This is an optimization exercise on Yosys and OpenROAD, whose aim is small area, not a production implementation.
The RTL was checked by simulation tests, not by an equivalence proof against the original design.
Not every run is shown, and edits may drop behaviour that the tests do not exercise.

Figure 1. Placement view (run 1).
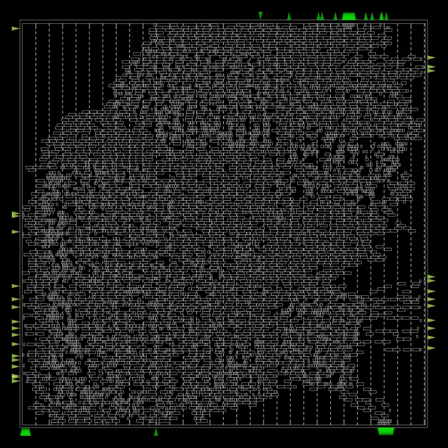
Figure 2. Wiring heat map (run 1).
The die is cut into 21 by 21 equal tiles; dark purple is low, yellow is high, scaled to the fullest tile. Values are wire area over tile area, all layers added.
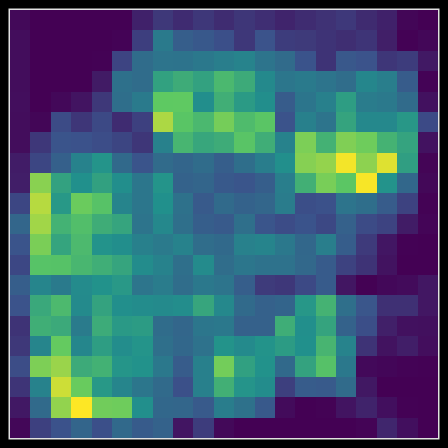
Figure 3. Placement density heat map (run 1).
The bar under the picture is 100 um long. The die is cut into 21 by 21 equal tiles; dark purple is low, yellow is high, 0 to 100% covered.
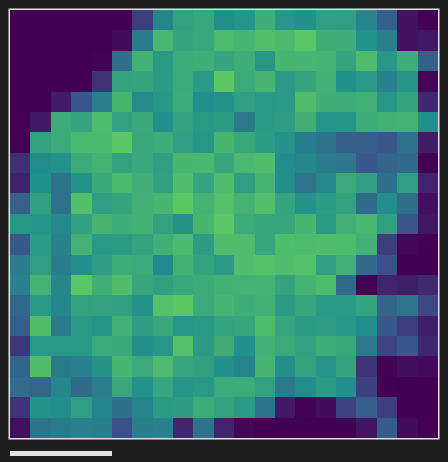
==> flow/design.v, too long to show whole: its modules and the start of the top module <==
// module idct_swap: 32 lines
// module idct_mac1: 860 lines
// module idct_mac2: 892 lines
// module idct_mac4: 526 lines
// module IDCT_all: 179 lines
module IDCT_all(seq_in, mode, clk, reset, seq_out_4, seq_out_8);
  // ...
==> flow/flow/run.sh <==
#!/bin/bash
# Layout flow: the standard flow (standard.sh) with these changes.
#
#  1. Synthesis runs with SYNTH_OPERATIONS_ARGS=-noabc: Yosys's generic
#     "abc -fast" pass is skipped before full-adder extraction, so the
#     ripple-carry adders of the RTL map straight onto full-adder cells
#     instead of full adders wrapped in inverters.
#  2. The combinational logic of that netlist (all but registers, full/half
#     adders and tie cells) is mapped again by ABC with a shorter script
#     (flow/reopt.ys, flow/reopt.abc: an area-oriented amap), and checked equivalent to it
#     (flow/equiv.ys).
#     After each of steps 1 and 2 the registers are compared with the
#     standard synthesis (same instance names and cell types); if a step
#     fails or changes them, the flow goes back to the previous netlist.
#  3. Clock tree synthesis without dummy loads and with larger sink clusters
#     driven by clkbuf_8 leaf buffers (CTS_ARGS).
#  4. Every input and output port still gets its own buffer, but a buf_1
#     instead of the default clkdlybuf4s50_1 (BUFFER_PORTS_ARGS).
#
# Everything else (floorplan, power grid, placement, routing, finishing) is
# standard.sh unchanged. Each step's output goes to its own log file here.
set -uo pipefail

RES=orfs/results/${FLOW_PLATFORM}/IDCT_all/base
LOGS=orfs/logs/${FLOW_PLATFORM}/IDCT_all/base
YOSYS=$(command -v yosys || echo "$FLOW_HOME/../tools/install/yosys/bin/yosys")

flops() {
    grep -oE 'sky130_fd_sc_hd__[a-z0-9_]+ +[^ (]+ *\(' "$1" \
        | grep -E 'sky130_fd_sc_hd__(s?e?df|dl)' | sed 's/ *($//' | sort
}

same_flops() {   # $1: netlist; compared with the standard synthesis
    flops "$1" > flops_check.txt && [[ -s flops_standard.txt ]] \
        && cmp -s flops_standard.txt flops_check.txt
}

use_netlist() {  # $1: netlist to lay out; rebuilds 1_synth.odb from it
    rm -f "$RES/1_2_yosys.v" "$RES/1_synth.odb" "$RES/1_synth.sdc"
    cp "$1" "$RES/1_2_yosys.v"
    [[ -f "$RES/1_2_yosys.sdc" ]] || cp "$FLOW_SDC" "$RES/1_2_yosys.sdc"
    bash standard.sh synth > "synth_odb_$(basename "$1" .v).log" 2>&1
}

# 1. reference: the standard synthesis
bash standard.sh synth > synth_standard.log 2>&1 || exit 1
cp "$RES/1_2_yosys.v" synth_standard.v
cp "$LOGS/1_2_yosys.log" synth_standard_yosys.log 2>/dev/null
flops synth_standard.v > flops_standard.txt
chosen=synth_standard.v

# 1'. synthesis without the generic abc pass
rm -f "$RES/1_2_yosys.v" "$RES/1_2_yosys.sdc" "$RES/1_synth.odb" "$RES/1_synth.sdc"
if SYNTH_OPERATIONS_ARGS=-noabc bash standard.sh synth > synth_noabc.log 2>&1 \
    && [[ -s "$RES/1_2_yosys.v" ]] && same_flops "$RES/1_2_yosys.v"; then
    cp "$RES/1_2_yosys.v" synth_noabc.v
    chosen=synth_noabc.v
    echo "noabc synthesis: used" > synth_choice.txt
else
    echo "noabc synthesis: failed or registers differ, not used" > synth_choice.txt
fi

# 2. re-map the combinational logic
LIB=$(make -s -C "$FLOW_HOME" DESIGN_CONFIG="$PWD/config.mk" WORK_HOME="$PWD/orfs" print-LIB_FILES 2>/dev/null | sed 's/^LIB_FILES: *//' | awk '{print $1}')
DONTUSE=$(make -s -C "$FLOW_HOME" DESIGN_CONFIG="$PWD/config.mk" WORK_HOME="$PWD/orfs" print-DONT_USE_CELLS 2>/dev/null | sed 's/^DONT_USE_CELLS: *//' | awk '{for (i = 1; i <= NF; i++) printf "-dont_use %s ", $i}')
PERIOD_PS=$(awk -v p="$FLOW_PERIOD_NS" 'BEGIN {printf "%d", p * 1000}')
printf 'set_driving_cell sky130_fd_sc_hd__buf_1\nset_load 5\n' > reopt.constr
sed -e "s#@LIB@#$LIB#g" -e "s#@IN@#$chosen#" -e "s#@OUT@#reopt.v#" -e "s#@TOP@#$FLOW_TOP#" \
    -e "s#@DONTUSE@#$DONTUSE#" -e "s#@CONSTR@#-constr reopt.constr#" -e "s#@PERIOD_PS@#$PERIOD_PS#" \
    -e "s#@ABC@#flow/reopt.abc#" flow/reopt.ys > reopt.ys
sed -e "s#@LIB@#$LIB#g" -e "s#@GOLD@#$chosen#" -e "s#@GATE@#reopt.v#" -e "s#@TOP@#$FLOW_TOP#g" \
    flow/equiv.ys > equiv.ys
if [[ -n "$LIB" ]] && timeout 1800 "$YOSYS" -s reopt.ys > reopt_yosys.log 2>&1 \
    && [[ -s reopt.v ]] && same_flops reopt.v \
    && timeout 1800 "$YOSYS" -s equiv.ys > reopt_equiv.log 2>&1; then
    chosen=reopt.v
    echo "re-mapped netlist: used" >> synth_choice.txt
else
    echo "re-mapped netlist: failed, not equivalent or registers differ, not used" >> synth_choice.txt
fi
use_netlist "$chosen" || { use_netlist synth_standard.v || exit 1; }

# 3. the rest of the standard flow, with the clock tree and port buffer settings
BUFFER_PORTS_ARGS="-buffer_cell sky130_fd_sc_hd__buf_1" \
CTS_ARGS="-sink_clustering_enable -repair_clock_nets -dont_use_dummy_load -sink_clustering_size 16 -sink_clustering_max_diameter 60 -buf_list sky130_fd_sc_hd__clkbuf_8" \
    bash standard.sh finish > finish.log 2>&1 || exit 1

[[ -s out/final.def ]]
==> flow/flow/equiv.ys <==
# The re-mapped netlist must do what the synthesized one does, register for
# register (registers are black boxes with the same names in both).
read_liberty -ignore_miss_func @LIB@
read_verilog @GOLD@
rename @TOP@ gold
read_verilog @GATE@
rename @TOP@ gate
blackbox sky130_fd_sc_hd__*df* sky130_fd_sc_hd__*dl* sky130_fd_sc_hd__fa_* sky130_fd_sc_hd__ha_* sky130_fd_sc_hd__conb_*
flatten
equiv_make gold gate eq
hierarchy -top eq
equiv_simple
equiv_status -assert
==> flow/flow/reopt.abc <==
strash
dch
amap
topo
stime -c
buffer -c
upsize -c
dnsize -c
==> flow/flow/reopt.ys <==
# Re-map the combinational logic of the synthesized netlist with a shorter
# ABC script. Registers, full/half adders and tie cells are kept as they are
# (black boxes); everything else is flattened into logic and mapped again.
read_liberty -ignore_miss_func @LIB@
read_verilog @IN@
hierarchy -top @TOP@
blackbox sky130_fd_sc_hd__*df* sky130_fd_sc_hd__*dl* sky130_fd_sc_hd__fa_* sky130_fd_sc_hd__ha_* sky130_fd_sc_hd__conb_*
flatten
opt_clean -purge
abc -liberty @LIB@ @DONTUSE@ @CONSTR@ -D @PERIOD_PS@ -script @ABC@
opt_clean -purge
setundef -zero
hilomap -singleton -hicell sky130_fd_sc_hd__conb_1 HI -locell sky130_fd_sc_hd__conb_1 LO
splitnets
opt_clean -purge
insbuf -buf sky130_fd_sc_hd__buf_4 A X
stat -liberty @LIB@
write_verilog -noattr -nohex -nodec @OUT@
==> flow/standard.sh <==
#!/bin/bash
# synth_recipe.tcl (not shown) runs the flow's synth.tcl, then flattens the netlist and writes it again
# the make line also repeats each setting of config.mk as NAME=value (left out here)
make -C /OpenROAD-flow-scripts/flow DESIGN_CONFIG=/design/flow/config.mk WORK_HOME=/design/flow/orfs CLKGATE_MAP_FILE= SYNTH_SCRIPT=/design/flow/synth_recipe.tcl "${@:-finish}"
==> flow/config.mk <==
export PLATFORM = sky130hd
export DESIGN_NAME = IDCT_all
export DESIGN_NICKNAME = IDCT_all
export VERILOG_FILES = /design/flow/design.v
export SDC_FILE = /design/flow/constraint.sdc
export NUM_CORES = 8
export LEC_CHECK = 0
export CAP_MARGIN = 20
export CORE_MARGIN = 2
export CORE_UTILIZATION = 45
export SLEW_MARGIN = 20
==> flow/constraint.sdc <==
create_clock -name core_clock -period 10.0 [get_ports {clk}]
set_input_delay 2.0000 -clock core_clock [delete_from_list [all_inputs] [get_ports {clk}]]
set_output_delay 2.0000 -clock core_clock [all_outputs]
set_load 0.01 [all_outputs]
==> results.py, run 1 <==
metrics = {
    "placement": {
        "place_inst": 9099,
        "pre_cts_slack_ns": 0.352,
        "hpwl_um": 105000,
        "portBuffers": 68,
        "place.gp.congestion": 0.897,
        "place_area_mm2": 0.0803,
    },
    "worst_setup_path": {
        "crit_type": "reg -> reg",
        "end_kind": "flop",
        "crit_buf_inv": 2,
        "crit_slowest_cell": "fa_1",
        "r2r_cells": 23,
        "cp.arrival_ns": 10.29,
        "crit_path_start_kind": "flop",
        "crit_path_frequent_cell": "fa_1",
        "crit_path_max_fanout": 35,
        "r2r_slack_ns": 0.47,
        "cp.depth": 23,
        "worstPathRequired_ns": 10.76,
        "slowest_delay_ns": 0.74,
        "crit_family": "adder cells",
        "worstPathCellList": "inv_1 > nand3_2 > buf_4 > o22ai_1 > o22ai_1 > o22ai_1 > fa_1 > fa_1 > fa_1 > fa_1 > fa_1 > fa_1 > a211oi_1 > or3_1 > o21ai_0 > o21ai_0 > fa_1 > fa_1 > fa_1 > fa_1 > fa_1 > fa_1 > fa_1",
    },
    "die": {
        "die_area_mm2": 0.176,
        "die_x_um": 420,
        "io_pins": 78,
        "row_count": 152,
        "die_y_um": 420,
    },
    "final_layout": {
        "final_common_cell": "dfxtp_1",
        "multi_input_area_mm2": 0.0305,
        "ff_latch_area_mm2": 0.0433,
        "syn2layout_area_growth_pct": 6.22,
        "final_area_mm2": 0.0827,
        "fin_nets": 7717,
        "largest_reg_flops": 448,
        "final_cell_mix": "dfxtp_1 (2155), nor2_1 (924), fa_1 (666), inv_1 (639), o22ai_1 (436)",
        "drive_gt1_share_pct": 5.47,
    },
    "sta": {
        "relSlewSlack_pct": 32.0,
        "clock_skew_ns": 0.0822,
        "tightestPinTransition_ns": 1.01,
        "hold_ws_ns": 0.285,
        "setup_violations": 0,
        "setup_slack_ns": 0.472,
        "setup_tns_ns": 0,
        "timing.final.crit_share_pct": 95.3,
        "max_clock_freq_ghz": 0.105,
        "hold_viol_final": 0,
        "drv_slew": 0,
        "rsz0062_at_grt": "no",
        "period_needed_ns": 9.53,
    },
    "logic_synthesis": {
        "yosysWarnings": 17,
        "syn_area_mm2": 0.0778,
        "synth_nets": 7720,
        "syn_inst": 6965,
        "syn-mean-instance-area_um2": 11.2,
    },
    "global_route": {
        "grt_overflow": 0,
        "grt_pass1_vias": 46400,
        "grt_max_degree": 87,
        "grt_pass1_wl_um": 247000,
        "antenna_found_initial": 2,
    },
    "worst_hold_path": {
        "min_path_cells": 0,
        "hp-class": "reg -> reg",
    },
    "cts": {
        "clk_pin_slew_ns": 0.09,
        "htree_levels": 4,
        "numClockSinks": 2163,
        "cts_buffer_depth": 3,
        "cts_buffers": 171,
        "cts_tree": "yes",
        "cts_hold_buffers": 0,
        "clock_latency_ns": 0.92,
        "cts-root-buf": "clkbuf_8",
        "cts_setup_buffers": 0,
    },
    "drt": {
        "wire_per_inst_um": 16.1,
        "vias_per_cell": 5.00,
        "ant_nets": 0,
        "drc": 0,
        "initialDrtViolationCount": 3301,
        "drt_first_pass_iters": 6,
    },
    "flow_run": {
        "drv_cap": 0,
    },
    "outcome": {
        "status": "no timing/DRC/antenna violations",
    },
}
About Figure 1:
fin cells: 9271
Core Util, Final: 48.1%
TAP cells: 2310
register share of the cell area: 52.4%
Fillers: 15500

About Figure 2:
tiles over half the peak	24%
nearly empty tiles	12%
emptiest ninth of the die	north-west
mean over tiles	0.13
fullest tile	0.39
Routed WL: 149000 um
routed vias: 46400
gr usage total: 17.4%

About Figure 3:
emptiest ninth of the die	north-west
nearly empty tiles	10%
mean over tiles	45%
densest ninth of the die	centre
starting density of the core: 45.3%
core area: 0.172 mm^2

[run 1: per-layer routing]
layer  routed length (um)  track usage [%]  vias to the layer above  part of all wire (%)
li1                     -                -                    22700                     -
met1                73200             25.5                    22400                    49
met2                64900             26.1                     1063                    44
met3                 7150             2.79                      246                   4.8
met4                 3870             5.71                        0                   2.6
met5                    0                0                        -                     0
[run 1: cell type report]
cell class | count | share of cell area (%)
multi-input cells | 3782 | 36.9
repair buffers | 169 | 1.23
diodes | 1 | 0.00303
flip-flops and latches | 2163 | 52.4
clock buffers | 171 | 2.85
inverters | 675 | 3.07
well taps | 2310 | 3.50
[run 1: timing repair]
item,CTS,global route
resized for setup,0,5
hold endpoints to repair,0,0
endpoints found under the setup margin,0,7
## Run 2: what changed since run 1
==> flow/flow/reopt.abc (replaced) <==
strash
dch
amap -F 3 -A 8
strash
dch
amap -F 3 -A 8
strash
dch
amap -F 3 -A 8
topo
stime -c
buffer -c
upsize -c
dnsize -c
Figure 4. Placement density heat map (run 2).
The bar under the picture is 100 um long. The die is cut into 21 by 21 equal tiles; dark purple is low, yellow is high, 0 to 100% covered.
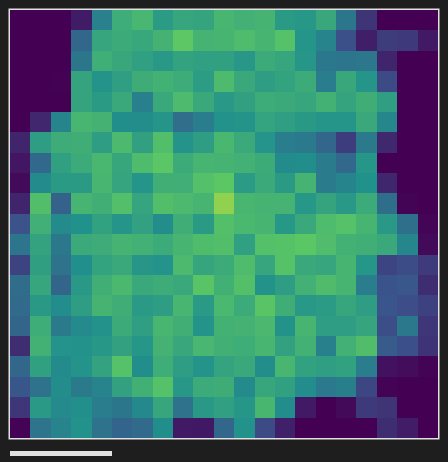
nearly empty tiles	11%
fullest tile	83%
tiles over 75% full	0.20%
Core Util, Final: 48.0%
core area: 0.171 mm^2
starting density of the core: 45.2%

Figure 5. Placement view (run 2).
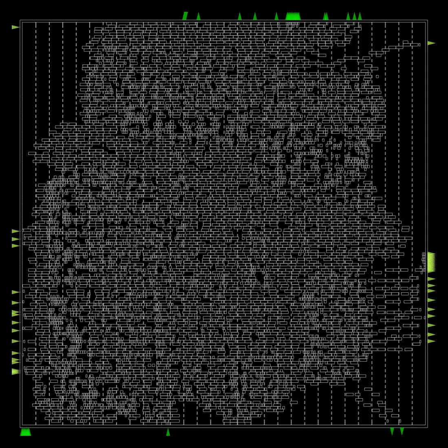
Fillers: 15500
fin cells: 8993
TAP cells: 2233
register share of the cell area: 52.7%

==> run 2 against run 1 <==
  * Critical endpoint is now pass2.b4[11]
  * First-iteration DRC count rose by 2.6%
  * Highest routed layer unchanged
  * Worst hold slack got worse by 0.042 ns
  * Still clean on timing, DRC and antenna
  * Clock-buffer cell count stayed put
  * Area after synthesis is 0.66% lower
  * Non-clock buffer count up 8
  * Cell area down 0.61%
  * Setup slack worse by 0.0018 ns
  * Routed wire length shrank 1.6%
==> results.py, run 2 <==
metrics = {
    "worst_setup_path": {
        "end_kind": "flop",
        "r2r_cells": 24,
        "crit_path_max_fanout": 6,
        "worstPathRequired_ns": 10.66,
        "cp.arrival_ns": 10.19,
        "crit_type": "reg -> reg",
        "r2r_slack_ns": 0.47,
        "crit_path_start_kind": "flop",
    },
    "drt": {
        "route.met3.wl_um": 7300,
        "initialDrtViolationCount": 3388,
        "ant_nets": 0,
        "wire_per_inst_um": 16.3,
        "vias_per_cell": 5.09,
        "drc": 0,
        "wl_met1_um": 71600,
        "dr_wl_met2_um": 64700,
        "highest_layer": "met4",
        "drt_first_pass_iters": 8,
    },
    "placement": {
        "portBuffers": 68,
        "place.gp.congestion": 0.884,
        "hpwl_um": 103000,
    },
    "sta": {
        "setup_tns_ns": 0,
        "hold_viol_final": 0,
        "relSlewSlack_pct": 31.5,
        "period_needed_ns": 9.53,
        "tightestPinTransition_ns": 1.02,
        "rsz0062_at_grt": "no",
        "max_clock_freq_ghz": 0.105,
        "clock_skew_ns": 0.116,
        "drv_slew": 0,
        "timing.final.crit_share_pct": 95.3,
        "setup_violations": 0,
    },
    "die": {
        "io_pins": 78,
        "die_x_um": 418,
        "row_count": 152,
        "die_y_um": 418,
    },
    "logic_synthesis": {
        "synth_nets": 7510,
        "yosysWarnings": 17,
        "syn-mean-instance-area_um2": 11.4,
        "syn_area_mm2": 0.0773,
        "syn_inst": 6755,
    },
    "global_route": {
        "grt_pass1_wl_um": 242000,
        "grt_pass1_vias": 45200,
        "grt_overflow": 0,
        "grt_usage_pct": 17.1,
        "grt_max_degree": 94,
        "antenna_found_initial": 2,
    },
    "final_layout": {
        "final_common_cell": "dfxtp_1",
        "final_cell_mix": "dfxtp_1 (2156), nor2_1 (667), fa_1 (661), inv_1 (591), o22ai_1 (525)",
        "drive_gt1_share_pct": 5.65,
        "fin_nets": 7515,
        "largest_reg_flops": 448,
        "syn2layout_area_growth_pct": 6.27,
    },
    "cts": {
        "cts-root-buf": "clkbuf_8",
        "clk_pin_slew_ns": 0.09,
        "cts_buffer_depth": 3,
        "cts_buffers": 171,
        "clock_latency_ns": 0.91,
        "cts_hold_buffers": 0,
        "cts_tree": "yes",
        "htree_levels": 4,
        "numClockSinks": 2163,
    },
    "worst_hold_path": {
        "hp-class": "reg -> reg",
        "min_path_cells": 0,
    },
    "outcome": {
        "status": "no timing/DRC/antenna violations",
    },
    "flow_run": {
        "drv_cap": 0,
    },
}
Figure 6. The metal 3 layer (run 2).
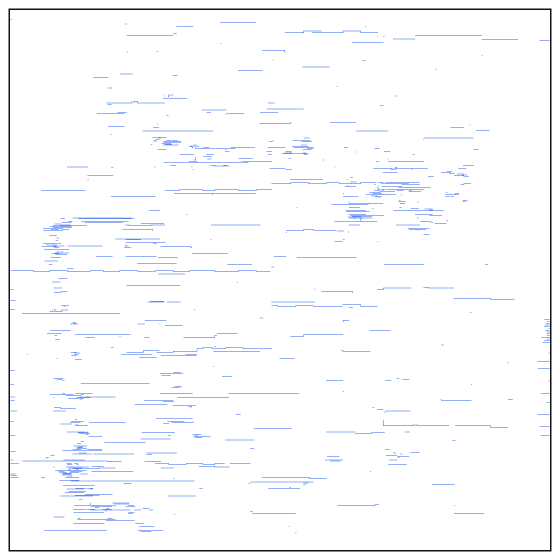
share of all routed wire	5.0%
wire length on this layer	7300 um
nets with wire on the layer	369
routed vias: 45700
Routed WL: 147000 um
M3 GR Usage: 2.69%

Figure 7. Flops by top-level scope (run 2).
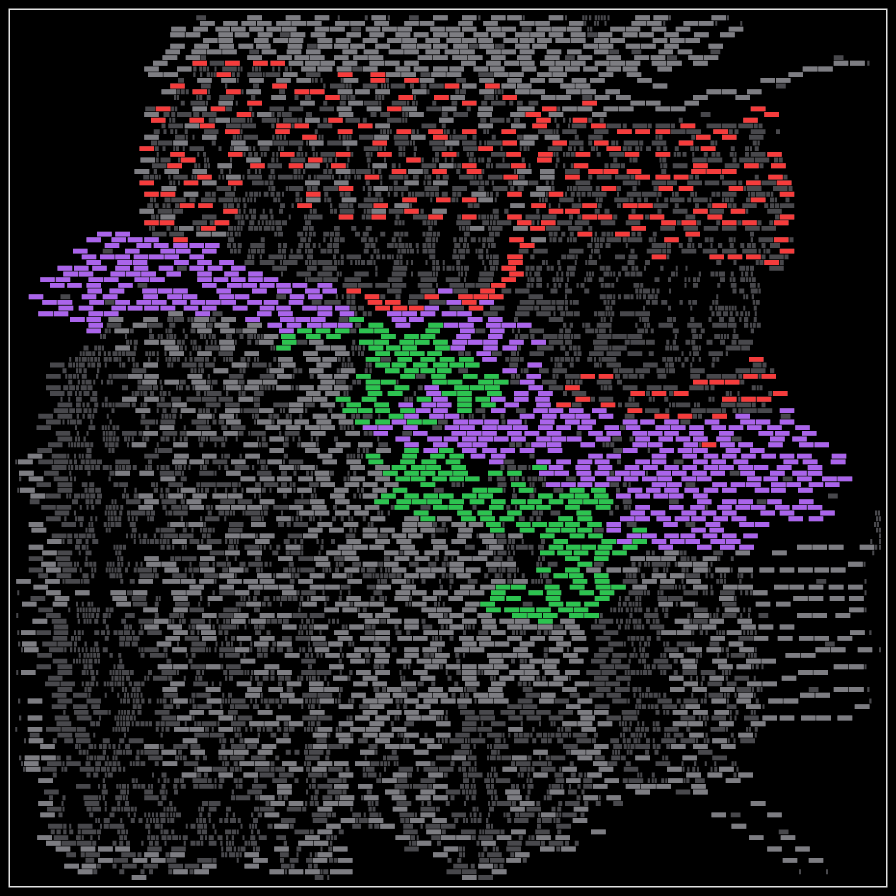
scope	colour	placed flops
sw8c	purple	455
sw8b	green	231
pass2	red	229
Die ar.: 0.175 mm^2

==> run 2: final cells by class <==
type	instances	area, um^2
fillers	15500	89000
flip-flops and latches	2163	43300
multi-input cells	3616	30200
well taps	2233	2790
inverters	631	2370
clock buffers	171	2350
repair buffers	177	1090
diodes	2	5.00
==> run 2: critical path, stage by stage (launching register included) <==
cell and delay (ns):
dfxtp_2 0.38, fa_1 0.62, fa_2 0.55, fa_1 0.69, fa_1 0.48, o22a_1 0.20, o21ai_0 0.34, o221ai_2 0.22
inv_1 0.12, o22ai_1 0.10, fa_1 0.48, fa_1 0.47, fa_1 0.47, fa_1 0.47, fa_1 0.48, fa_1 0.48
fa_1 0.47, fa_1 0.47, fa_1 0.49, fa_1 0.48, fa_1 0.45, a21oi_1 0.13, a31oi_1 0.07, nor2_1 0.11
a21oi_1 0.05
==> run 2: metal layers <==
metal | GRT usage [%] | up-vias
met4 | 4.84 | 0
met2 | 25.9 | 1142
li1 | - | 22300
met5 | 0 | -
met1 | 25.3 | 22100
met3 | 2.69 | 216
==> run 2: repair_timing <==
item,4_1_cts,5_1_grt
gates resized for setup,0,9
setup buffers,0,0
setup endpoints to repair,0,11
==> run 2: stage by stage <==
stage	hold slack (ns)	util, %	instances	worst slack [ns]	instance area, um^2
after detailed placement	0.312	46.6	8820	0.378	79800
after floorplan	0.310	-	6755	1.17	77300
after global placement	0.310	46.6	8820	0.478	79800
after global routing	0.252	48.0	8993	0.0154	82200
final	0.243	48.0	8993	0.470	82200
after CTS	0.245	48.0	8991	0.235	82100
## Run 3: what changed since run 2
--- a/flow/flow/run.sh
+++ b/flow/flow/run.sh
@@ -7,7 +7,7 @@
 #     instead of full adders wrapped in inverters.
 #  2. The combinational logic of that netlist (all but registers, full/half
 #     adders and tie cells) is mapped again by ABC with a shorter script
-#     (flow/reopt.ys, flow/reopt.abc: an area-oriented amap), and checked equivalent to it
+#     (flow/reopt.ys, flow/reopt.abc), and checked equivalent to it
 #     (flow/equiv.ys).
 #     After each of steps 1 and 2 the registers are compared with the
 #     standard synthesis (same instance names and cell types); if a step
@@ -66,7 +66,7 @@
 PERIOD_PS=$(awk -v p="$FLOW_PERIOD_NS" 'BEGIN {printf "%d", p * 1000}')
 printf 'set_driving_cell sky130_fd_sc_hd__buf_1\nset_load 5\n' > reopt.constr
 sed -e "s#@LIB@#$LIB#g" -e "s#@IN@#$chosen#" -e "s#@OUT@#reopt.v#" -e "s#@TOP@#$FLOW_TOP#" \
-    -e "s#@DONTUSE@#$DONTUSE#" -e "s#@CONSTR@#-constr reopt.constr#" -e "s#@PERIOD_PS@#$PERIOD_PS#" \
+    -e "s#@DONTUSE@#$DONTUSE#" -e "s#@CONSTR@##" -e "s#@PERIOD_PS@#$PERIOD_PS#" \
     -e "s#@ABC@#flow/reopt.abc#" flow/reopt.ys > reopt.ys
 sed -e "s#@LIB@#$LIB#g" -e "s#@GOLD@#$chosen#" -e "s#@GATE@#reopt.v#" -e "s#@TOP@#$FLOW_TOP#g" \
     flow/equiv.ys > equiv.ys
==> flow/flow/reopt.abc (replaced) <==
&get -n
&st
&dch
&nf
&put
buffer -c
topo
stime -c
upsize -c
dnsize -c
Figure 8. Wiring heat map (run 3).
The die is cut into 21 by 21 equal tiles; dark purple is low, yellow is high, scaled to the fullest tile. Values are wire area over tile area, all layers added.
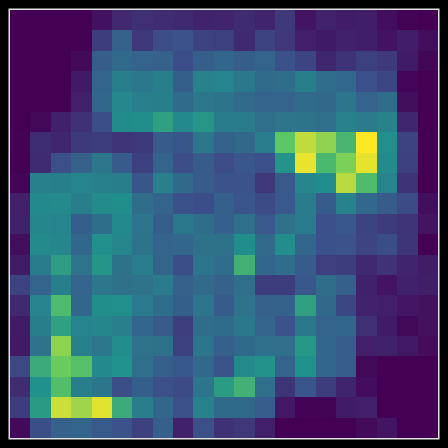
gr usage total: 15.9%
routed vias: 40700
Routed WL: 136000 um
DR WL/cell: 16.1 um

Figure 9. Signal routing as the flow saved it (run 3).
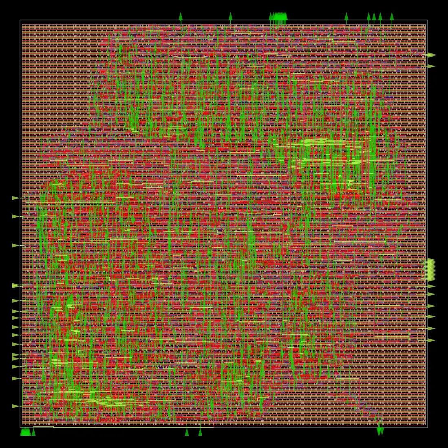
DR WL met2: 58400 um
Top Metal Used: met4

==> run 3 against run 2 <==
  * Still clean on timing, DRC and antenna
  * Routed wire length shrank 7.2%
  * Cell area grew 2.0%
  * Sequential cell count is the same
  * Global-route usage shrank 1.1 points
  * Final cell count shrank 6.2%
==> results.py, run 3 <==
metrics = {
    "worst_hold_path": {
        "hp-class": "reg -> reg",
        "min_path_cells": 0,
    },
    "die": {
        "die_y_um": 421,
        "io_pins": 78,
        "row_count": 152,
        "die_x_um": 421,
    },
    "final_layout": {
        "largest_reg_flops": 448,
        "final_area_mm2": 0.0838,
        "final_cell_mix": "dfxtp_1 (2151), fa_1 (667), nor2b_1 (468), nand2_1 (334), a21oi_1 (293)",
        "final_common_cell": "dfxtp_1",
        "drive_gt1_share_pct": 10.6,
        "syn2layout_area_growth_pct": 7.24,
    },
    "drt": {
        "drt_first_pass_iters": 5,
        "vias_per_cell": 4.82,
        "drc": 0,
        "ant_nets": 0,
        "initialDrtViolationCount": 2692,
    },
    "logic_synthesis": {
        "syn-mean-instance-area_um2": 13.2,
        "syn_inst": 5938,
        "yosysWarnings": 17,
        "syn_area_mm2": 0.0782,
        "synth_nets": 6693,
    },
    "sta": {
        "timing.final.crit_share_pct": 94.7,
        "setup_tns_ns": 0,
        "clock_skew_ns": 0.0886,
        "drv_slew": 0,
        "tightestPinTransition_ns": 1.01,
        "rsz0062_at_grt": "no",
        "relSlewSlack_pct": 32.1,
        "setup_violations": 0,
        "hold_viol_final": 0,
        "period_needed_ns": 9.47,
        "setup_slack_ns": 0.530,
        "max_clock_freq_ghz": 0.106,
    },
    "placement": {
        "hpwl_um": 95600,
        "portBuffers": 68,
        "place_inst": 8258,
        "place_area_mm2": 0.0813,
        "pre_cts_slack_ns": 0.507,
    },
    "cts": {
        "cts-root-buf": "clkbuf_8",
        "clk_pin_slew_ns": 0.09,
        "numClockSinks": 2163,
        "htree_levels": 4,
        "cts_buffer_depth": 3,
        "cts_buffers": 175,
        "cts_tree": "yes",
        "clock_latency_ns": 0.93,
        "cts_hold_buffers": 0,
        "cts_setup_buffers": 0,
    },
    "worst_setup_path": {
        "worstPathRequired_ns": 10.72,
        "crit_type": "reg -> reg",
        "cp.arrival_ns": 10.19,
        "r2r_cells": 21,
        "crit_path_max_fanout": 7,
        "end_kind": "flop",
        "crit_path_start_kind": "flop",
    },
    "flow_run": {
        "drv_cap": 0,
    },
    "global_route": {
        "grt_max_degree": 96,
        "antenna_found_initial": 1,
        "grt_pass1_vias": 41800,
        "grt_pass1_wl_um": 226000,
        "grt_overflow": 0,
    },
    "outcome": {
        "status": "no timing/DRC/antenna violations",
    },
}
Figure 10. Placement density heat map (run 3).
The bar under the picture is 100 um long. The die is cut into 21 by 21 equal tiles; dark purple is low, yellow is high, 0 to 100% covered.
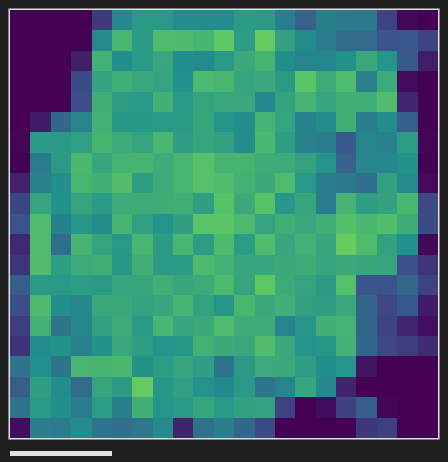
nearly empty tiles	9.8%
densest ninth of the die	centre
fullest tile	77%
emptiest ninth of the die	south-east
tiles over 75% full	0.70%
mean over tiles	46%
core area: 0.172 mm^2
Core Util, Final: 48.7%
starting density of the core: 45.4%

Figure 11. Flops by top-level scope (run 3).
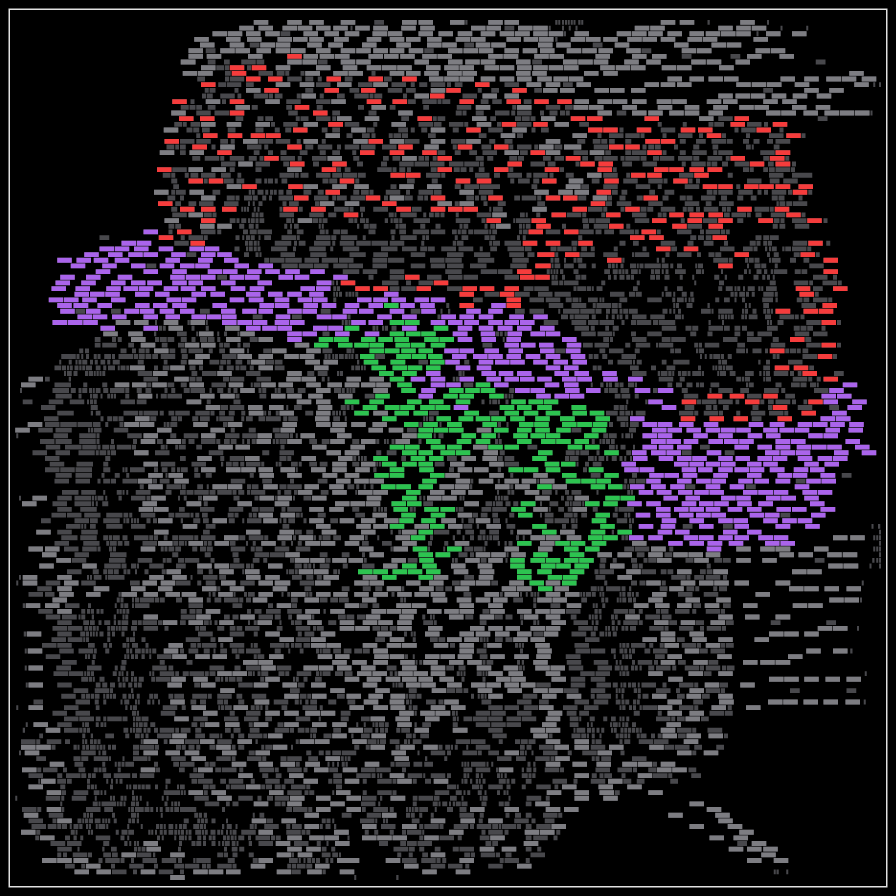
scope	colour	placed flops
sw8c	purple	455
pass2	red	229
sw8b	green	231
not coloured	1248
Die ar.: 0.177 mm^2
fin cells: 8437

==> run 3: final cells by class <==
| type | count | area [um^2] |
|---|---|---|
| clock buffer | 175 | 2410 |
| timing repair buffer | 178 | 1120 |
| inverter | 41 | 154 |
| multi-input combinational | 3569 | 33900 |
| fill | 15000 | 88300 |
| tap | 2310 | 2890 |
| antenna | 1 | 2.50 |
| sequential | 2163 | 43300 |
==> run 3: what timing repair did <==
item | CTS | global route
setup endpoints to repair | 0 | 1
hold endpoints to repair | 0 | 0
gates resized for setup | 0 | 1
==> run 3: metal layers <==
metal / global-route usage [%] / share of wire [%]
met1: 23.7 / 50
met2: 23.6 / 43
met3: 2.93 / 4.2
met4: 4.80 / 2.5
met5: 0 / 0
==> run 3: worst max-delay path, stage by stage, from the launching register on <==
cell,delay (ns)
dfxtp_1,0.52
fa_1,0.60
fa_1,0.47
fa_1,0.75
fa_1,0.56
fa_1,0.52
mux2i_1,0.14
a21o_1,0.16
a21boi_0,0.43
xnor2_1,0.16
fa_1,0.46
fa_1,0.47
fa_1,0.48
fa_1,0.46
fa_1,0.48
fa_1,0.48
fa_1,0.47
fa_1,0.47
fa_1,0.48
fa_1,0.45
xnor2_1,0.19
xnor2_1,0.09
==> run 3: metrics by stage <==
stage               util, %  hold WS [ns]
finish                 48.7         0.262
global route           48.7         0.244
CTS                    48.7         0.244
detailed placement     47.3         0.312
global placement       47.3         0.310
floorplan                 -         0.310
--- run 4: outline of the changes from run 3 ---
flow/design.v: 2489 -> 2475 lines; modules unchanged: 2
  idct_mac1: edited, 860 -> 853 lines
  idct_mac2: edited, 892 -> 885 lines
  IDCT_all: edited, 179 -> 179 lines
==> module IDCT_all as of run 4 <==
module IDCT_all(seq_in, mode, clk, reset, seq_out_4, seq_out_8);
input  signed [24:0] seq_in;
input                mode;
input                clk;
input                reset;
output signed [24:0] seq_out_4;
output signed [24:0] seq_out_8;
reg       act;         
reg       m8;          
reg [5:0] cnt;         
always @(posedge clk) begin
    if (reset)
        act <= 1'b0;
    else if (!act)
        act <= 1'b1;
    else if (cnt == (m8 ? 6'd63 : 6'd15))
        act <= 1'b0;
    if (!act) begin
        m8  <= mode;
        cnt <= 6'd0;
    end else
        cnt <= cnt + 6'd1;
end
reg [15:0] xr;
reg        xv;
reg        xm;
reg [5:0]  xi;
always @(posedge clk) begin
    xr <= seq_in[15:0];
    xi <= cnt;
    xm <= m8;
    xv <= act & ~reset;
end
wire [2:0]  c1     = xm ? xi[2:0] : {xi[1:0], 1'b0};
wire        first1 = xm ? (xi[2:0] == 3'd0) : (xi[1:0] == 2'd0);
localparam S1 = 13;              
localparam YA = S1 - 7;          
localparam YB = 23 - S1;         
wire [8*S1-1:0] a1;              
wire [8*YB-1:0] b1;              
idct_mac1 pass1 (.clk(clk), .x(xr), .c(c1), .first(first1), .rot(xi[1:0]), .acca(a1), .accb(b1));
reg rd, rdm;         
reg rd2, rdm2;       
always @(posedge clk) begin
    rd   <= xv & (xm ? (xi[2:0] == 3'd7) : (xi[1:0] == 2'd3));
    rdm  <= xm;
    rd2  <= rd;
    rdm2 <= rdm;
end
wire [YA-1:0] ya0 = a1[0*S1+7 +: YA];
wire [YA-1:0] ya1 = a1[1*S1+7 +: YA];
wire [YA-1:0] ya2 = a1[2*S1+7 +: YA];
wire [YA-1:0] ya3 = a1[3*S1+7 +: YA];
wire [YA-1:0] ya4 = a1[4*S1+7 +: YA];
wire [YA-1:0] ya5 = a1[5*S1+7 +: YA];
wire [YA-1:0] ya6 = a1[6*S1+7 +: YA];
wire [YA-1:0] ya7 = a1[7*S1+7 +: YA];
wire [YB-1:0] yb0 = b1[0*YB +: YB];
wire [YB-1:0] yb1 = b1[1*YB +: YB];
wire [YB-1:0] yb2 = b1[2*YB +: YB];
wire [YB-1:0] yb3 = b1[3*YB +: YB];
wire [YB-1:0] yb4 = b1[4*YB +: YB];
wire [YB-1:0] yb5 = b1[5*YB +: YB];
wire [YB-1:0] yb6 = b1[6*YB +: YB];
wire [YB-1:0] yb7 = b1[7*YB +: YB];
reg [YA-1:0] sa1, sa2, sa3, sa4, sa5, sa6, sa7, sa8;
reg [YB-1:0] sb1, sb2, sb3, sb4, sb5, sb6, sb7;
wire ld8a = rd  &  rdm;
wire ld4a = rd  & ~rdm;
wire ld8b = rd2 &  rdm2;
wire ld4b = rd2 & ~rdm2;
always @(posedge clk) begin
    sa1 <= ld8a ? ya0 : sa2;
    sa2 <= ld8a ? ya1 : sa3;
    sa3 <= ld8a ? ya2 : sa4;
    sa4 <= ld8a ? ya3 : ld4a ? ya0 : sa5;
    sa5 <= ld8a ? ya4 : ld4a ? ya1 : sa6;
    sa6 <= ld8a ? ya5 : ld4a ? ya2 : sa7;
    sa7 <= ld8a ? ya6 : ld4a ? ya3 : sa8;
    sa8 <= ya7;
    sb1 <= ld8b ? yb1 : sb2;
    sb2 <= ld8b ? yb2 : sb3;
    sb3 <= ld8b ? yb3 : ld4b ? yb0 : sb4;
    sb4 <= ld8b ? yb4 : ld4b ? yb1 : sb5;
    sb5 <= ld8b ? yb5 : ld4b ? yb2 : sb6;
    sb6 <= ld8b ? yb6 : ld4b ? yb3 : sb7;
    sb7 <= yb7;
end
wire [15:0] ystr = {ld8b ? yb0 : sb1, sa1};    
wire [15:0] ys1  = {sb1, sa1};                 
reg       s8v;
reg [5:0] s8p;
reg       s4v;
reg [3:0] s4p;
always @(posedge clk) begin
    if (reset)
        s8v <= 1'b0;
    else if (xv & xm & (xi == 6'd8))
        s8v <= 1'b1;
    else if (s8p == 6'd63)
        s8v <= 1'b0;
    if (xv & xm & (xi == 6'd8))
        s8p <= 6'd0;
    else
        s8p <= s8p + 6'd1;
    if (reset)
        s4v <= 1'b0;
    else if (xv & ~xm & (xi == 6'd7))
        s4v <= 1'b1;
    else if (s4p == 4'd15)
        s4v <= 1'b0;
    if (xv & ~xm & (xi == 6'd7))
        s4p <= 4'd0;
    else
        s4p <= s4p + 4'd1;
end
wire [15:0] ta, tb, tc;
wire        pav, pbv, pcv;
wire [5:0]  pa, pb, pc;
idct_swap #(.W(16), .PW(6), .D(7),  .I(0), .J(3)) sw8a (
    .clk(clk), .reset(reset), .din(ystr), .piv(s8v), .pin(s8p), .dout(ta), .pov(pav), .pout(pa));
idct_swap #(.W(16), .PW(6), .D(14), .I(1), .J(4)) sw8b (
    .clk(clk), .reset(reset), .din(ta), .piv(pav), .pin(pa), .dout(tb), .pov(pbv), .pout(pb));
idct_swap #(.W(16), .PW(6), .D(28), .I(2), .J(5)) sw8c (
    .clk(clk), .reset(reset), .din(tb), .piv(pbv), .pin(pb), .dout(tc), .pov(pcv), .pout(pc));
localparam S2 = 13;              
localparam ZA = S2 - 12;         
localparam ZB = 25 - S2;         
wire [8*S2-1:0] a2;
wire [8*ZB-1:0] b2;
idct_mac2 pass2 (.clk(clk), .x(tc), .c(pc[2:0]), .first(pc[2:0] == 3'd0), .rot(pc[1:0]), .acca(a2), .accb(b2));
reg cd8a, cd8;       
always @(posedge clk) begin
    cd8a <= pcv & (pc[2:0] == 3'd7);
    cd8  <= cd8a;
end
reg [ZB-1:0] z8b [0:27];
reg [ZA-1:0] z8a [0:28];
integer n8;
always @(posedge clk) begin
    for (n8 = 0; n8 < 20; n8 = n8 + 1)
        z8b[n8] <= z8b[n8+1];
    for (n8 = 20; n8 < 27; n8 = n8 + 1)
        z8b[n8] <= cd8 ? b2[(n8-20)*ZB +: ZB] : z8b[n8+1];
    z8b[27] <= b2[7*ZB +: ZB];
    for (n8 = 0; n8 < 21; n8 = n8 + 1)
        z8a[n8] <= z8a[n8+1];
    for (n8 = 21; n8 < 28; n8 = n8 + 1)
        z8a[n8] <= cd8a ? a2[(n8-21)*S2+12 +: ZA] : z8a[n8+1];
    z8a[28] <= a2[7*S2+12 +: ZA];
end
wire [12:0] z8o = {z8b[0], z8a[0]};
assign seq_out_8 = {{12{z8o[12]}}, z8o};
wire [15:0] ua, ub;
wire        qav, qbv;
wire [3:0]  qa, qb;
idct_swap #(.W(16), .PW(4), .D(3), .I(0), .J(2)) sw4a (
    .clk(clk), .reset(reset), .din(ys1), .piv(s4v), .pin(s4p), .dout(ua), .pov(qav), .pout(qa));
idct_swap #(.W(16), .PW(4), .D(6), .I(1), .J(3)) sw4b (
    .clk(clk), .reset(reset), .din(ua), .piv(qav), .pin(qa), .dout(ub), .pov(qbv), .pout(qb));
wire [47:0] a4;      
wire [47:0] b4;      
idct_mac4 pass4 (.clk(clk), .x(ub), .c(qb[1:0]), .first(qb[1:0] == 2'd0), .acca(a4), .accb(b4));
reg cd4a, cd4;
always @(posedge clk) begin
    cd4a <= qbv & (qb[1:0] == 2'd3);
    cd4  <= cd4a;
end
reg [11:0] z4 [0:8];
integer n4;
always @(posedge clk) begin
    for (n4 = 0; n4 < 5; n4 = n4 + 1)
        z4[n4] <= z4[n4+1];
    for (n4 = 5; n4 < 8; n4 = n4 + 1)
        z4[n4] <= cd4 ? b4[(n4-5)*12 +: 12] : z4[n4+1];
    z4[8] <= b4[3*12 +: 12];
end
assign seq_out_4 = {{13{z4[0][11]}}, z4[0]};
endmodule
--- a/flow/flow/run.sh
+++ b/flow/flow/run.sh
@@ -8,5 +8,5 @@
 #  2. The combinational logic of that netlist (all but registers, full/half
 #     adders and tie cells) is mapped again by ABC with a shorter script
-#     (flow/reopt.ys, flow/reopt.abc), and checked equivalent to it
+#     (flow/reopt.ys, flow/reopt.abc: an area-oriented amap), and checked equivalent to it
 #     (flow/equiv.ys).
 #     After each of steps 1 and 2 the registers are compared with the
@@ -67,5 +67,5 @@
 printf 'set_driving_cell sky130_fd_sc_hd__buf_1\nset_load 5\n' > reopt.constr
 sed -e "s#@LIB@#$LIB#g" -e "s#@IN@#$chosen#" -e "s#@OUT@#reopt.v#" -e "s#@TOP@#$FLOW_TOP#" \
-    -e "s#@DONTUSE@#$DONTUSE#" -e "s#@CONSTR@##" -e "s#@PERIOD_PS@#$PERIOD_PS#" \
+    -e "s#@DONTUSE@#$DONTUSE#" -e "s#@CONSTR@#-constr reopt.constr#" -e "s#@PERIOD_PS@#$PERIOD_PS#" \
     -e "s#@ABC@#flow/reopt.abc#" flow/reopt.ys > reopt.ys
 sed -e "s#@LIB@#$LIB#g" -e "s#@GOLD@#$chosen#" -e "s#@GATE@#reopt.v#" -e "s#@TOP@#$FLOW_TOP#g" \
==> flow/flow/reopt.abc (replaced) <==
strash
dch
amap -F 3 -A 8
strash
dch
amap -F 3 -A 8
strash
dch
amap -F 3 -A 8
topo
stime -c
buffer -c
upsize -c
dnsize -c
--- a/flow/config.mk
+++ b/flow/config.mk
@@ -8,4 +8,5 @@
 export CAP_MARGIN = 20
 export CORE_MARGIN = 2
-export CORE_UTILIZATION = 45
+export CORE_UTILIZATION = 60
+export PLACE_DENSITY = 0.75
 export SLEW_MARGIN = 20
Figure 12. Flops by top-level scope (run 4).
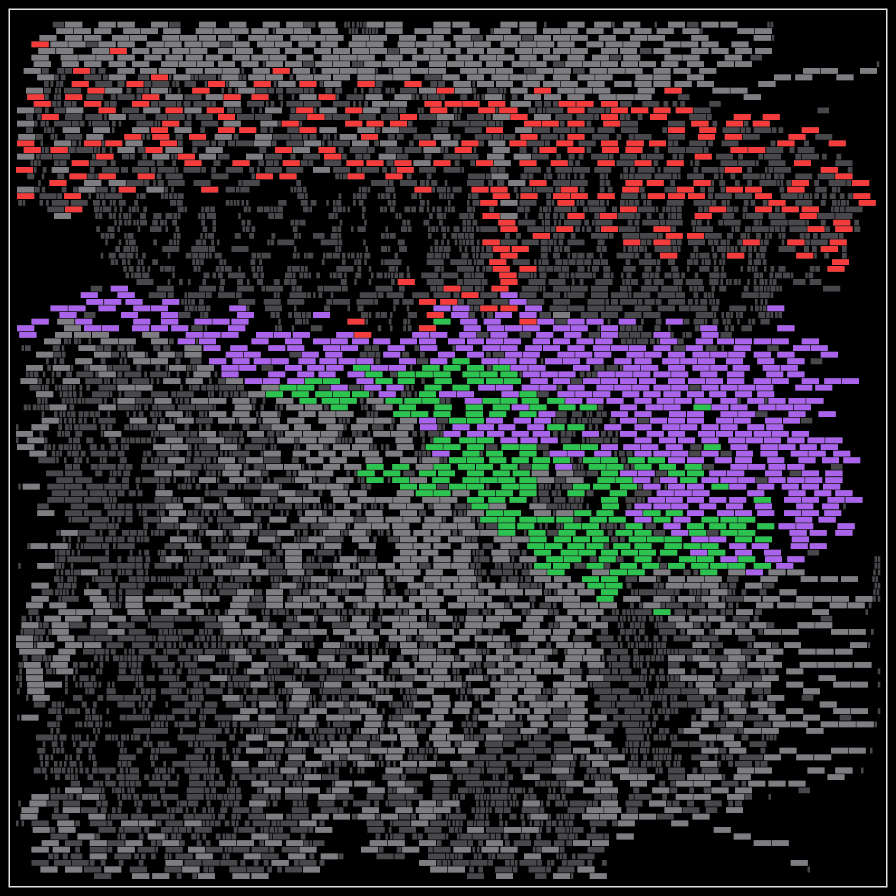
scope	colour	placed flops
pass2	red	229
sw8b	green	231
sw8c	purple	455
not coloured	1250
Die ar.: 0.130 mm^2
Core Util, Final: 64.2%
fin cells: 8114

Figure 13. Wiring heat map (run 4).
The die is cut into 36 by 36 equal tiles; dark purple is low, yellow is high, scaled to the fullest tile. Values are wire area over tile area, all layers added.
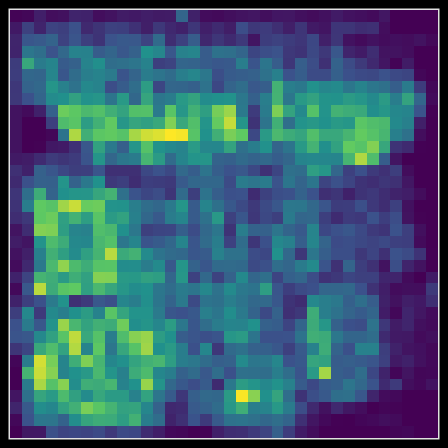
tiles over half the peak	23%
mean over tiles	0.18
nearly empty tiles	6.1%
routed vias: 45100
DR WL/cell: 18.2 um
gr usage total: 23.1%
Routed WL: 148000 um

==> run 4 against run 3 <==
  * Die area is 26% lower
  * Cell area is 3.5% lower
  * Critical path type unchanged
  * Fmax is 0.87% lower
  * Critical path depth is 4 higher
  * Via count is 11% higher
  * Clock-buffer cell count is 7 lower
  * Sequential share of layout area is 1.9 points higher
  * Still clean on timing, DRC and antenna
  * Setup slack worse by 0.083 ns
  * First-iteration DRC count is 45% higher
  * Global-route usage is 7.2 points higher
==> results.py, run 4 <==
metrics = {
    "worst_setup_path": {
        "crit_family": "adder cells",
        "cp.arrival_ns": 10.37,
        "r2r_cells": 25,
        "end_kind": "flop",
        "cp.depth": 25,
        "crit_path_frequent_cell": "fa_1",
        "crit_slowest_cell": "fa_1",
        "worstPathRequired_ns": 10.82,
        "crit_type": "reg -> reg",
        "crit_path_max_fanout": 5,
    },
    "sta": {
        "timing.final.crit_share_pct": 95.5,
        "max_clock_freq_ghz": 0.105,
        "drv_slew": 0,
        "relSlewSlack_pct": 31.4,
        "period_needed_ns": 9.55,
        "rsz0062_at_grt": "no",
        "setup_tns_ns": 0,
        "hold_ws_ns": 0.258,
        "tightestPinTransition_ns": 1.03,
        "clock_skew_ns": 0.122,
    },
    "global_route": {
        "grt_max_degree": 90,
        "grt_pass1_vias": 45100,
        "grt_pass1_wl_um": 241000,
    },
    "outcome": {
        "status": "no timing/DRC/antenna violations",
    },
    "die": {
        "core-area_mm2": 0.126,
        "io_pins": 78,
        "start_util_pct": 60.7,
        "die_x_um": 361,
        "die_y_um": 361,
    },
    "drt": {
        "vias_per_cell": 5.56,
        "ant_nets": 0,
        "drc": 0,
        "initialDrtViolationCount": 3896,
    },
    "cts": {
        "clock_latency_ns": 0.94,
        "cts_buffer_depth": 3,
        "clk_pin_slew_ns": 0.09,
        "htree_levels": 4,
        "cts-root-buf": "clkbuf_8",
    },
    "final_layout": {
        "multi_input_area_mm2": 0.0297,
        "largest_reg_flops": 448,
        "syn2layout_area_growth_pct": 5.79,
        "final_common_cell": "dfxtp_1",
        "drive_gt1_share_pct": 6.70,
        "final_cell_mix": "dfxtp_1 (2161), fa_1 (669), o22ai_1 (531), inv_1 (520), nor2_1 (505)",
    },
    "flow_run": {
        "drv_cap": 0,
    },
    "logic_synthesis": {
        "syn_inst": 6393,
        "synth_nets": 7148,
        "syn-mean-instance-area_um2": 12.0,
        "yosysWarnings": 17,
    },
    "placement": {
        "hpwl_um": 106000,
    },
    "worst_hold_path": {
        "hp-class": "reg -> reg",
    },
}
Figure 14. Signal routing as the flow saved it (run 4).
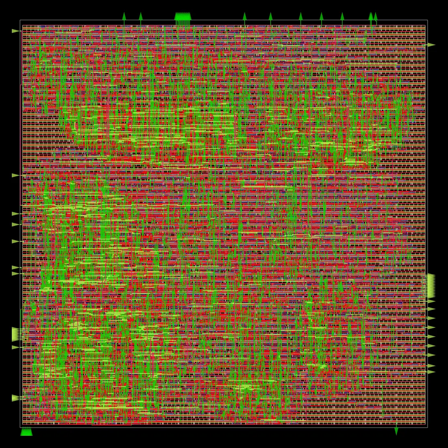
Metal-1 WL: 68800 um
met3 wire length: 9230 um
DR WL met2: 65900 um

Figure 15. Placement view (run 4).
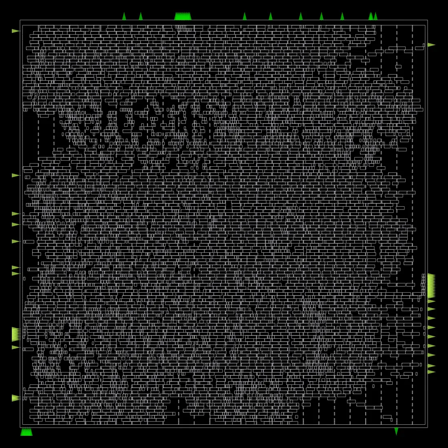
Rows: 130
TAP cells: 1650
register share of the cell area: 53.6%

run 4: routing by layer:
metal	routed length (um)	vias up	track usage (%)	part of all wire (%)
met5	0	-	0	0
met1	68800	21900	34.4	47
met3	9230	265	3.76	6.3
li1	-	21500	-	-
met2	65900	1462	35.1	45
met4	3790	0	6.89	2.6
run 4: area by class of cell:
type                            instances  area share [%]
Sequential cell                      2165            53.6
Clock buffer                          168            2.86
Tap cell                             1650            2.55
Timing Repair Buffer                  202            1.58
Inverter                              571            2.67
Antenna cell                            6          0.0186
Multi-Input combinational cell       3352            36.7
run 4: stage by stage:
| stage | cells | setup slack, ns | util [%] | instance area, um^2 |
|---|---|---|---|---|
| global placement | 7937 | 0.537 | 62.3 | 78500 |
| floorplan | 6393 | 0.790 | - | 76500 |
| CTS | 8105 | 0.455 | 64.1 | 80800 |
| finish | 8114 | 0.447 | 64.2 | 80900 |
| detailed placement | 7937 | 0.448 | 62.3 | 78500 |
| global route | 8113 | 0.00895 | 64.2 | 80900 |
run 4: what timing repair did:
item,CTS,global route
setup endpoints to repair,0,4
gates resized for setup,0,1
buffers inserted,0,2
## Run 5: what changed since run 4
--- a/flow/config.mk
+++ b/flow/config.mk
@@ -8,5 +8,5 @@
 export CAP_MARGIN = 20
 export CORE_MARGIN = 2
 export CORE_UTILIZATION = 60
-export PLACE_DENSITY = 0.75
+export GPL_TIMING_DRIVEN = 0
 export SLEW_MARGIN = 20
Figure 16. Wiring heat map (run 5).
The die is cut into 36 by 36 equal tiles; dark purple is low, yellow is high, scaled to the fullest tile. Values are wire area over tile area, all layers added.
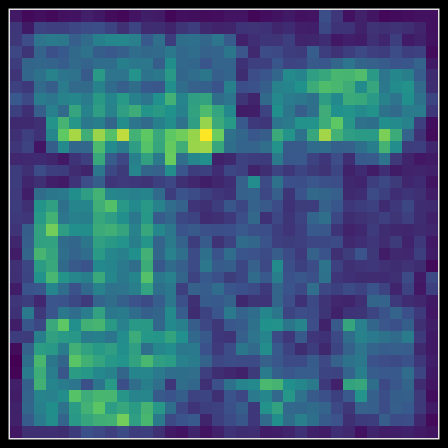
mean over tiles	0.22
nearly empty tiles	0.30%
fullest tile	0.70
tiles over half the peak	15%
emptiest ninth of the die	east
gr usage total: 26.9%
Routed WL: 174000 um

Figure 17. The metal 3 layer (run 5).
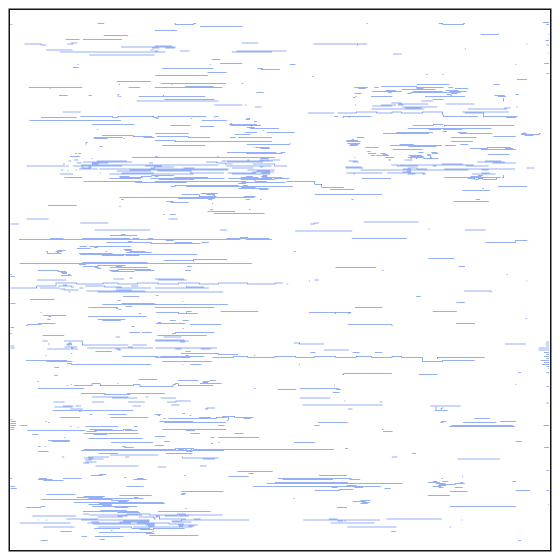
share of all routed wire	7.4%
main direction	horizontal
longest straight run	155 um
routed vias: 46800
M3 GR Usage: 5.47%

==> run 5 against run 4 <==
  * Register-to-register slack got worse by 0.02 ns
  * First-iteration DRC count rose by 4.7%
  * Non-clock buffer count rose by 178
  * Cell area rose by 0.54%
  * Synthesized cell count did not move
  * Setup slack got worse by 0.020 ns
  * Fmax fell by 0.21%
  * Die area did not move
  * Clock skew fell by 0.038 ns
  * Critical path depth fell by 1
  * Sequential share of layout area fell by 0.29 points
==> results.py, run 5 <==
metrics = {
    "outcome": {
        "status": "no timing/DRC/antenna violations",
    },
    "final_layout": {
        "final_cell_mix": "dfxtp_1 (2161), fa_1 (655), o22ai_1 (527), inv_1 (520), nor2_1 (507)",
        "drive_gt1_share_pct": 5.79,
        "syn2layout_area_growth_pct": 6.36,
        "final_common_cell": "dfxtp_1",
        "final_area_mm2": 0.0813,
        "largest_reg_flops": 448,
        "fin_nets": 7391,
    },
    "cts": {
        "cts_hold_buffers": 0,
        "clk_pin_slew_ns": 0.09,
        "cts-root-buf": "clkbuf_8",
        "numClockSinks": 2165,
        "htree_levels": 4,
        "cts_buffers": 166,
        "cts_buffer_depth": 3,
        "clock_latency_ns": 0.90,
        "cts_tree": "yes",
    },
    "logic_synthesis": {
        "syn_inst": 6393,
        "synth_nets": 7148,
        "syn_area_mm2": 0.0765,
        "yosysWarnings": 17,
        "syn-mean-instance-area_um2": 12.0,
    },
    "sta": {
        "relSlewSlack_pct": 24.1,
        "drv_slew": 0,
        "clock_skew_ns": 0.0841,
        "setup_slack_ns": 0.428,
        "timing.final.crit_share_pct": 95.7,
        "hold_viol_final": 0,
        "rsz0062_at_grt": "no",
        "hold_ws_ns": 0.260,
        "max_clock_freq_ghz": 0.104,
        "setup_tns_ns": 0,
        "setup_violations": 0,
        "tightestPinTransition_ns": 1.13,
        "period_needed_ns": 9.57,
    },
    "drt": {
        "drc": 0,
        "ant_nets": 0,
        "drt_first_pass_iters": 5,
        "initialDrtViolationCount": 4079,
        "wire_per_inst_um": 21.0,
        "vias_per_cell": 5.64,
    },
    "die": {
        "start_util_pct": 60.7,
        "die_y_um": 361,
        "die_area_mm2": 0.130,
        "io_pins": 78,
        "die_x_um": 361,
        "row_count": 130,
    },
    "placement": {
        "hpwl_um": 132000,
        "place_inst": 8112,
        "pre_cts_slack_ns": -0.590,
        "place.gp.congestion": 0.963,
        "place_area_mm2": 0.0788,
        "portBuffers": 67,
    },
    "flow_run": {
        "drv_cap": 0,
    },
    "worst_setup_path": {
        "r2r_cells": 24,
        "cp.arrival_ns": 10.33,
        "crit_path_max_fanout": 7,
        "crit_path_start_kind": "flop",
        "r2r_slack_ns": 0.43,
        "worstPathRequired_ns": 10.76,
        "end_kind": "flop",
        "crit_type": "reg -> reg",
    },
    "global_route": {
        "grt_pass1_wl_um": 270000,
        "grt_pass1_vias": 47000,
        "grt_overflow": 0,
        "grt_max_degree": 18,
        "antenna_found_initial": 3,
    },
    "worst_hold_path": {
        "hp-class": "reg -> reg",
        "min_path_cells": 0,
    },
}
Figure 18. Flops by top-level scope (run 5).
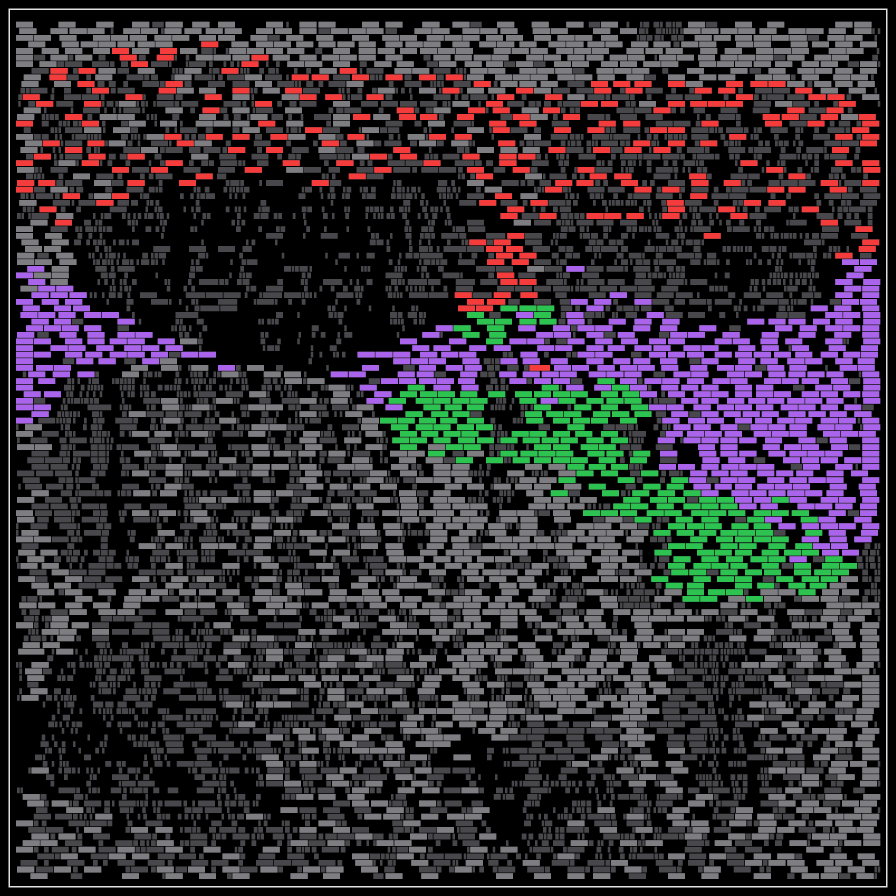
Core Util, Final: 64.5%
fin cells: 8286

Figure 19. Placement view (run 5).
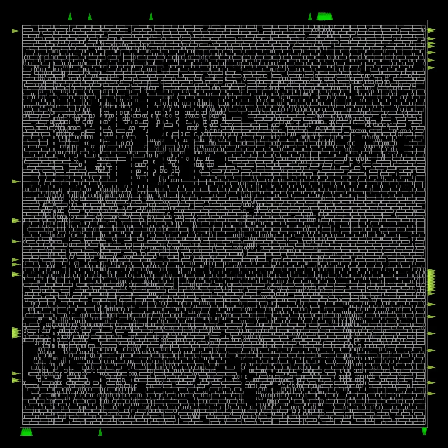
Fillers: 9982
core area: 0.126 mm^2

-- run 5: cell type report --
cell class / count / area (um^2) / share of cell area [%]
buffer: 305 / 1310 / 1.61
antenna: 2 / 5.00 / 0.00615
timing repair buffer: 75 / 315 / 0.388
clock buffer: 166 / 2280 / 2.81
inverter: 571 / 2160 / 2.65
sequential: 2165 / 43400 / 53.3
multi-input combinational: 3352 / 29800 / 36.7
tap: 1650 / 2060 / 2.54
-- run 5: routing by layer --
metal	wire length [um]	global-route usage (%)
met3	12900	5.47
met4	4330	7.41
met1	83200	41.0
met2	73900	39.2
met5	0	0
-- run 5: repair_timing --
item	4_1_cts	5_1_grt
endpoints found under the setup margin	13	27
pin swaps	0	6
setup buffers	0	6
gates resized for setup	10	36
-- run 5: critical path, cell delays in order (launching register included) --
cell and delay [ns]:
dfxtp_4 0.47, fa_2 0.50, fa_2 0.63, fa_2 0.52, fa_1 0.46, fa_1 0.49
fa_1 0.50, fa_1 0.49, fa_1 0.49, fa_1 0.46, fa_1 0.48, fa_1 0.55
inv_1 0.08, a221oi_4 0.34, inv_1 0.10, a222oi_1 0.46, o22ai_1 0.17, fa_1 0.49
fa_1 0.47, fa_1 0.46, fa_1 0.45, a21oi_1 0.13, a31oi_1 0.07, nor2_1 0.12
a21oi_1 0.05
## Run 6: what changed since run 5
==> flow/flow/reopt.abc (replaced) <==
strash
dch
amap -F 3 -A 8
strash
dch
amap -F 3 -A 8
strash
dch
amap -F 3 -A 8
topo
stime -c
upsize -c
dnsize -c
Figure 20. Placement density heat map (run 6).
The bar under the picture is 100 um long. The die is cut into 36 by 36 equal tiles; dark purple is low, yellow is high, 0 to 100% covered.
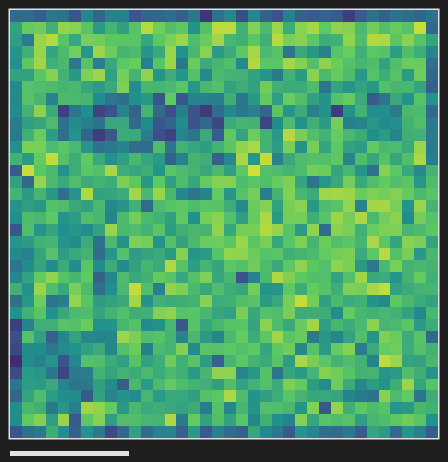
core area: 0.124 mm^2
Core Util, Final: 65.2%
starting density of the core: 60.6%

Figure 21. The metal 3 layer (run 6).
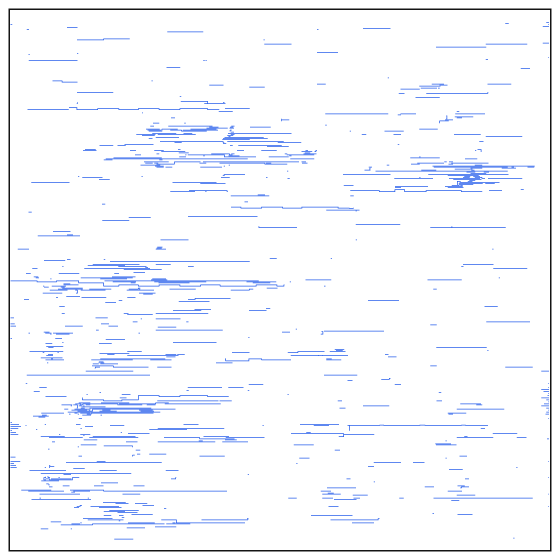
routed vias: 44700
Routed WL: 151000 um

==> run 6 against run 5 <==
  * Still clean
  * Worst hold slack better by 0.0097 ns
  * First-iteration DRC count down 16%
  * Synthesized cell count fell by 4.3%
  * Largest cell class unchanged
  * Final cell count is 3.1% lower
  * Clock-buffer cell count is 1 lower
  * Core utilization rose by 0.67 points
  * Die area decreased by 1.5%
  * Sequential cell count unchanged
  * Global-route usage decreased by 2.8 points
  * Area after synthesis down 1.6%
==> results.py, run 6 <==
metrics = {
    "cts": {
        "clock_latency_ns": 0.90,
        "cts_buffer_depth": 3,
        "htree_levels": 4,
        "numClockSinks": 2165,
        "cts_buffers": 165,
        "cts_tree": "yes",
        "cts-root-buf": "clkbuf_8",
        "cts_hold_buffers": 0,
        "clk_pin_slew_ns": 0.09,
    },
    "drt": {
        "ant_nets": 0,
        "initialDrtViolationCount": 3414,
        "drc": 0,
        "drt_first_pass_iters": 8,
        "vias_per_cell": 5.56,
        "wire_per_inst_um": 18.8,
    },
    "sta": {
        "setup_violations": 0,
        "clock_skew_ns": 0.0923,
        "drv_slew": 0,
        "relSlewSlack_pct": 26.1,
        "timing.final.crit_share_pct": 97.1,
        "hold_viol_final": 0,
        "period_needed_ns": 9.71,
        "tightestPinTransition_ns": 1.11,
        "setup_slack_ns": 0.291,
        "max_clock_freq_ghz": 0.103,
    },
    "worst_setup_path": {
        "crit_path_start_kind": "flop",
        "r2r_slack_ns": 0.29,
        "r2r_cells": 18,
        "worstPathRequired_ns": 10.74,
        "end_kind": "flop",
        "crit_buf_inv": 3,
        "crit_family": "adder cells",
        "crit_type": "reg -> reg",
        "cp.arrival_ns": 10.45,
        "crit_slowest_cell": "dfxtp_1",
        "slowest_delay_ns": 0.80,
        "cp.depth": 18,
        "crit_path_max_fanout": 37,
        "crit_path_frequent_cell": "fa_1",
        "worstPathCellList": "inv_4 > nor2_2 > inv_2 > o21ai_4 > clkinv_2 > fa_1 > fa_1 > fa_1 > fa_1 > fa_1 > fa_1 > fa_1 > fa_1 > fa_1 > fa_1 > fa_1 > fa_1 > fa_1",
    },
    "logic_synthesis": {
        "synth_nets": 6872,
        "yosysWarnings": 17,
        "syn_inst": 6117,
        "syn_area_mm2": 0.0753,
        "syn-mean-instance-area_um2": 12.3,
    },
    "worst_hold_path": {
        "hp-class": "reg -> reg",
        "min_path_cells": 0,
    },
    "placement": {
        "place.gp.congestion": 0.913,
        "hpwl_um": 107000,
        "pre_cts_slack_ns": -0.662,
        "portBuffers": 68,
        "place_inst": 7852,
    },
    "global_route": {
        "grt_max_degree": 72,
        "antenna_found_initial": 2,
        "grt_overflow": 0,
        "grt_pass1_vias": 44400,
        "grt_usage_pct": 24.1,
        "grt_pass1_wl_um": 242000,
    },
    "final_layout": {
        "final_cell_mix": "dfxtp_1 (2147), fa_1 (654), o22ai_1 (521), clkinv_1 (512), nor2_1 (497)",
        "largest_reg_flops": 448,
        "syn2layout_area_growth_pct": 7.49,
        "final_common_cell": "dfxtp_1",
        "fin_nets": 7150,
        "drive_gt1_share_pct": 6.24,
    },
    "die": {
        "die_x_um": 358,
        "io_pins": 78,
        "die_y_um": 358,
    },
    "flow_run": {
        "drv_cap": 0,
    },
    "outcome": {
        "status": "no timing/DRC/antenna violations",
    },
}
Figure 22. Flops by top-level scope (run 6).
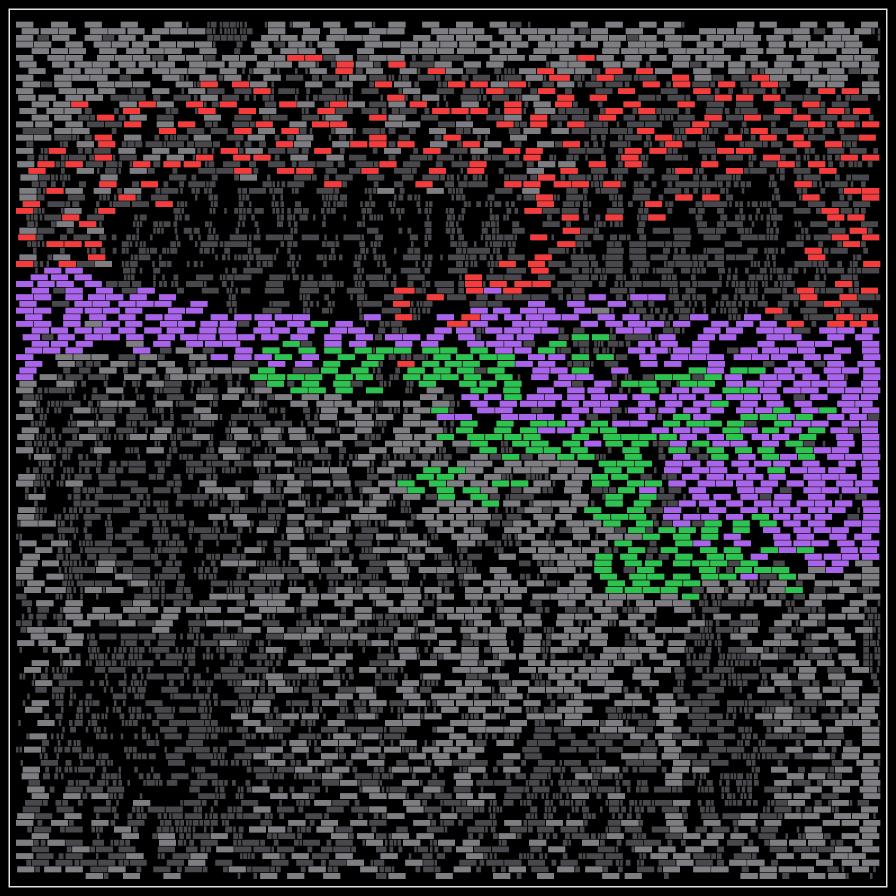
scope	colour	placed flops
pass2	red	229
sw8c	purple	455
sw8b	green	231
Die ar.: 0.128 mm^2
fin cells: 8032

Figure 23. Placement view (run 6).
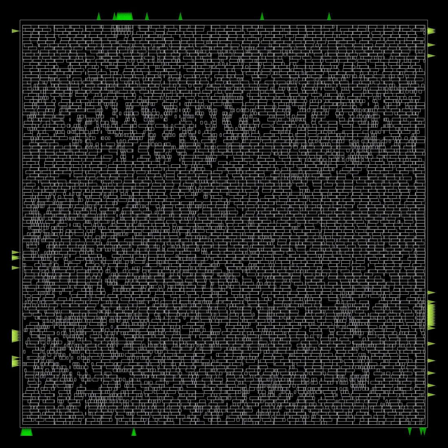
seq_cells: 2165
Fillers: 9641
Rows: 129
TAP cells: 1637
register share of the cell area: 53.6%

==> run 6: cell types whose count changed in the layout (fill, tap and decap cells not counted), sizes merged <==
cell / previous run / this run
buf: 156 / 138
clkbuf: 390 / 165
clkinv: 18 / 515
bufinv: 0 / 5
clkinvlp: 0 / 3
inv: 553 / 48
nand3: 19 / 21
==> run 6: area by class of cell <==
cell class | instances | area [um^2]
flip-flops and latches | 2165 | 43400
inverters | 571 | 2290
fillers | 9641 | 43200
well taps | 1637 | 2050
clock buffers | 165 | 2270
multi-input cells | 3354 | 29800
plain buffers | 29 | 214
diodes | 2 | 5.00
repair buffers | 109 | 927
==> run 6: per-layer routing <==
layer  part of all wire (%)  wire length, um  global-route usage [%]
met1                     48            72900                    36.4
met2                     44            66000                    35.8
met3                    5.6             8520                    4.16
met4                    2.6             3900                    6.86
met5                      0                0                       0
==> run 6: what timing repair did <==
| item | CTS | global route |
|---|---|---|
| setup buffers | 1 | 10 |
| hold endpoints to repair | 0 | 0 |
| pin swaps | 2 | 8 |
| setup endpoints to repair | 37 | 33 |
| gates resized for setup | 15 | 44 |
| gates cloned | 1 | 1 |
==> run 6: stage by stage <==
| step | utilization [%] | area, um^2 | setup TNS [ns] | hold WS, ns |
|---|---|---|---|---|
| floorplan | - | 75300 | 0 | 0.310 |
| global placement | 62.5 | 77600 | -43.27 | 0.310 |
| detailed placement | 63.1 | 78300 | -13.47 | 0.312 |
| CTS | 65.0 | 80700 | 0 | 0.251 |
| global route | 65.2 | 80900 | -0.00956 | 0.279 |
| finish | 65.2 | 80900 | 0 | 0.270 |
## Run 7: what changed since run 6
==> flow/flow/reopt.abc (replaced) <==
strash
dch
amap -F 3 -A 8
strash
dch
amap -F 3 -A 8
strash
dch
amap -F 3 -A 8
topo
stime -c
buffer -c
upsize -c
dnsize -c
--- a/flow/config.mk
+++ b/flow/config.mk
@@ -8,5 +8,4 @@
 export CAP_MARGIN = 20
 export CORE_MARGIN = 2
 export CORE_UTILIZATION = 60
-export GPL_TIMING_DRIVEN = 0
 export SLEW_MARGIN = 20
Figure 24. Wiring heat map (run 7).
The die is cut into 36 by 36 equal tiles; dark purple is low, yellow is high, scaled to the fullest tile. Values are wire area over tile area, all layers added.
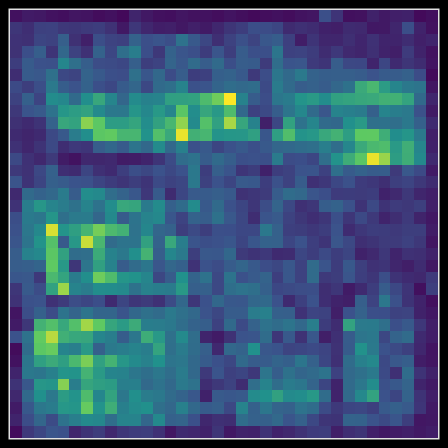
tiles over half the peak	13%
mean over tiles	0.19
fullest tile	0.61
gr usage total: 23.8%
DR WL/cell: 18.7 um
Routed WL: 152000 um

Figure 25. Signal routing as the flow saved it (run 7).
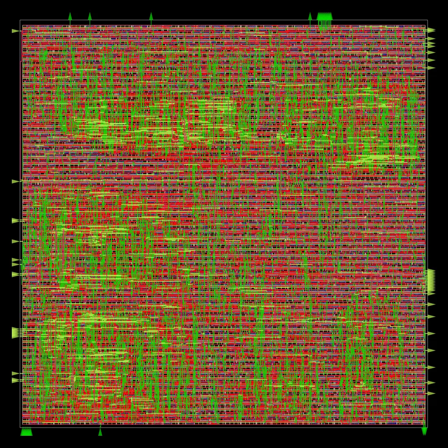
Metal-1 WL: 73300 um
met3 wire length: 8600 um
routed vias: 44700
DR WL met2: 66100 um

==> run 7 against run 6 <==
  * Sequential cell count is the same
  * Worst hold slack improved by 0.010 ns
  * Non-clock buffer count up 60
  * Die area rose by 1.6%
  * First-iteration DRC count decreased by 2.9%
  * Register-to-register slack improved by 0.29 ns
  * Synthesized cell count is 4.5% higher
  * Final cell count increased by 0.95%
  * Cell area barely moved
==> results.py, run 7 <==
metrics = {
    "sta": {
        "setup_tns_ns": 0,
        "hold_ws_ns": 0.280,
        "tightestPinTransition_ns": 1.01,
        "period_needed_ns": 9.42,
        "timing.final.crit_share_pct": 94.2,
        "hold_viol_final": 0,
        "setup_slack_ns": 0.579,
        "setup_violations": 0,
        "max_clock_freq_ghz": 0.106,
        "drv_slew": 0,
        "clock_skew_ns": 0.0870,
        "relSlewSlack_pct": 32.6,
    },
    "cts": {
        "clock_latency_ns": 0.93,
        "numClockSinks": 2165,
        "cts_setup_buffers": 0,
        "htree_levels": 4,
        "cts_hold_buffers": 0,
        "cts-root-buf": "clkbuf_8",
        "cts_buffer_depth": 3,
        "post_cts_resized": 0,
        "clk_pin_slew_ns": 0.09,
        "cts_buffers": 167,
    },
    "flow_run": {
        "drv_cap": 0,
    },
    "global_route": {
        "grt_overflow": 0,
        "grt_pass1_vias": 44900,
        "grt_max_degree": 90,
        "grt_pass1_wl_um": 245000,
        "antenna_found_initial": 4,
    },
    "worst_setup_path": {
        "crit_type": "reg -> reg",
        "crit_path_max_fanout": 4,
        "crit_path_start_kind": "flop",
        "r2r_slack_ns": 0.58,
        "cp.depth": 26,
        "end_kind": "flop",
        "cp.arrival_ns": 10.17,
        "slowest_delay_ns": 0.67,
        "crit_path_frequent_cell": "fa_1",
        "crit_slowest_cell": "fa_1",
        "r2r_cells": 26,
        "crit_buf_inv": 1,
        "crit_family": "adder cells",
    },
    "die": {
        "die_x_um": 361,
        "die_y_um": 361,
        "start_util_pct": 60.7,
        "core-area_mm2": 0.126,
        "die_area_mm2": 0.130,
    },
    "final_layout": {
        "final_area_mm2": 0.0809,
        "multi_input_area_mm2": 0.0297,
        "fin_nets": 7210,
        "syn2layout_area_growth_pct": 5.79,
        "ff_latch_area_mm2": 0.0434,
        "drive_gt1_share_pct": 6.66,
        "n_fill_cell": 9940,
        "fin_cells": 8108,
        "final_common_cell": "dfxtp_1",
        "largest_reg_flops": 448,
        "final_cell_mix": "dfxtp_1 (2161), fa_1 (669), o22ai_1 (529), inv_1 (520), nor2_1 (505)",
    },
    "placement": {
        "pre_cts_slack_ns": 0.348,
        "place_area_mm2": 0.0785,
        "place.gp.congestion": 0.901,
        "place_inst": 7935,
    },
    "logic_synthesis": {
        "syn-mean-instance-area_um2": 12.0,
        "yosysWarnings": 17,
        "syn_area_mm2": 0.0765,
        "syn_inst": 6393,
        "synth_nets": 7148,
    },
    "drt": {
        "drt_first_pass_iters": 5,
        "vias_per_cell": 5.51,
        "ant_nets": 0,
        "initialDrtViolationCount": 3316,
    },
    "worst_hold_path": {
        "min_path_cells": 0,
        "hp-class": "reg -> reg",
    },
    "outcome": {
        "status": "no timing/DRC/antenna violations",
    },
}
Figure 26. The metal 3 layer (run 7).
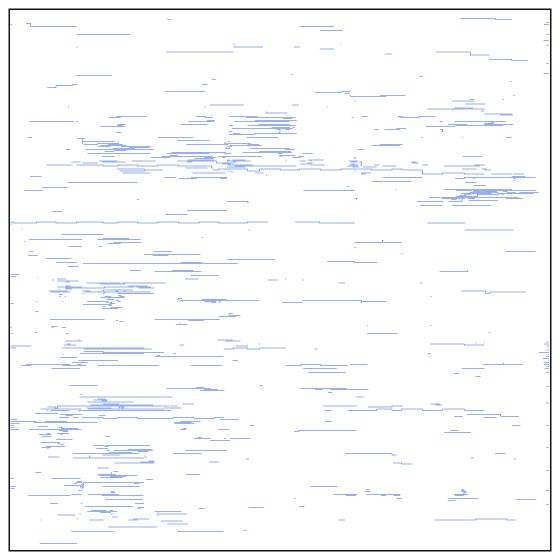
M3 GR Usage: 3.69%

Figure 27. Placement view (run 7).
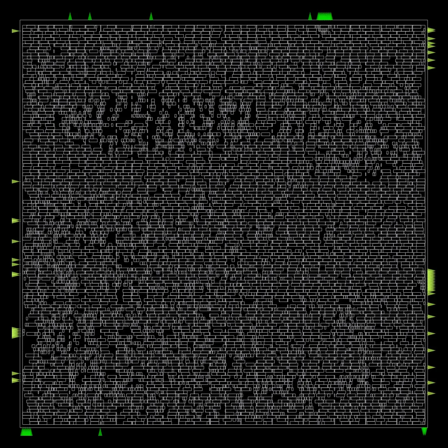
Rows: 130
register share of the cell area: 53.6%

==> run 7: cell type report <==
class                   instances  share of cell area, %
multi-input cells            3352                   36.8
clock buffers                 167                   2.84
well taps                    1650                   2.55
diodes                          5                 0.0155
flip-flops and latches       2165                   53.6
repair buffers                198                   1.56
inverters                     571                   2.67
==> run 7: per-layer routing <==
layer	vias up	part of all wire (%)	track usage (%)
met2	1222	44	35.8
li1	21400	-	-
met5	-	0	0
met1	21800	48	35.9
met3	242	5.7	3.69
met4	0	2.3	6.55
==> run 7: worst reg2reg max path: stages, from the launching register on <==
cell      delay, ns
dfxtp_1        0.33
fa_1           0.47
fa_1           0.67
fa_1           0.49
fa_1           0.49
fa_1           0.51
inv_1          0.05
a221oi_1       0.52
a21oi_1        0.08
o221ai_1       0.20
o21ai_0        0.18
nand2_1        0.11
o21ai_0        0.11
fa_1           0.44
fa_1           0.48
fa_1           0.48
fa_1           0.48
fa_1           0.48
fa_1           0.49
fa_1           0.50
fa_1           0.47
fa_1           0.46
fa_1           0.45
a21oi_1        0.12
a31oi_1        0.07
nor2_1         0.11
a21oi_1        0.05
==> run 7: metrics by stage <==
step	utilization (%)
finish	64.2
detailed placement	62.3
CTS	64.1
global route	64.2
global placement	62.3
floorplan	-
## Run 8: what changed since run 7
--- a/flow/flow/run.sh
+++ b/flow/flow/run.sh
@@ -82,7 +82,7 @@
 
 # 3. the rest of the standard flow, with the clock tree and port buffer settings
 BUFFER_PORTS_ARGS="-buffer_cell sky130_fd_sc_hd__buf_1" \
-CTS_ARGS="-sink_clustering_enable -repair_clock_nets -dont_use_dummy_load -sink_clustering_size 16 -sink_clustering_max_diameter 60 -buf_list sky130_fd_sc_hd__clkbuf_8" \
+CTS_ARGS="-sink_clustering_enable -repair_clock_nets -dont_use_dummy_load -sink_clustering_size 18 -sink_clustering_max_diameter 60 -buf_list sky130_fd_sc_hd__clkbuf_8" \
     bash standard.sh finish > finish.log 2>&1 || exit 1
 
 [[ -s out/final.def ]]
--- a/flow/flow/reopt.abc
+++ b/flow/flow/reopt.abc
@@ -1,3 +1,9 @@
+strash
+dch
+amap -F 3 -A 8
+strash
+dch
+amap -F 3 -A 8
 strash
 dch
 amap -F 3 -A 8
--- a/flow/config.mk
+++ b/flow/config.mk
@@ -5,7 +5,7 @@
 export SDC_FILE = /design/flow/constraint.sdc
 export NUM_CORES = 8
 export LEC_CHECK = 0
-export CAP_MARGIN = 20
+export CAP_MARGIN = 5
 export CORE_MARGIN = 2
 export CORE_UTILIZATION = 60
-export SLEW_MARGIN = 20
+export SLEW_MARGIN = 5
Figure 28. Signal routing as the flow saved it (run 8).
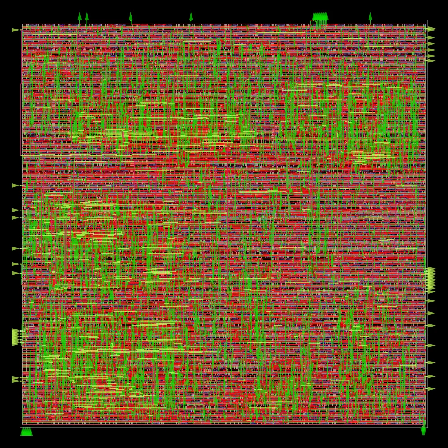
DR WL met2: 65100 um
routed vias: 44000
Metal-1 WL: 74400 um

Figure 29. Placement view (run 8).
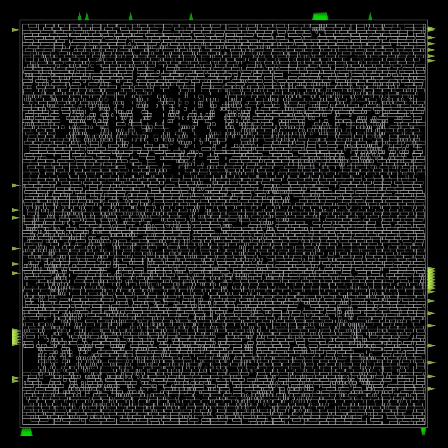
register share of the cell area: 54.0%
fin cells: 8050
TAP cells: 1650
Fillers: 9897
Core Util, Final: 63.9%

==> run 8 against run 7 <==
  * Worst hold slack improved by 0.017 ns
  * Still clean on timing, DRC and antenna
  * Sequential share of layout area rose by 0.37 points
  * Final cell count is 0.72% lower
  * Critical path type unchanged
  * Non-clock buffer count grew 18
  * Global-route usage shrank 0.074 points
  * Core utilization is 0.27 points lower
==> results.py, run 8 <==
metrics = {
    "outcome": {
        "status": "no timing/DRC/antenna violations",
    },
    "final_layout": {
        "final_area_mm2": 0.0803,
        "final_common_cell": "dfxtp_1",
        "drive_gt1_share_pct": 6.55,
        "largest_reg_flops": 448,
        "fin_nets": 7155,
        "syn2layout_area_growth_pct": 5.64,
        "final_cell_mix": "dfxtp_1 (2161), fa_1 (667), o22ai_1 (537), inv_1 (518), nor2_1 (485)",
    },
    "cts": {
        "cts_buffers": 151,
        "clock_latency_ns": 0.89,
        "cts-root-buf": "clkbuf_8",
        "cts_hold_buffers": 0,
        "cts_buffer_depth": 3,
        "clk_pin_slew_ns": 0.11,
        "htree_levels": 4,
        "cts_setup_buffers": 0,
        "numClockSinks": 2165,
    },
    "logic_synthesis": {
        "syn_area_mm2": 0.0760,
        "syn-mean-instance-area_um2": 12.0,
        "yosysWarnings": 17,
        "synth_nets": 7087,
        "syn_inst": 6332,
    },
    "die": {
        "die_area_mm2": 0.130,
        "io_pins": 78,
        "die_y_um": 360,
        "row_count": 130,
        "die_x_um": 360,
    },
    "drt": {
        "initialDrtViolationCount": 3635,
        "drt_first_pass_iters": 6,
        "ant_nets": 0,
        "vias_per_cell": 5.47,
    },
    "sta": {
        "relSlewSlack_pct": 30.2,
        "hold_viol_final": 0,
        "max_clock_freq_ghz": 0.105,
        "setup_tns_ns": 0,
        "period_needed_ns": 9.50,
        "hold_ws_ns": 0.296,
        "setup_slack_ns": 0.499,
        "tightestPinTransition_ns": 1.04,
        "setup_violations": 0,
        "drv_slew": 0,
        "timing.final.crit_share_pct": 95.0,
        "clock_skew_ns": 0.0967,
    },
    "worst_hold_path": {
        "min_path_cells": 0,
        "hp-class": "reg -> reg",
    },
    "global_route": {
        "antenna_found_initial": 4,
        "grt_overflow": 0,
        "grt_pass1_wl_um": 243000,
        "grt_max_degree": 90,
        "grt_pass1_vias": 44400,
    },
    "worst_setup_path": {
        "r2r_slack_ns": 0.50,
        "crit_path_start_kind": "flop",
        "r2r_cells": 24,
        "worstPathRequired_ns": 10.75,
        "crit_path_max_fanout": 4,
        "cp.arrival_ns": 10.25,
        "end_kind": "flop",
        "crit_type": "reg -> reg",
    },
    "placement": {
        "place_area_mm2": 0.0782,
        "place.gp.congestion": 0.909,
        "place_inst": 7896,
        "portBuffers": 68,
        "pre_cts_slack_ns": 0.379,
    },
    "flow_run": {
        "drv_cap": 0,
    },
}
Figure 30. Wiring heat map (run 8).
The die is cut into 36 by 36 equal tiles; dark purple is low, yellow is high, scaled to the fullest tile. Values are wire area over tile area, all layers added.
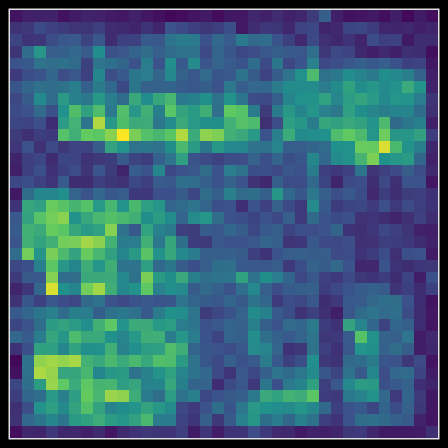
tiles over half the peak	21%
mean over tiles	0.18
emptiest ninth of the die	east
fullest tile	0.53
Routed WL: 150000 um
DR WL/cell: 18.7 um
gr usage total: 23.7%

Figure 31. Placement density heat map (run 8).
The bar under the picture is 100 um long. The die is cut into 36 by 36 equal tiles; dark purple is low, yellow is high, 0 to 100% covered.
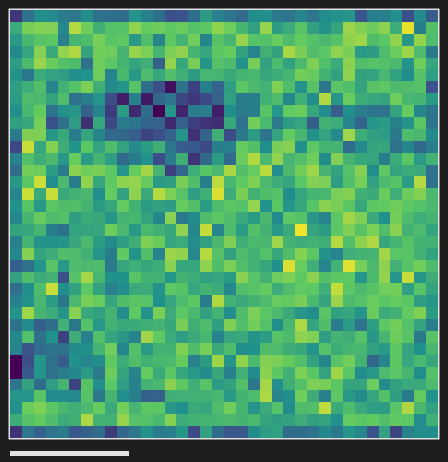
fullest tile	98%
tiles over 75% full	18%
nearly empty tiles	0.20%
starting density of the core: 60.5%
core area: 0.126 mm^2

run 8: worst max-delay path, stage by stage, from the launching register on:
cell	delay, ns
dfxtp_1	0.32
fa_1	0.48
fa_1	0.68
fa_1	0.50
fa_1	0.43
fa_1	0.50
fa_1	0.48
fa_1	0.47
fa_1	0.48
fa_1	0.59
fa_1	0.46
fa_1	0.55
inv_1	0.05
a222oi_1	0.43
nand2_1	0.16
a222oi_1	0.40
o22ai_1	0.16
fa_1	0.48
fa_1	0.48
fa_1	0.46
fa_1	0.46
a21oi_1	0.15
a31oi_1	0.08
nor2_1	0.11
a21oi_1	0.04
run 8: what timing repair did:
action,in CTS,in global routing
endpoints found under the setup margin,0,14
endpoints found under the hold margin,0,0
gates resized for setup,0,5
run 8: layout make-up:
type,count,area (um^2)
multi-input combinational,3300,29300
fill,9897,45400
clock buffer,151,2080
sequential,2165,43400
inverter,566,2130
antenna,2,5.00
tap,1650,2060
timing repair buffer,216,1360
run 8: per-layer routing:
layer  part of all wire, %  GRT usage, %
met5                     0             0
met4                   2.0          6.17
met3                   5.3          3.64
met2                    43          35.0
met1                    49          36.6
## Run 9: what changed since run 8
--- a/flow/config.mk
+++ b/flow/config.mk
@@ -5,7 +5,7 @@
 export SDC_FILE = /design/flow/constraint.sdc
 export NUM_CORES = 8
 export LEC_CHECK = 0
-export CAP_MARGIN = 5
+export CAP_MARGIN = 10
 export CORE_MARGIN = 2
 export CORE_UTILIZATION = 60
-export SLEW_MARGIN = 5
+export SLEW_MARGIN = 10
Figure 32. Wiring heat map (run 9).
The die is cut into 36 by 36 equal tiles; dark purple is low, yellow is high, scaled to the fullest tile. Values are wire area over tile area, all layers added.
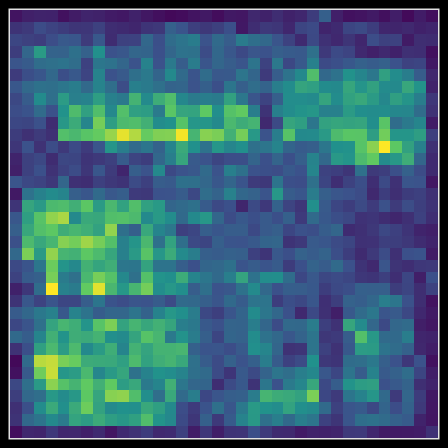
mean over tiles	0.18
tiles over half the peak	22%
emptiest ninth of the die	east
fullest tile	0.52
routed vias: 44000
DR WL/cell: 18.7 um
Routed WL: 150000 um

Figure 33. Flops by top-level scope (run 9).
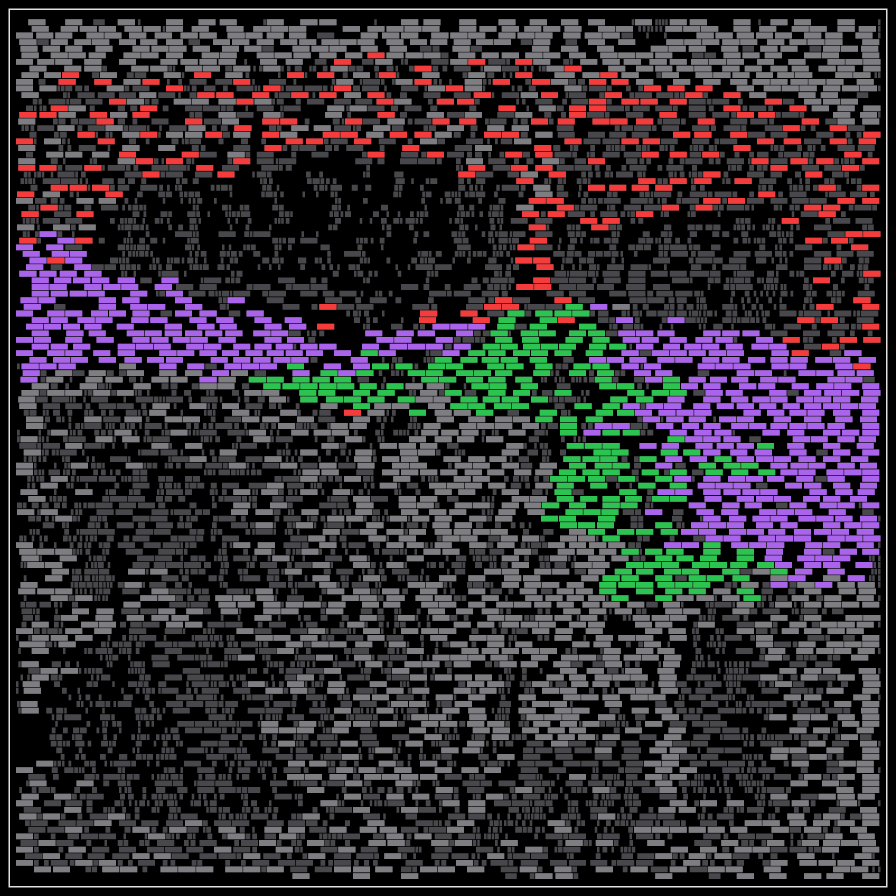
Core Util, Final: 63.9%
fin cells: 8049

==> run 9 against run 8 <==
  * Fmax grew 0.11%
  * Sequential cell count is the same
  * Clock-buffer cell count is the same
  * Highest routed layer unchanged
==> results.py, run 9 <==
metrics = {
    "logic_synthesis": {
        "syn_inst": 6332,
        "synth_nets": 7087,
        "syn_area_mm2": 0.0760,
        "syn-mean-instance-area_um2": 12.0,
        "yosysWarnings": 17,
    },
    "die": {
        "die_x_um": 360,
        "die_area_mm2": 0.130,
        "die_y_um": 360,
        "io_pins": 78,
        "start_util_pct": 60.5,
        "core-area_mm2": 0.126,
        "row_count": 130,
    },
    "worst_setup_path": {
        "crit_slowest_cell": "fa_1",
        "cp.depth": 24,
        "crit_path_frequent_cell": "fa_1",
        "crit_path_max_fanout": 4,
        "crit_buf_inv": 1,
        "worstPathRequired_ns": 10.75,
        "crit_path_start_kind": "flop",
        "crit_family": "adder cells",
        "r2r_slack_ns": 0.51,
        "r2r_cells": 24,
        "cp.arrival_ns": 10.24,
        "worstPathCellList": "fa_1 > fa_1 > fa_1 > fa_1 > fa_1 > fa_1 > fa_1 > fa_1 > fa_1 > fa_1 > fa_1 > inv_1 > a222oi_1 > nand2_1 > a222oi_1 > o22ai_1 > fa_1 > fa_1 > fa_1 > fa_1 > a21oi_1 > a31oi_1 > nor2_1 > a21oi_1",
        "end_kind": "flop",
        "crit_type": "reg -> reg",
        "slowest_delay_ns": 0.68,
    },
    "sta": {
        "relSlewSlack_pct": 27.9,
        "hold_viol_final": 0,
        "setup_slack_ns": 0.510,
        "setup_tns_ns": 0,
        "setup_violations": 0,
        "max_clock_freq_ghz": 0.105,
        "period_needed_ns": 9.49,
        "clock_skew_ns": 0.0974,
        "rsz0062_at_grt": "no",
        "tightestPinTransition_ns": 1.08,
        "timing.final.crit_share_pct": 94.9,
        "drv_slew": 0,
    },
    "global_route": {
        "grt_busiest_layer": "met1",
        "grt_pass1_wl_um": 243000,
        "grt_pass1_vias": 44400,
        "grt_overflow": 0,
        "use_met1_pct": 36.6,
        "met2_usage_pct": 35.0,
        "grt_max_degree": 90,
        "grt_usage_pct": 23.7,
        "antenna_found_initial": 4,
    },
    "final_layout": {
        "fin_nets": 7154,
        "final_cell_mix": "dfxtp_1 (2161), fa_1 (667), o22ai_1 (537), inv_1 (518), nor2_1 (485)",
        "final_common_cell": "dfxtp_1",
        "multi_input_area_mm2": 0.0293,
        "n_fill_cell": 9896,
        "largest_reg_flops": 448,
        "syn2layout_area_growth_pct": 5.64,
        "drive_gt1_share_pct": 6.55,
        "ff_latch_area_mm2": 0.0434,
    },
    "cts": {
        "cts_buffers": 151,
        "numClockSinks": 2165,
        "cts-root-buf": "clkbuf_8",
        "clock_latency_ns": 0.88,
        "cts_setup_buffers": 0,
        "htree_levels": 4,
        "cts_tree": "yes",
        "cts_buffer_depth": 3,
        "clk_pin_slew_ns": 0.10,
    },
    "placement": {
        "hpwl_um": 108000,
        "portBuffers": 68,
        "place.gp.congestion": 0.909,
        "pre_cts_slack_ns": 0.379,
    },
    "worst_hold_path": {
        "min_path_cells": 0,
        "hp-class": "reg -> reg",
    },
    "drt": {
        "initialDrtViolationCount": 3423,
        "drc": 0,
        "vias_per_cell": 5.47,
        "ant_nets": 0,
        "drt_first_pass_iters": 5,
    },
    "flow_run": {
        "drv_cap": 0,
    },
    "outcome": {
        "status": "no timing/DRC/antenna violations",
    },
}
Figure 34. Signal routing as the flow saved it (run 9).
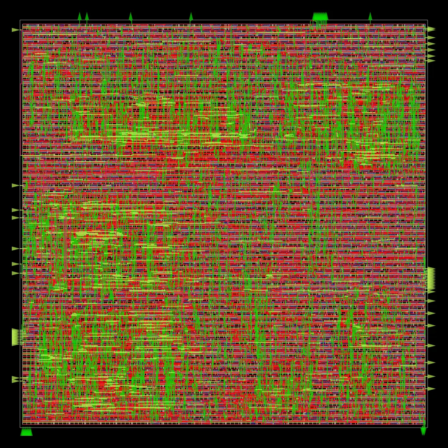
DR WL met2: 65000 um
Metal-1 WL: 74000 um
met3 wire length: 8380 um

Figure 35. The metal 3 layer (run 9).
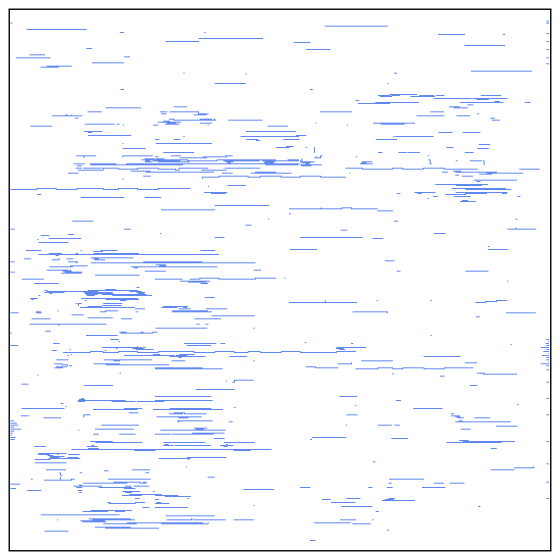
wire length on this layer	8380 um
main direction	horizontal
nets with wire on the layer	398
longest straight run	133 um
M3 GR Usage: 3.64%

==> run 9: layer usage <==
layer  share of wire (%)  wire length (um)
met1                  49             74000
met2                  43             65000
met3                 5.6              8380
met4                 1.9              2930
met5                   0                 0
==> run 9: what timing repair did <==
item / 4_1_cts / 5_1_grt
endpoints found under the setup margin: 0 / 14
hold buffers: 0 / 0
gates resized for setup: 0 / 5
==> run 9: final cells by class <==
cell class | instances | share of cell area, %
diodes | 2 | 0.00623
clock buffers | 151 | 2.59
inverters | 566 | 2.65
multi-input cells | 3300 | 36.5
flip-flops and latches | 2165 | 54.0
well taps | 1650 | 2.57
repair buffers | 215 | 1.69
==> run 9: per-stage QoR <==
stage / instances / hold WS (ns) / cell area, um^2
final: 8049 / 0.290 / 80300
after floorplan: 6332 / 0.310 / 76000
after detailed placement: 7896 / 0.312 / 78200
after global routing: 8048 / 0.300 / 80300
after CTS: 8047 / 0.282 / 80300
after global placement: 7896 / 0.309 / 78200
## Run 10: what changed since run 9
--- a/flow/config.mk
+++ b/flow/config.mk
@@ -5,7 +5,7 @@
 export SDC_FILE = /design/flow/constraint.sdc
 export NUM_CORES = 8
 export LEC_CHECK = 0
-export CAP_MARGIN = 10
+export CAP_MARGIN = 20
 export CORE_MARGIN = 2
 export CORE_UTILIZATION = 60
-export SLEW_MARGIN = 10
+export SLEW_MARGIN = 20
Figure 36. Wiring heat map (run 10).
The die is cut into 36 by 36 equal tiles; dark purple is low, yellow is high, scaled to the fullest tile. Values are wire area over tile area, all layers added.
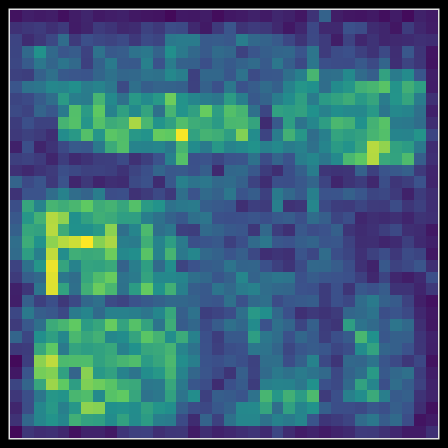
fullest tile	0.53
tiles over half the peak	21%
mean over tiles	0.18
emptiest ninth of the die	east
gr usage total: 23.7%
routed vias: 44100

Figure 37. Flops by top-level scope (run 10).
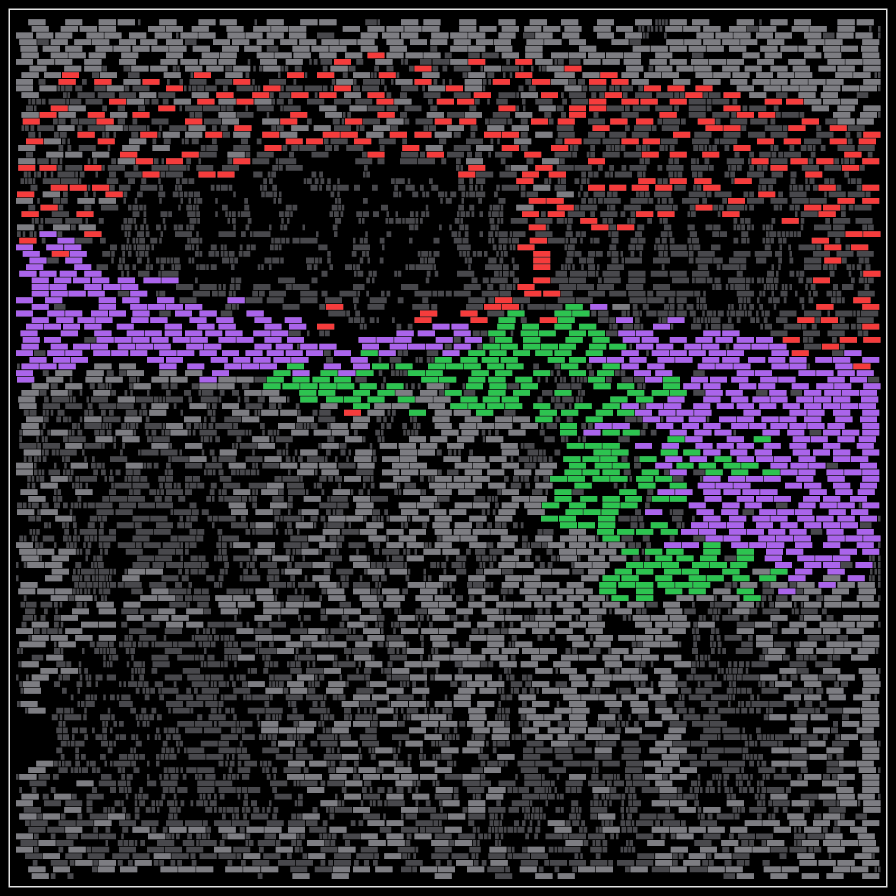
scope	colour	placed flops
sw8c	purple	455
sw8b	green	231
pass2	red	229
not coloured	1250
Die ar.: 0.130 mm^2
fin cells: 8048
Core Util, Final: 63.9%

==> run 10 against run 9 <==
  * Still clean on timing, DRC and antenna
  * Cell area about the same
  * Area after synthesis unchanged
  * Via count is 0.21% higher
  * Clock-buffer cell count decreased by 2
  * Final cell count barely moved
  * First-iteration DRC count fell by 1.3%
  * Routed wire length is essentially flat
  * Sequential cell count is the same
  * Critical path type unchanged
==> results.py, run 10 <==
metrics = {
    "die": {
        "core-area_mm2": 0.126,
        "start_util_pct": 60.5,
        "die_y_um": 360,
        "die_x_um": 360,
        "io_pins": 78,
        "row_count": 130,
    },
    "worst_setup_path": {
        "worstPathRequired_ns": 10.76,
        "slowest_delay_ns": 0.69,
        "crit_path_start_kind": "flop",
        "r2r_cells": 25,
        "r2r_slack_ns": 0.51,
        "crit_type": "reg -> reg",
        "crit_path_frequent_cell": "fa_1",
        "crit_path_max_fanout": 14,
        "end_kind": "flop",
        "crit_slowest_cell": "fa_1",
        "cp.arrival_ns": 10.24,
    },
    "global_route": {
        "antenna_found_initial": 2,
        "grt_pass1_wl_um": 243000,
        "grt_max_degree": 90,
        "grt_overflow": 0,
        "grt_pass1_vias": 44200,
    },
    "logic_synthesis": {
        "syn-mean-instance-area_um2": 12.0,
        "yosysWarnings": 17,
        "synth_nets": 7087,
        "syn_inst": 6332,
        "syn_area_mm2": 0.0760,
    },
    "outcome": {
        "status": "no timing/DRC/antenna violations",
    },
    "sta": {
        "setup_tns_ns": 0,
        "period_needed_ns": 9.49,
        "max_clock_freq_ghz": 0.105,
        "setup_violations": 0,
        "timing.final.crit_share_pct": 94.9,
        "relSlewSlack_pct": 30.1,
        "rsz0062_at_grt": "no",
        "drv_slew": 0,
        "tightestPinTransition_ns": 1.05,
        "clock_skew_ns": 0.0856,
        "hold_viol_final": 0,
    },
    "drt": {
        "drt_first_pass_iters": 6,
        "drc": 0,
        "vias_per_cell": 5.48,
        "wl_um": 150000,
        "ant_nets": 0,
        "wire_per_inst_um": 18.7,
        "initialDrtViolationCount": 3379,
    },
    "final_layout": {
        "largest_reg_flops": 448,
        "final_cell_mix": "dfxtp_1 (2161), fa_1 (668), o22ai_1 (537), inv_1 (518), nor2_1 (485)",
        "final_common_cell": "dfxtp_1",
        "drive_gt1_share_pct": 6.53,
        "fin_nets": 7154,
        "syn2layout_area_growth_pct": 5.63,
    },
    "cts": {
        "cts-root-buf": "clkbuf_8",
        "cts_buffer_depth": 3,
        "htree_levels": 4,
        "cts_buffers": 149,
        "clk_pin_slew_ns": 0.11,
        "cts_tree": "yes",
        "clock_latency_ns": 0.89,
        "numClockSinks": 2165,
    },
    "placement": {
        "place.gp.congestion": 0.909,
        "hpwl_um": 108000,
        "portBuffers": 68,
    },
    "worst_hold_path": {
        "hp-class": "reg -> reg",
        "min_path_cells": 0,
    },
    "flow_run": {
        "drv_cap": 0,
    },
}
Figure 38. Placement density heat map (run 10).
The bar under the picture is 100 um long. The die is cut into 36 by 36 equal tiles; dark purple is low, yellow is high, 0 to 100% covered.
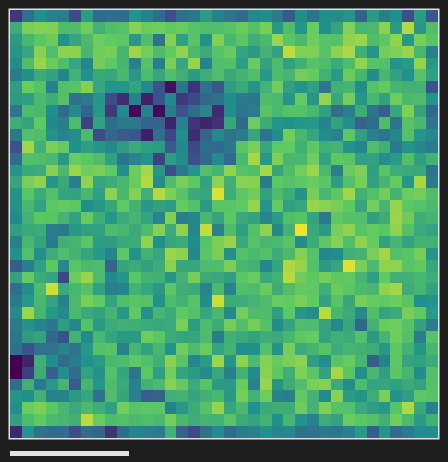
nearly empty tiles	0.20%
fullest tile	98%
tiles over 75% full	18%
mean over tiles	60%

Figure 39. Placement view (run 10).
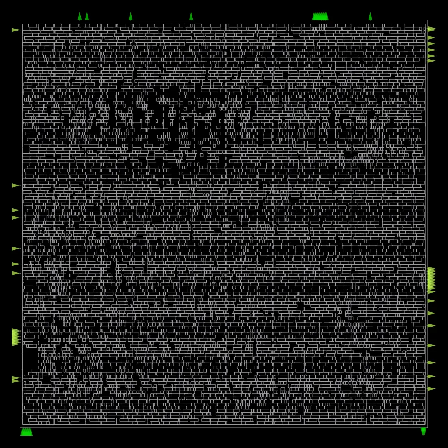
Fillers: 9901
register share of the cell area: 54.0%

run 10: through the flow:
step           hold slack (ns)  util, %  worst slack, ns  std cells  area [um^2]
2_1_floorplan            0.310        -            0.941       6332        76000
3_3_place_gp             0.309     62.2            0.495       7896        78200
3_5_place_dp             0.312     62.2            0.378       7896        78200
4_1_cts                  0.279     63.9            0.330       8045        80300
5_1_grt                  0.292     63.9          0.00117       8048        80300
6_report                 0.277     63.9            0.512       8048        80300
run 10: area by class of cell:
cell class              count  area (um^2)
diodes                      1         2.50
clock buffers             149         2050
fillers                  9901        45400
inverters                 566         2130
multi-input cells        3300        29300
flip-flops and latches   2165        43400
well taps                1650         2060
repair buffers            217         1380
run 10: layer usage:
metal | global-route usage [%] | share of wire [%]
met3 | 3.65 | 5.5
met5 | 0 | 0
met2 | 35.0 | 43
met4 | 6.38 | 2.2
met1 | 36.6 | 49
run 10: critical path, delay by kind of cell, from the launching register on:
kind                     cells  cell delay [ns]
AND/OR/NAND/NOR              1             0.22
AO/OA/AOI/OAI                7             1.29
buffers and inverters        3             0.62
flip-flops                   1             0.47
adder cells (fa/ha/maj)     14             6.74
run 10: repair_timing:
action,CTS,global route
hold buffers,0,0
setup endpoints to repair,0,13
gates resized for setup,0,4
setup buffers,0,1
## Run 11: what changed since run 10
--- a/flow/flow/reopt.abc
+++ b/flow/flow/reopt.abc
@@ -16,5 +16,4 @@
 topo
 stime -c
 buffer -c
-upsize -c
 dnsize -c
Figure 40. Placement view (run 11).
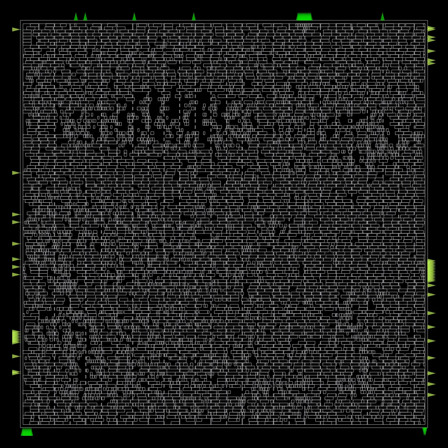
Core Util, Final: 63.9%
Fillers: 9905
fin cells: 8064
core area: 0.125 mm^2
register share of the cell area: 54.1%

Figure 41. Flops by top-level scope (run 11).
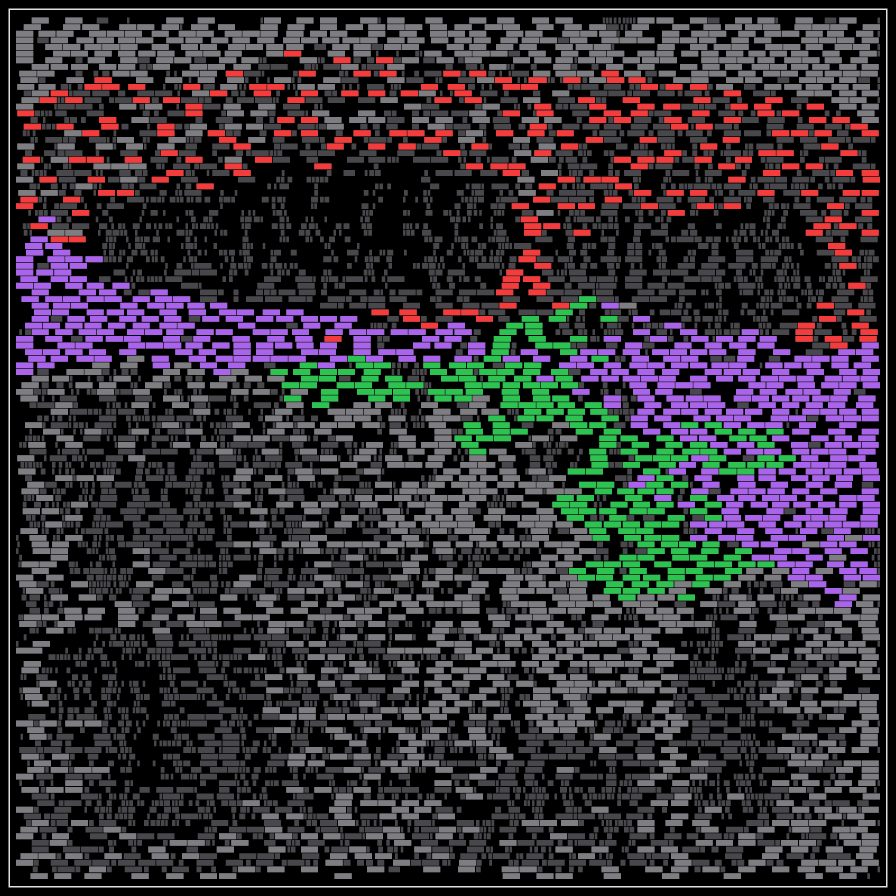
scope	colour	placed flops
pass2	red	229
sw8c	purple	455
sw8b	green	231
not coloured	1250
Die ar.: 0.129 mm^2

==> run 11 against run 10 <==
  * Cell area shrank 0.16%
  * Clock-buffer cell count increased by 4
  * Setup slack improved by 0.088 ns
  * Sequential cell count is the same
  * Fmax grew 0.93%
  * Register-to-register slack improved by 0.09 ns
  * Synthesized cell count unchanged
  * Final cell count is 0.20% higher
==> results.py, run 11 <==
metrics = {
    "sta": {
        "hold_viol_final": 0,
        "rsz0062_at_grt": "no",
        "drv_slew": 0,
        "setup_violations": 0,
        "clock_skew_ns": 0.0823,
        "tightestPinTransition_ns": 1.17,
        "timing.final.crit_share_pct": 94.0,
        "relSlewSlack_pct": 21.2,
        "period_needed_ns": 9.40,
        "max_clock_freq_ghz": 0.106,
        "setup_tns_ns": 0,
    },
    "cts": {
        "clock_latency_ns": 0.90,
        "clk_pin_slew_ns": 0.10,
        "cts_buffer_depth": 3,
        "cts-root-buf": "clkbuf_8",
        "cts_hold_buffers": 0,
        "cts_buffers": 153,
        "post_cts_resized": 0,
        "numClockSinks": 2165,
        "htree_levels": 4,
        "cts_tree": "yes",
        "cts_setup_buffers": 0,
    },
    "final_layout": {
        "final_cell_mix": "dfxtp_1 (2161), fa_1 (669), o22ai_1 (544), inv_1 (536), nor2_1 (500)",
        "syn2layout_area_growth_pct": 5.90,
        "largest_reg_flops": 448,
        "drive_gt1_share_pct": 5.69,
        "fin_nets": 7167,
        "final_common_cell": "dfxtp_1",
    },
    "worst_setup_path": {
        "r2r_cells": 24,
        "crit_slowest_cell": "fa_1",
        "slowest_delay_ns": 0.72,
        "worstPathRequired_ns": 10.74,
        "cp.arrival_ns": 10.14,
        "end_kind": "flop",
        "worstPathCellList": "fa_1 > fa_1 > fa_1 > fa_1 > fa_1 > fa_1 > fa_1 > fa_1 > fa_1 > fa_1 > fa_1 > inv_1 > a222oi_1 > nand2_1 > a222oi_1 > o22ai_1 > fa_1 > fa_1 > fa_1 > fa_1 > a21oi_1 > a31oi_1 > nor2_1 > a21oi_1",
        "crit_path_frequent_cell": "fa_1",
        "crit_path_max_fanout": 7,
        "crit_type": "reg -> reg",
        "r2r_slack_ns": 0.60,
        "crit_path_start_kind": "flop",
    },
    "drt": {
        "wire_per_inst_um": 18.5,
        "vias_per_cell": 5.50,
        "drt_first_pass_iters": 6,
        "drc": 0,
        "initialDrtViolationCount": 3441,
        "ant_nets": 0,
    },
    "die": {
        "die_y_um": 359,
        "die_x_um": 359,
        "row_count": 130,
        "io_pins": 78,
    },
    "logic_synthesis": {
        "syn-mean-instance-area_um2": 12.0,
        "syn_inst": 6332,
        "yosysWarnings": 17,
        "synth_nets": 7087,
        "syn_area_mm2": 0.0757,
    },
    "global_route": {
        "grt_pass1_vias": 44200,
        "grt_overflow": 0,
        "grt_usage_pct": 23.7,
        "grt_pass1_wl_um": 244000,
        "antenna_found_initial": 2,
        "grt_max_degree": 90,
    },
    "outcome": {
        "status": "no timing/DRC/antenna violations",
    },
    "placement": {
        "place_inst": 7906,
        "portBuffers": 68,
        "hpwl_um": 107000,
        "place.gp.congestion": 0.897,
    },
    "worst_hold_path": {
        "hp-class": "reg -> reg",
        "min_path_cells": 0,
    },
    "flow_run": {
        "drv_cap": 0,
    },
}
Figure 42. The metal 3 layer (run 11).
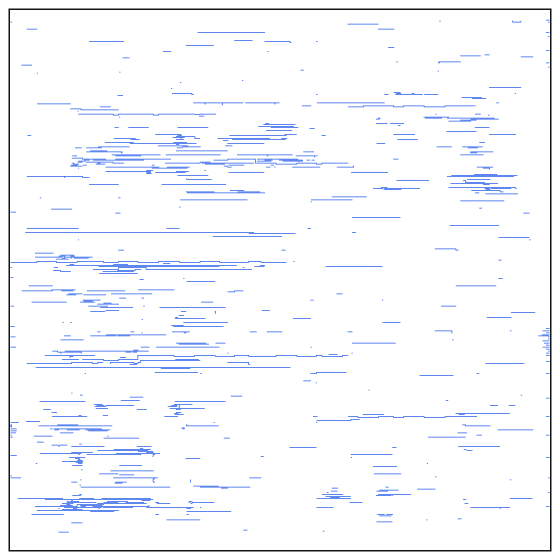
routed vias: 44300
Routed WL: 149000 um

Figure 43. Placement density heat map (run 11).
The bar under the picture is 100 um long. The die is cut into 36 by 36 equal tiles; dark purple is low, yellow is high, 0 to 100% covered.
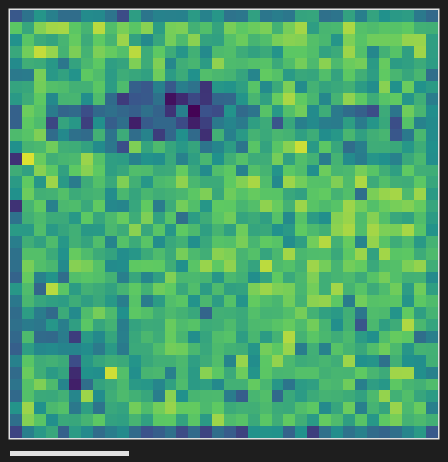
starting density of the core: 60.4%

==> run 11: final cells by class <==
class	instances	area, um^2	share of cell area [%]
flip-flops and latches	2165	43400	54.1
repair buffers	226	1460	1.82
multi-input cells	3300	29100	36.2
inverters	566	2120	2.65
well taps	1650	2060	2.57
diodes	4	10.0	0.0125
clock buffers	153	2110	2.63
==> run 11: layer usage <==
layer	routed length (um)	GRT usage [%]	share of wire [%]
met5	0	0	0
met3	8180	3.68	5.5
met1	73100	36.4	49
met4	2990	5.98	2.0
met2	64900	35.4	44
==> run 11: critical path: cells and delay by family (launching register included) <==
| family | cells | cell delay, ns |
|---|---|---|
| fa+ha+maj | 15 | 7.50 |
| compound gates | 6 | 1.18 |
| flops | 1 | 0.32 |
| simple gates | 2 | 0.27 |
| buf+inv | 1 | 0.05 |
==> run 11: through the flow <==
stage	setup slack, ns	area, um^2	hold slack (ns)	util [%]
detailed placement	0.524	78000	0.312	62.2
global placement	0.508	78000	0.310	62.2
floorplan	0.855	75700	0.310	-
global route	0.0139	80200	0.281	63.9
CTS	0.555	80200	0.275	63.9
finish	0.599	80200	0.277	63.9

==> notes/layouts.md <==
Pictures saved along the way, in no particular order.

Signal routing as the flow saved it.
picture 1
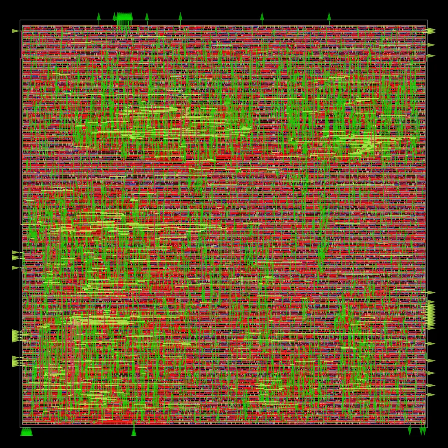
picture 2
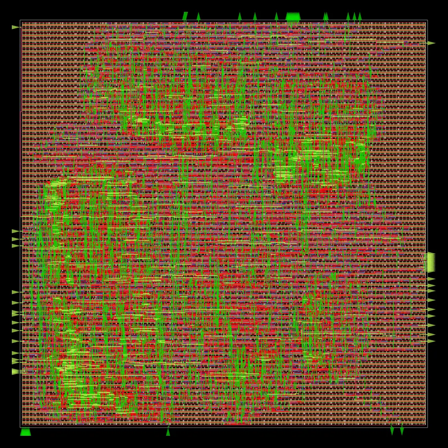
For run 6, see picture 1.
For run 2, see picture 2.

[re-timing with driven ports]
In the flow no input, the clock included, has a driving cell. The finished layouts below were timed again as built, in two steps. Step 1: set_driving_cell puts a clkbuf_16 on clk and a buf_2 on each other input, an assumption about the parent block. Step 2, shift: input delay + t, output delay - t, t = (earliest + latest rising clock arrival at the registers) / 2. This alone moves slack from input paths to output paths. a / b / c = ideal / step 1 / step 2; a / b = the first two.
run	t (ns)	setup slack, ns	worst setup path after step 2	latest minus earliest clock arrival (ns)	slew at the worst register clock pin (ns)
run 1	0.956	0.472 / 0.472 / 0.472	register to register	0.101 / 0.101	0.10 / 0.10
run 2	0.934	0.470 / 0.470 / 0.470	register to register	0.140 / 0.140	0.11 / 0.11
run 3	0.951	0.530 / 0.530 / 0.530	register to register	0.089 / 0.090	0.10 / 0.10
run 4	0.949	0.447 / 0.447 / 0.447	register to register	0.134 / 0.135	0.10 / 0.10
run 5	0.941	0.428 / 0.428 / 0.428	register to register	0.108 / 0.108	0.11 / 0.11
run 6	0.932	0.291 / 0.291 / 0.291	register to register	0.095 / 0.095	0.10 / 0.10
run 7	0.941	0.579 / 0.579 / 0.579	register to register	0.123 / 0.124	0.10 / 0.10
run 8	0.911	0.499 / 0.499 / 0.499	register to register	0.106 / 0.106	0.11 / 0.11
run 9	0.909	0.510 / 0.510 / 0.510	register to register	0.108 / 0.107	0.11 / 0.11
run 10	0.928	0.512 / 0.512 / 0.512	register to register	0.102 / 0.102	0.11 / 0.11
run 11	0.914	0.599 / 0.599 / 0.599	register to register	0.114 / 0.113	0.11 / 0.11
After both steps every run listed still meets setup and hold.
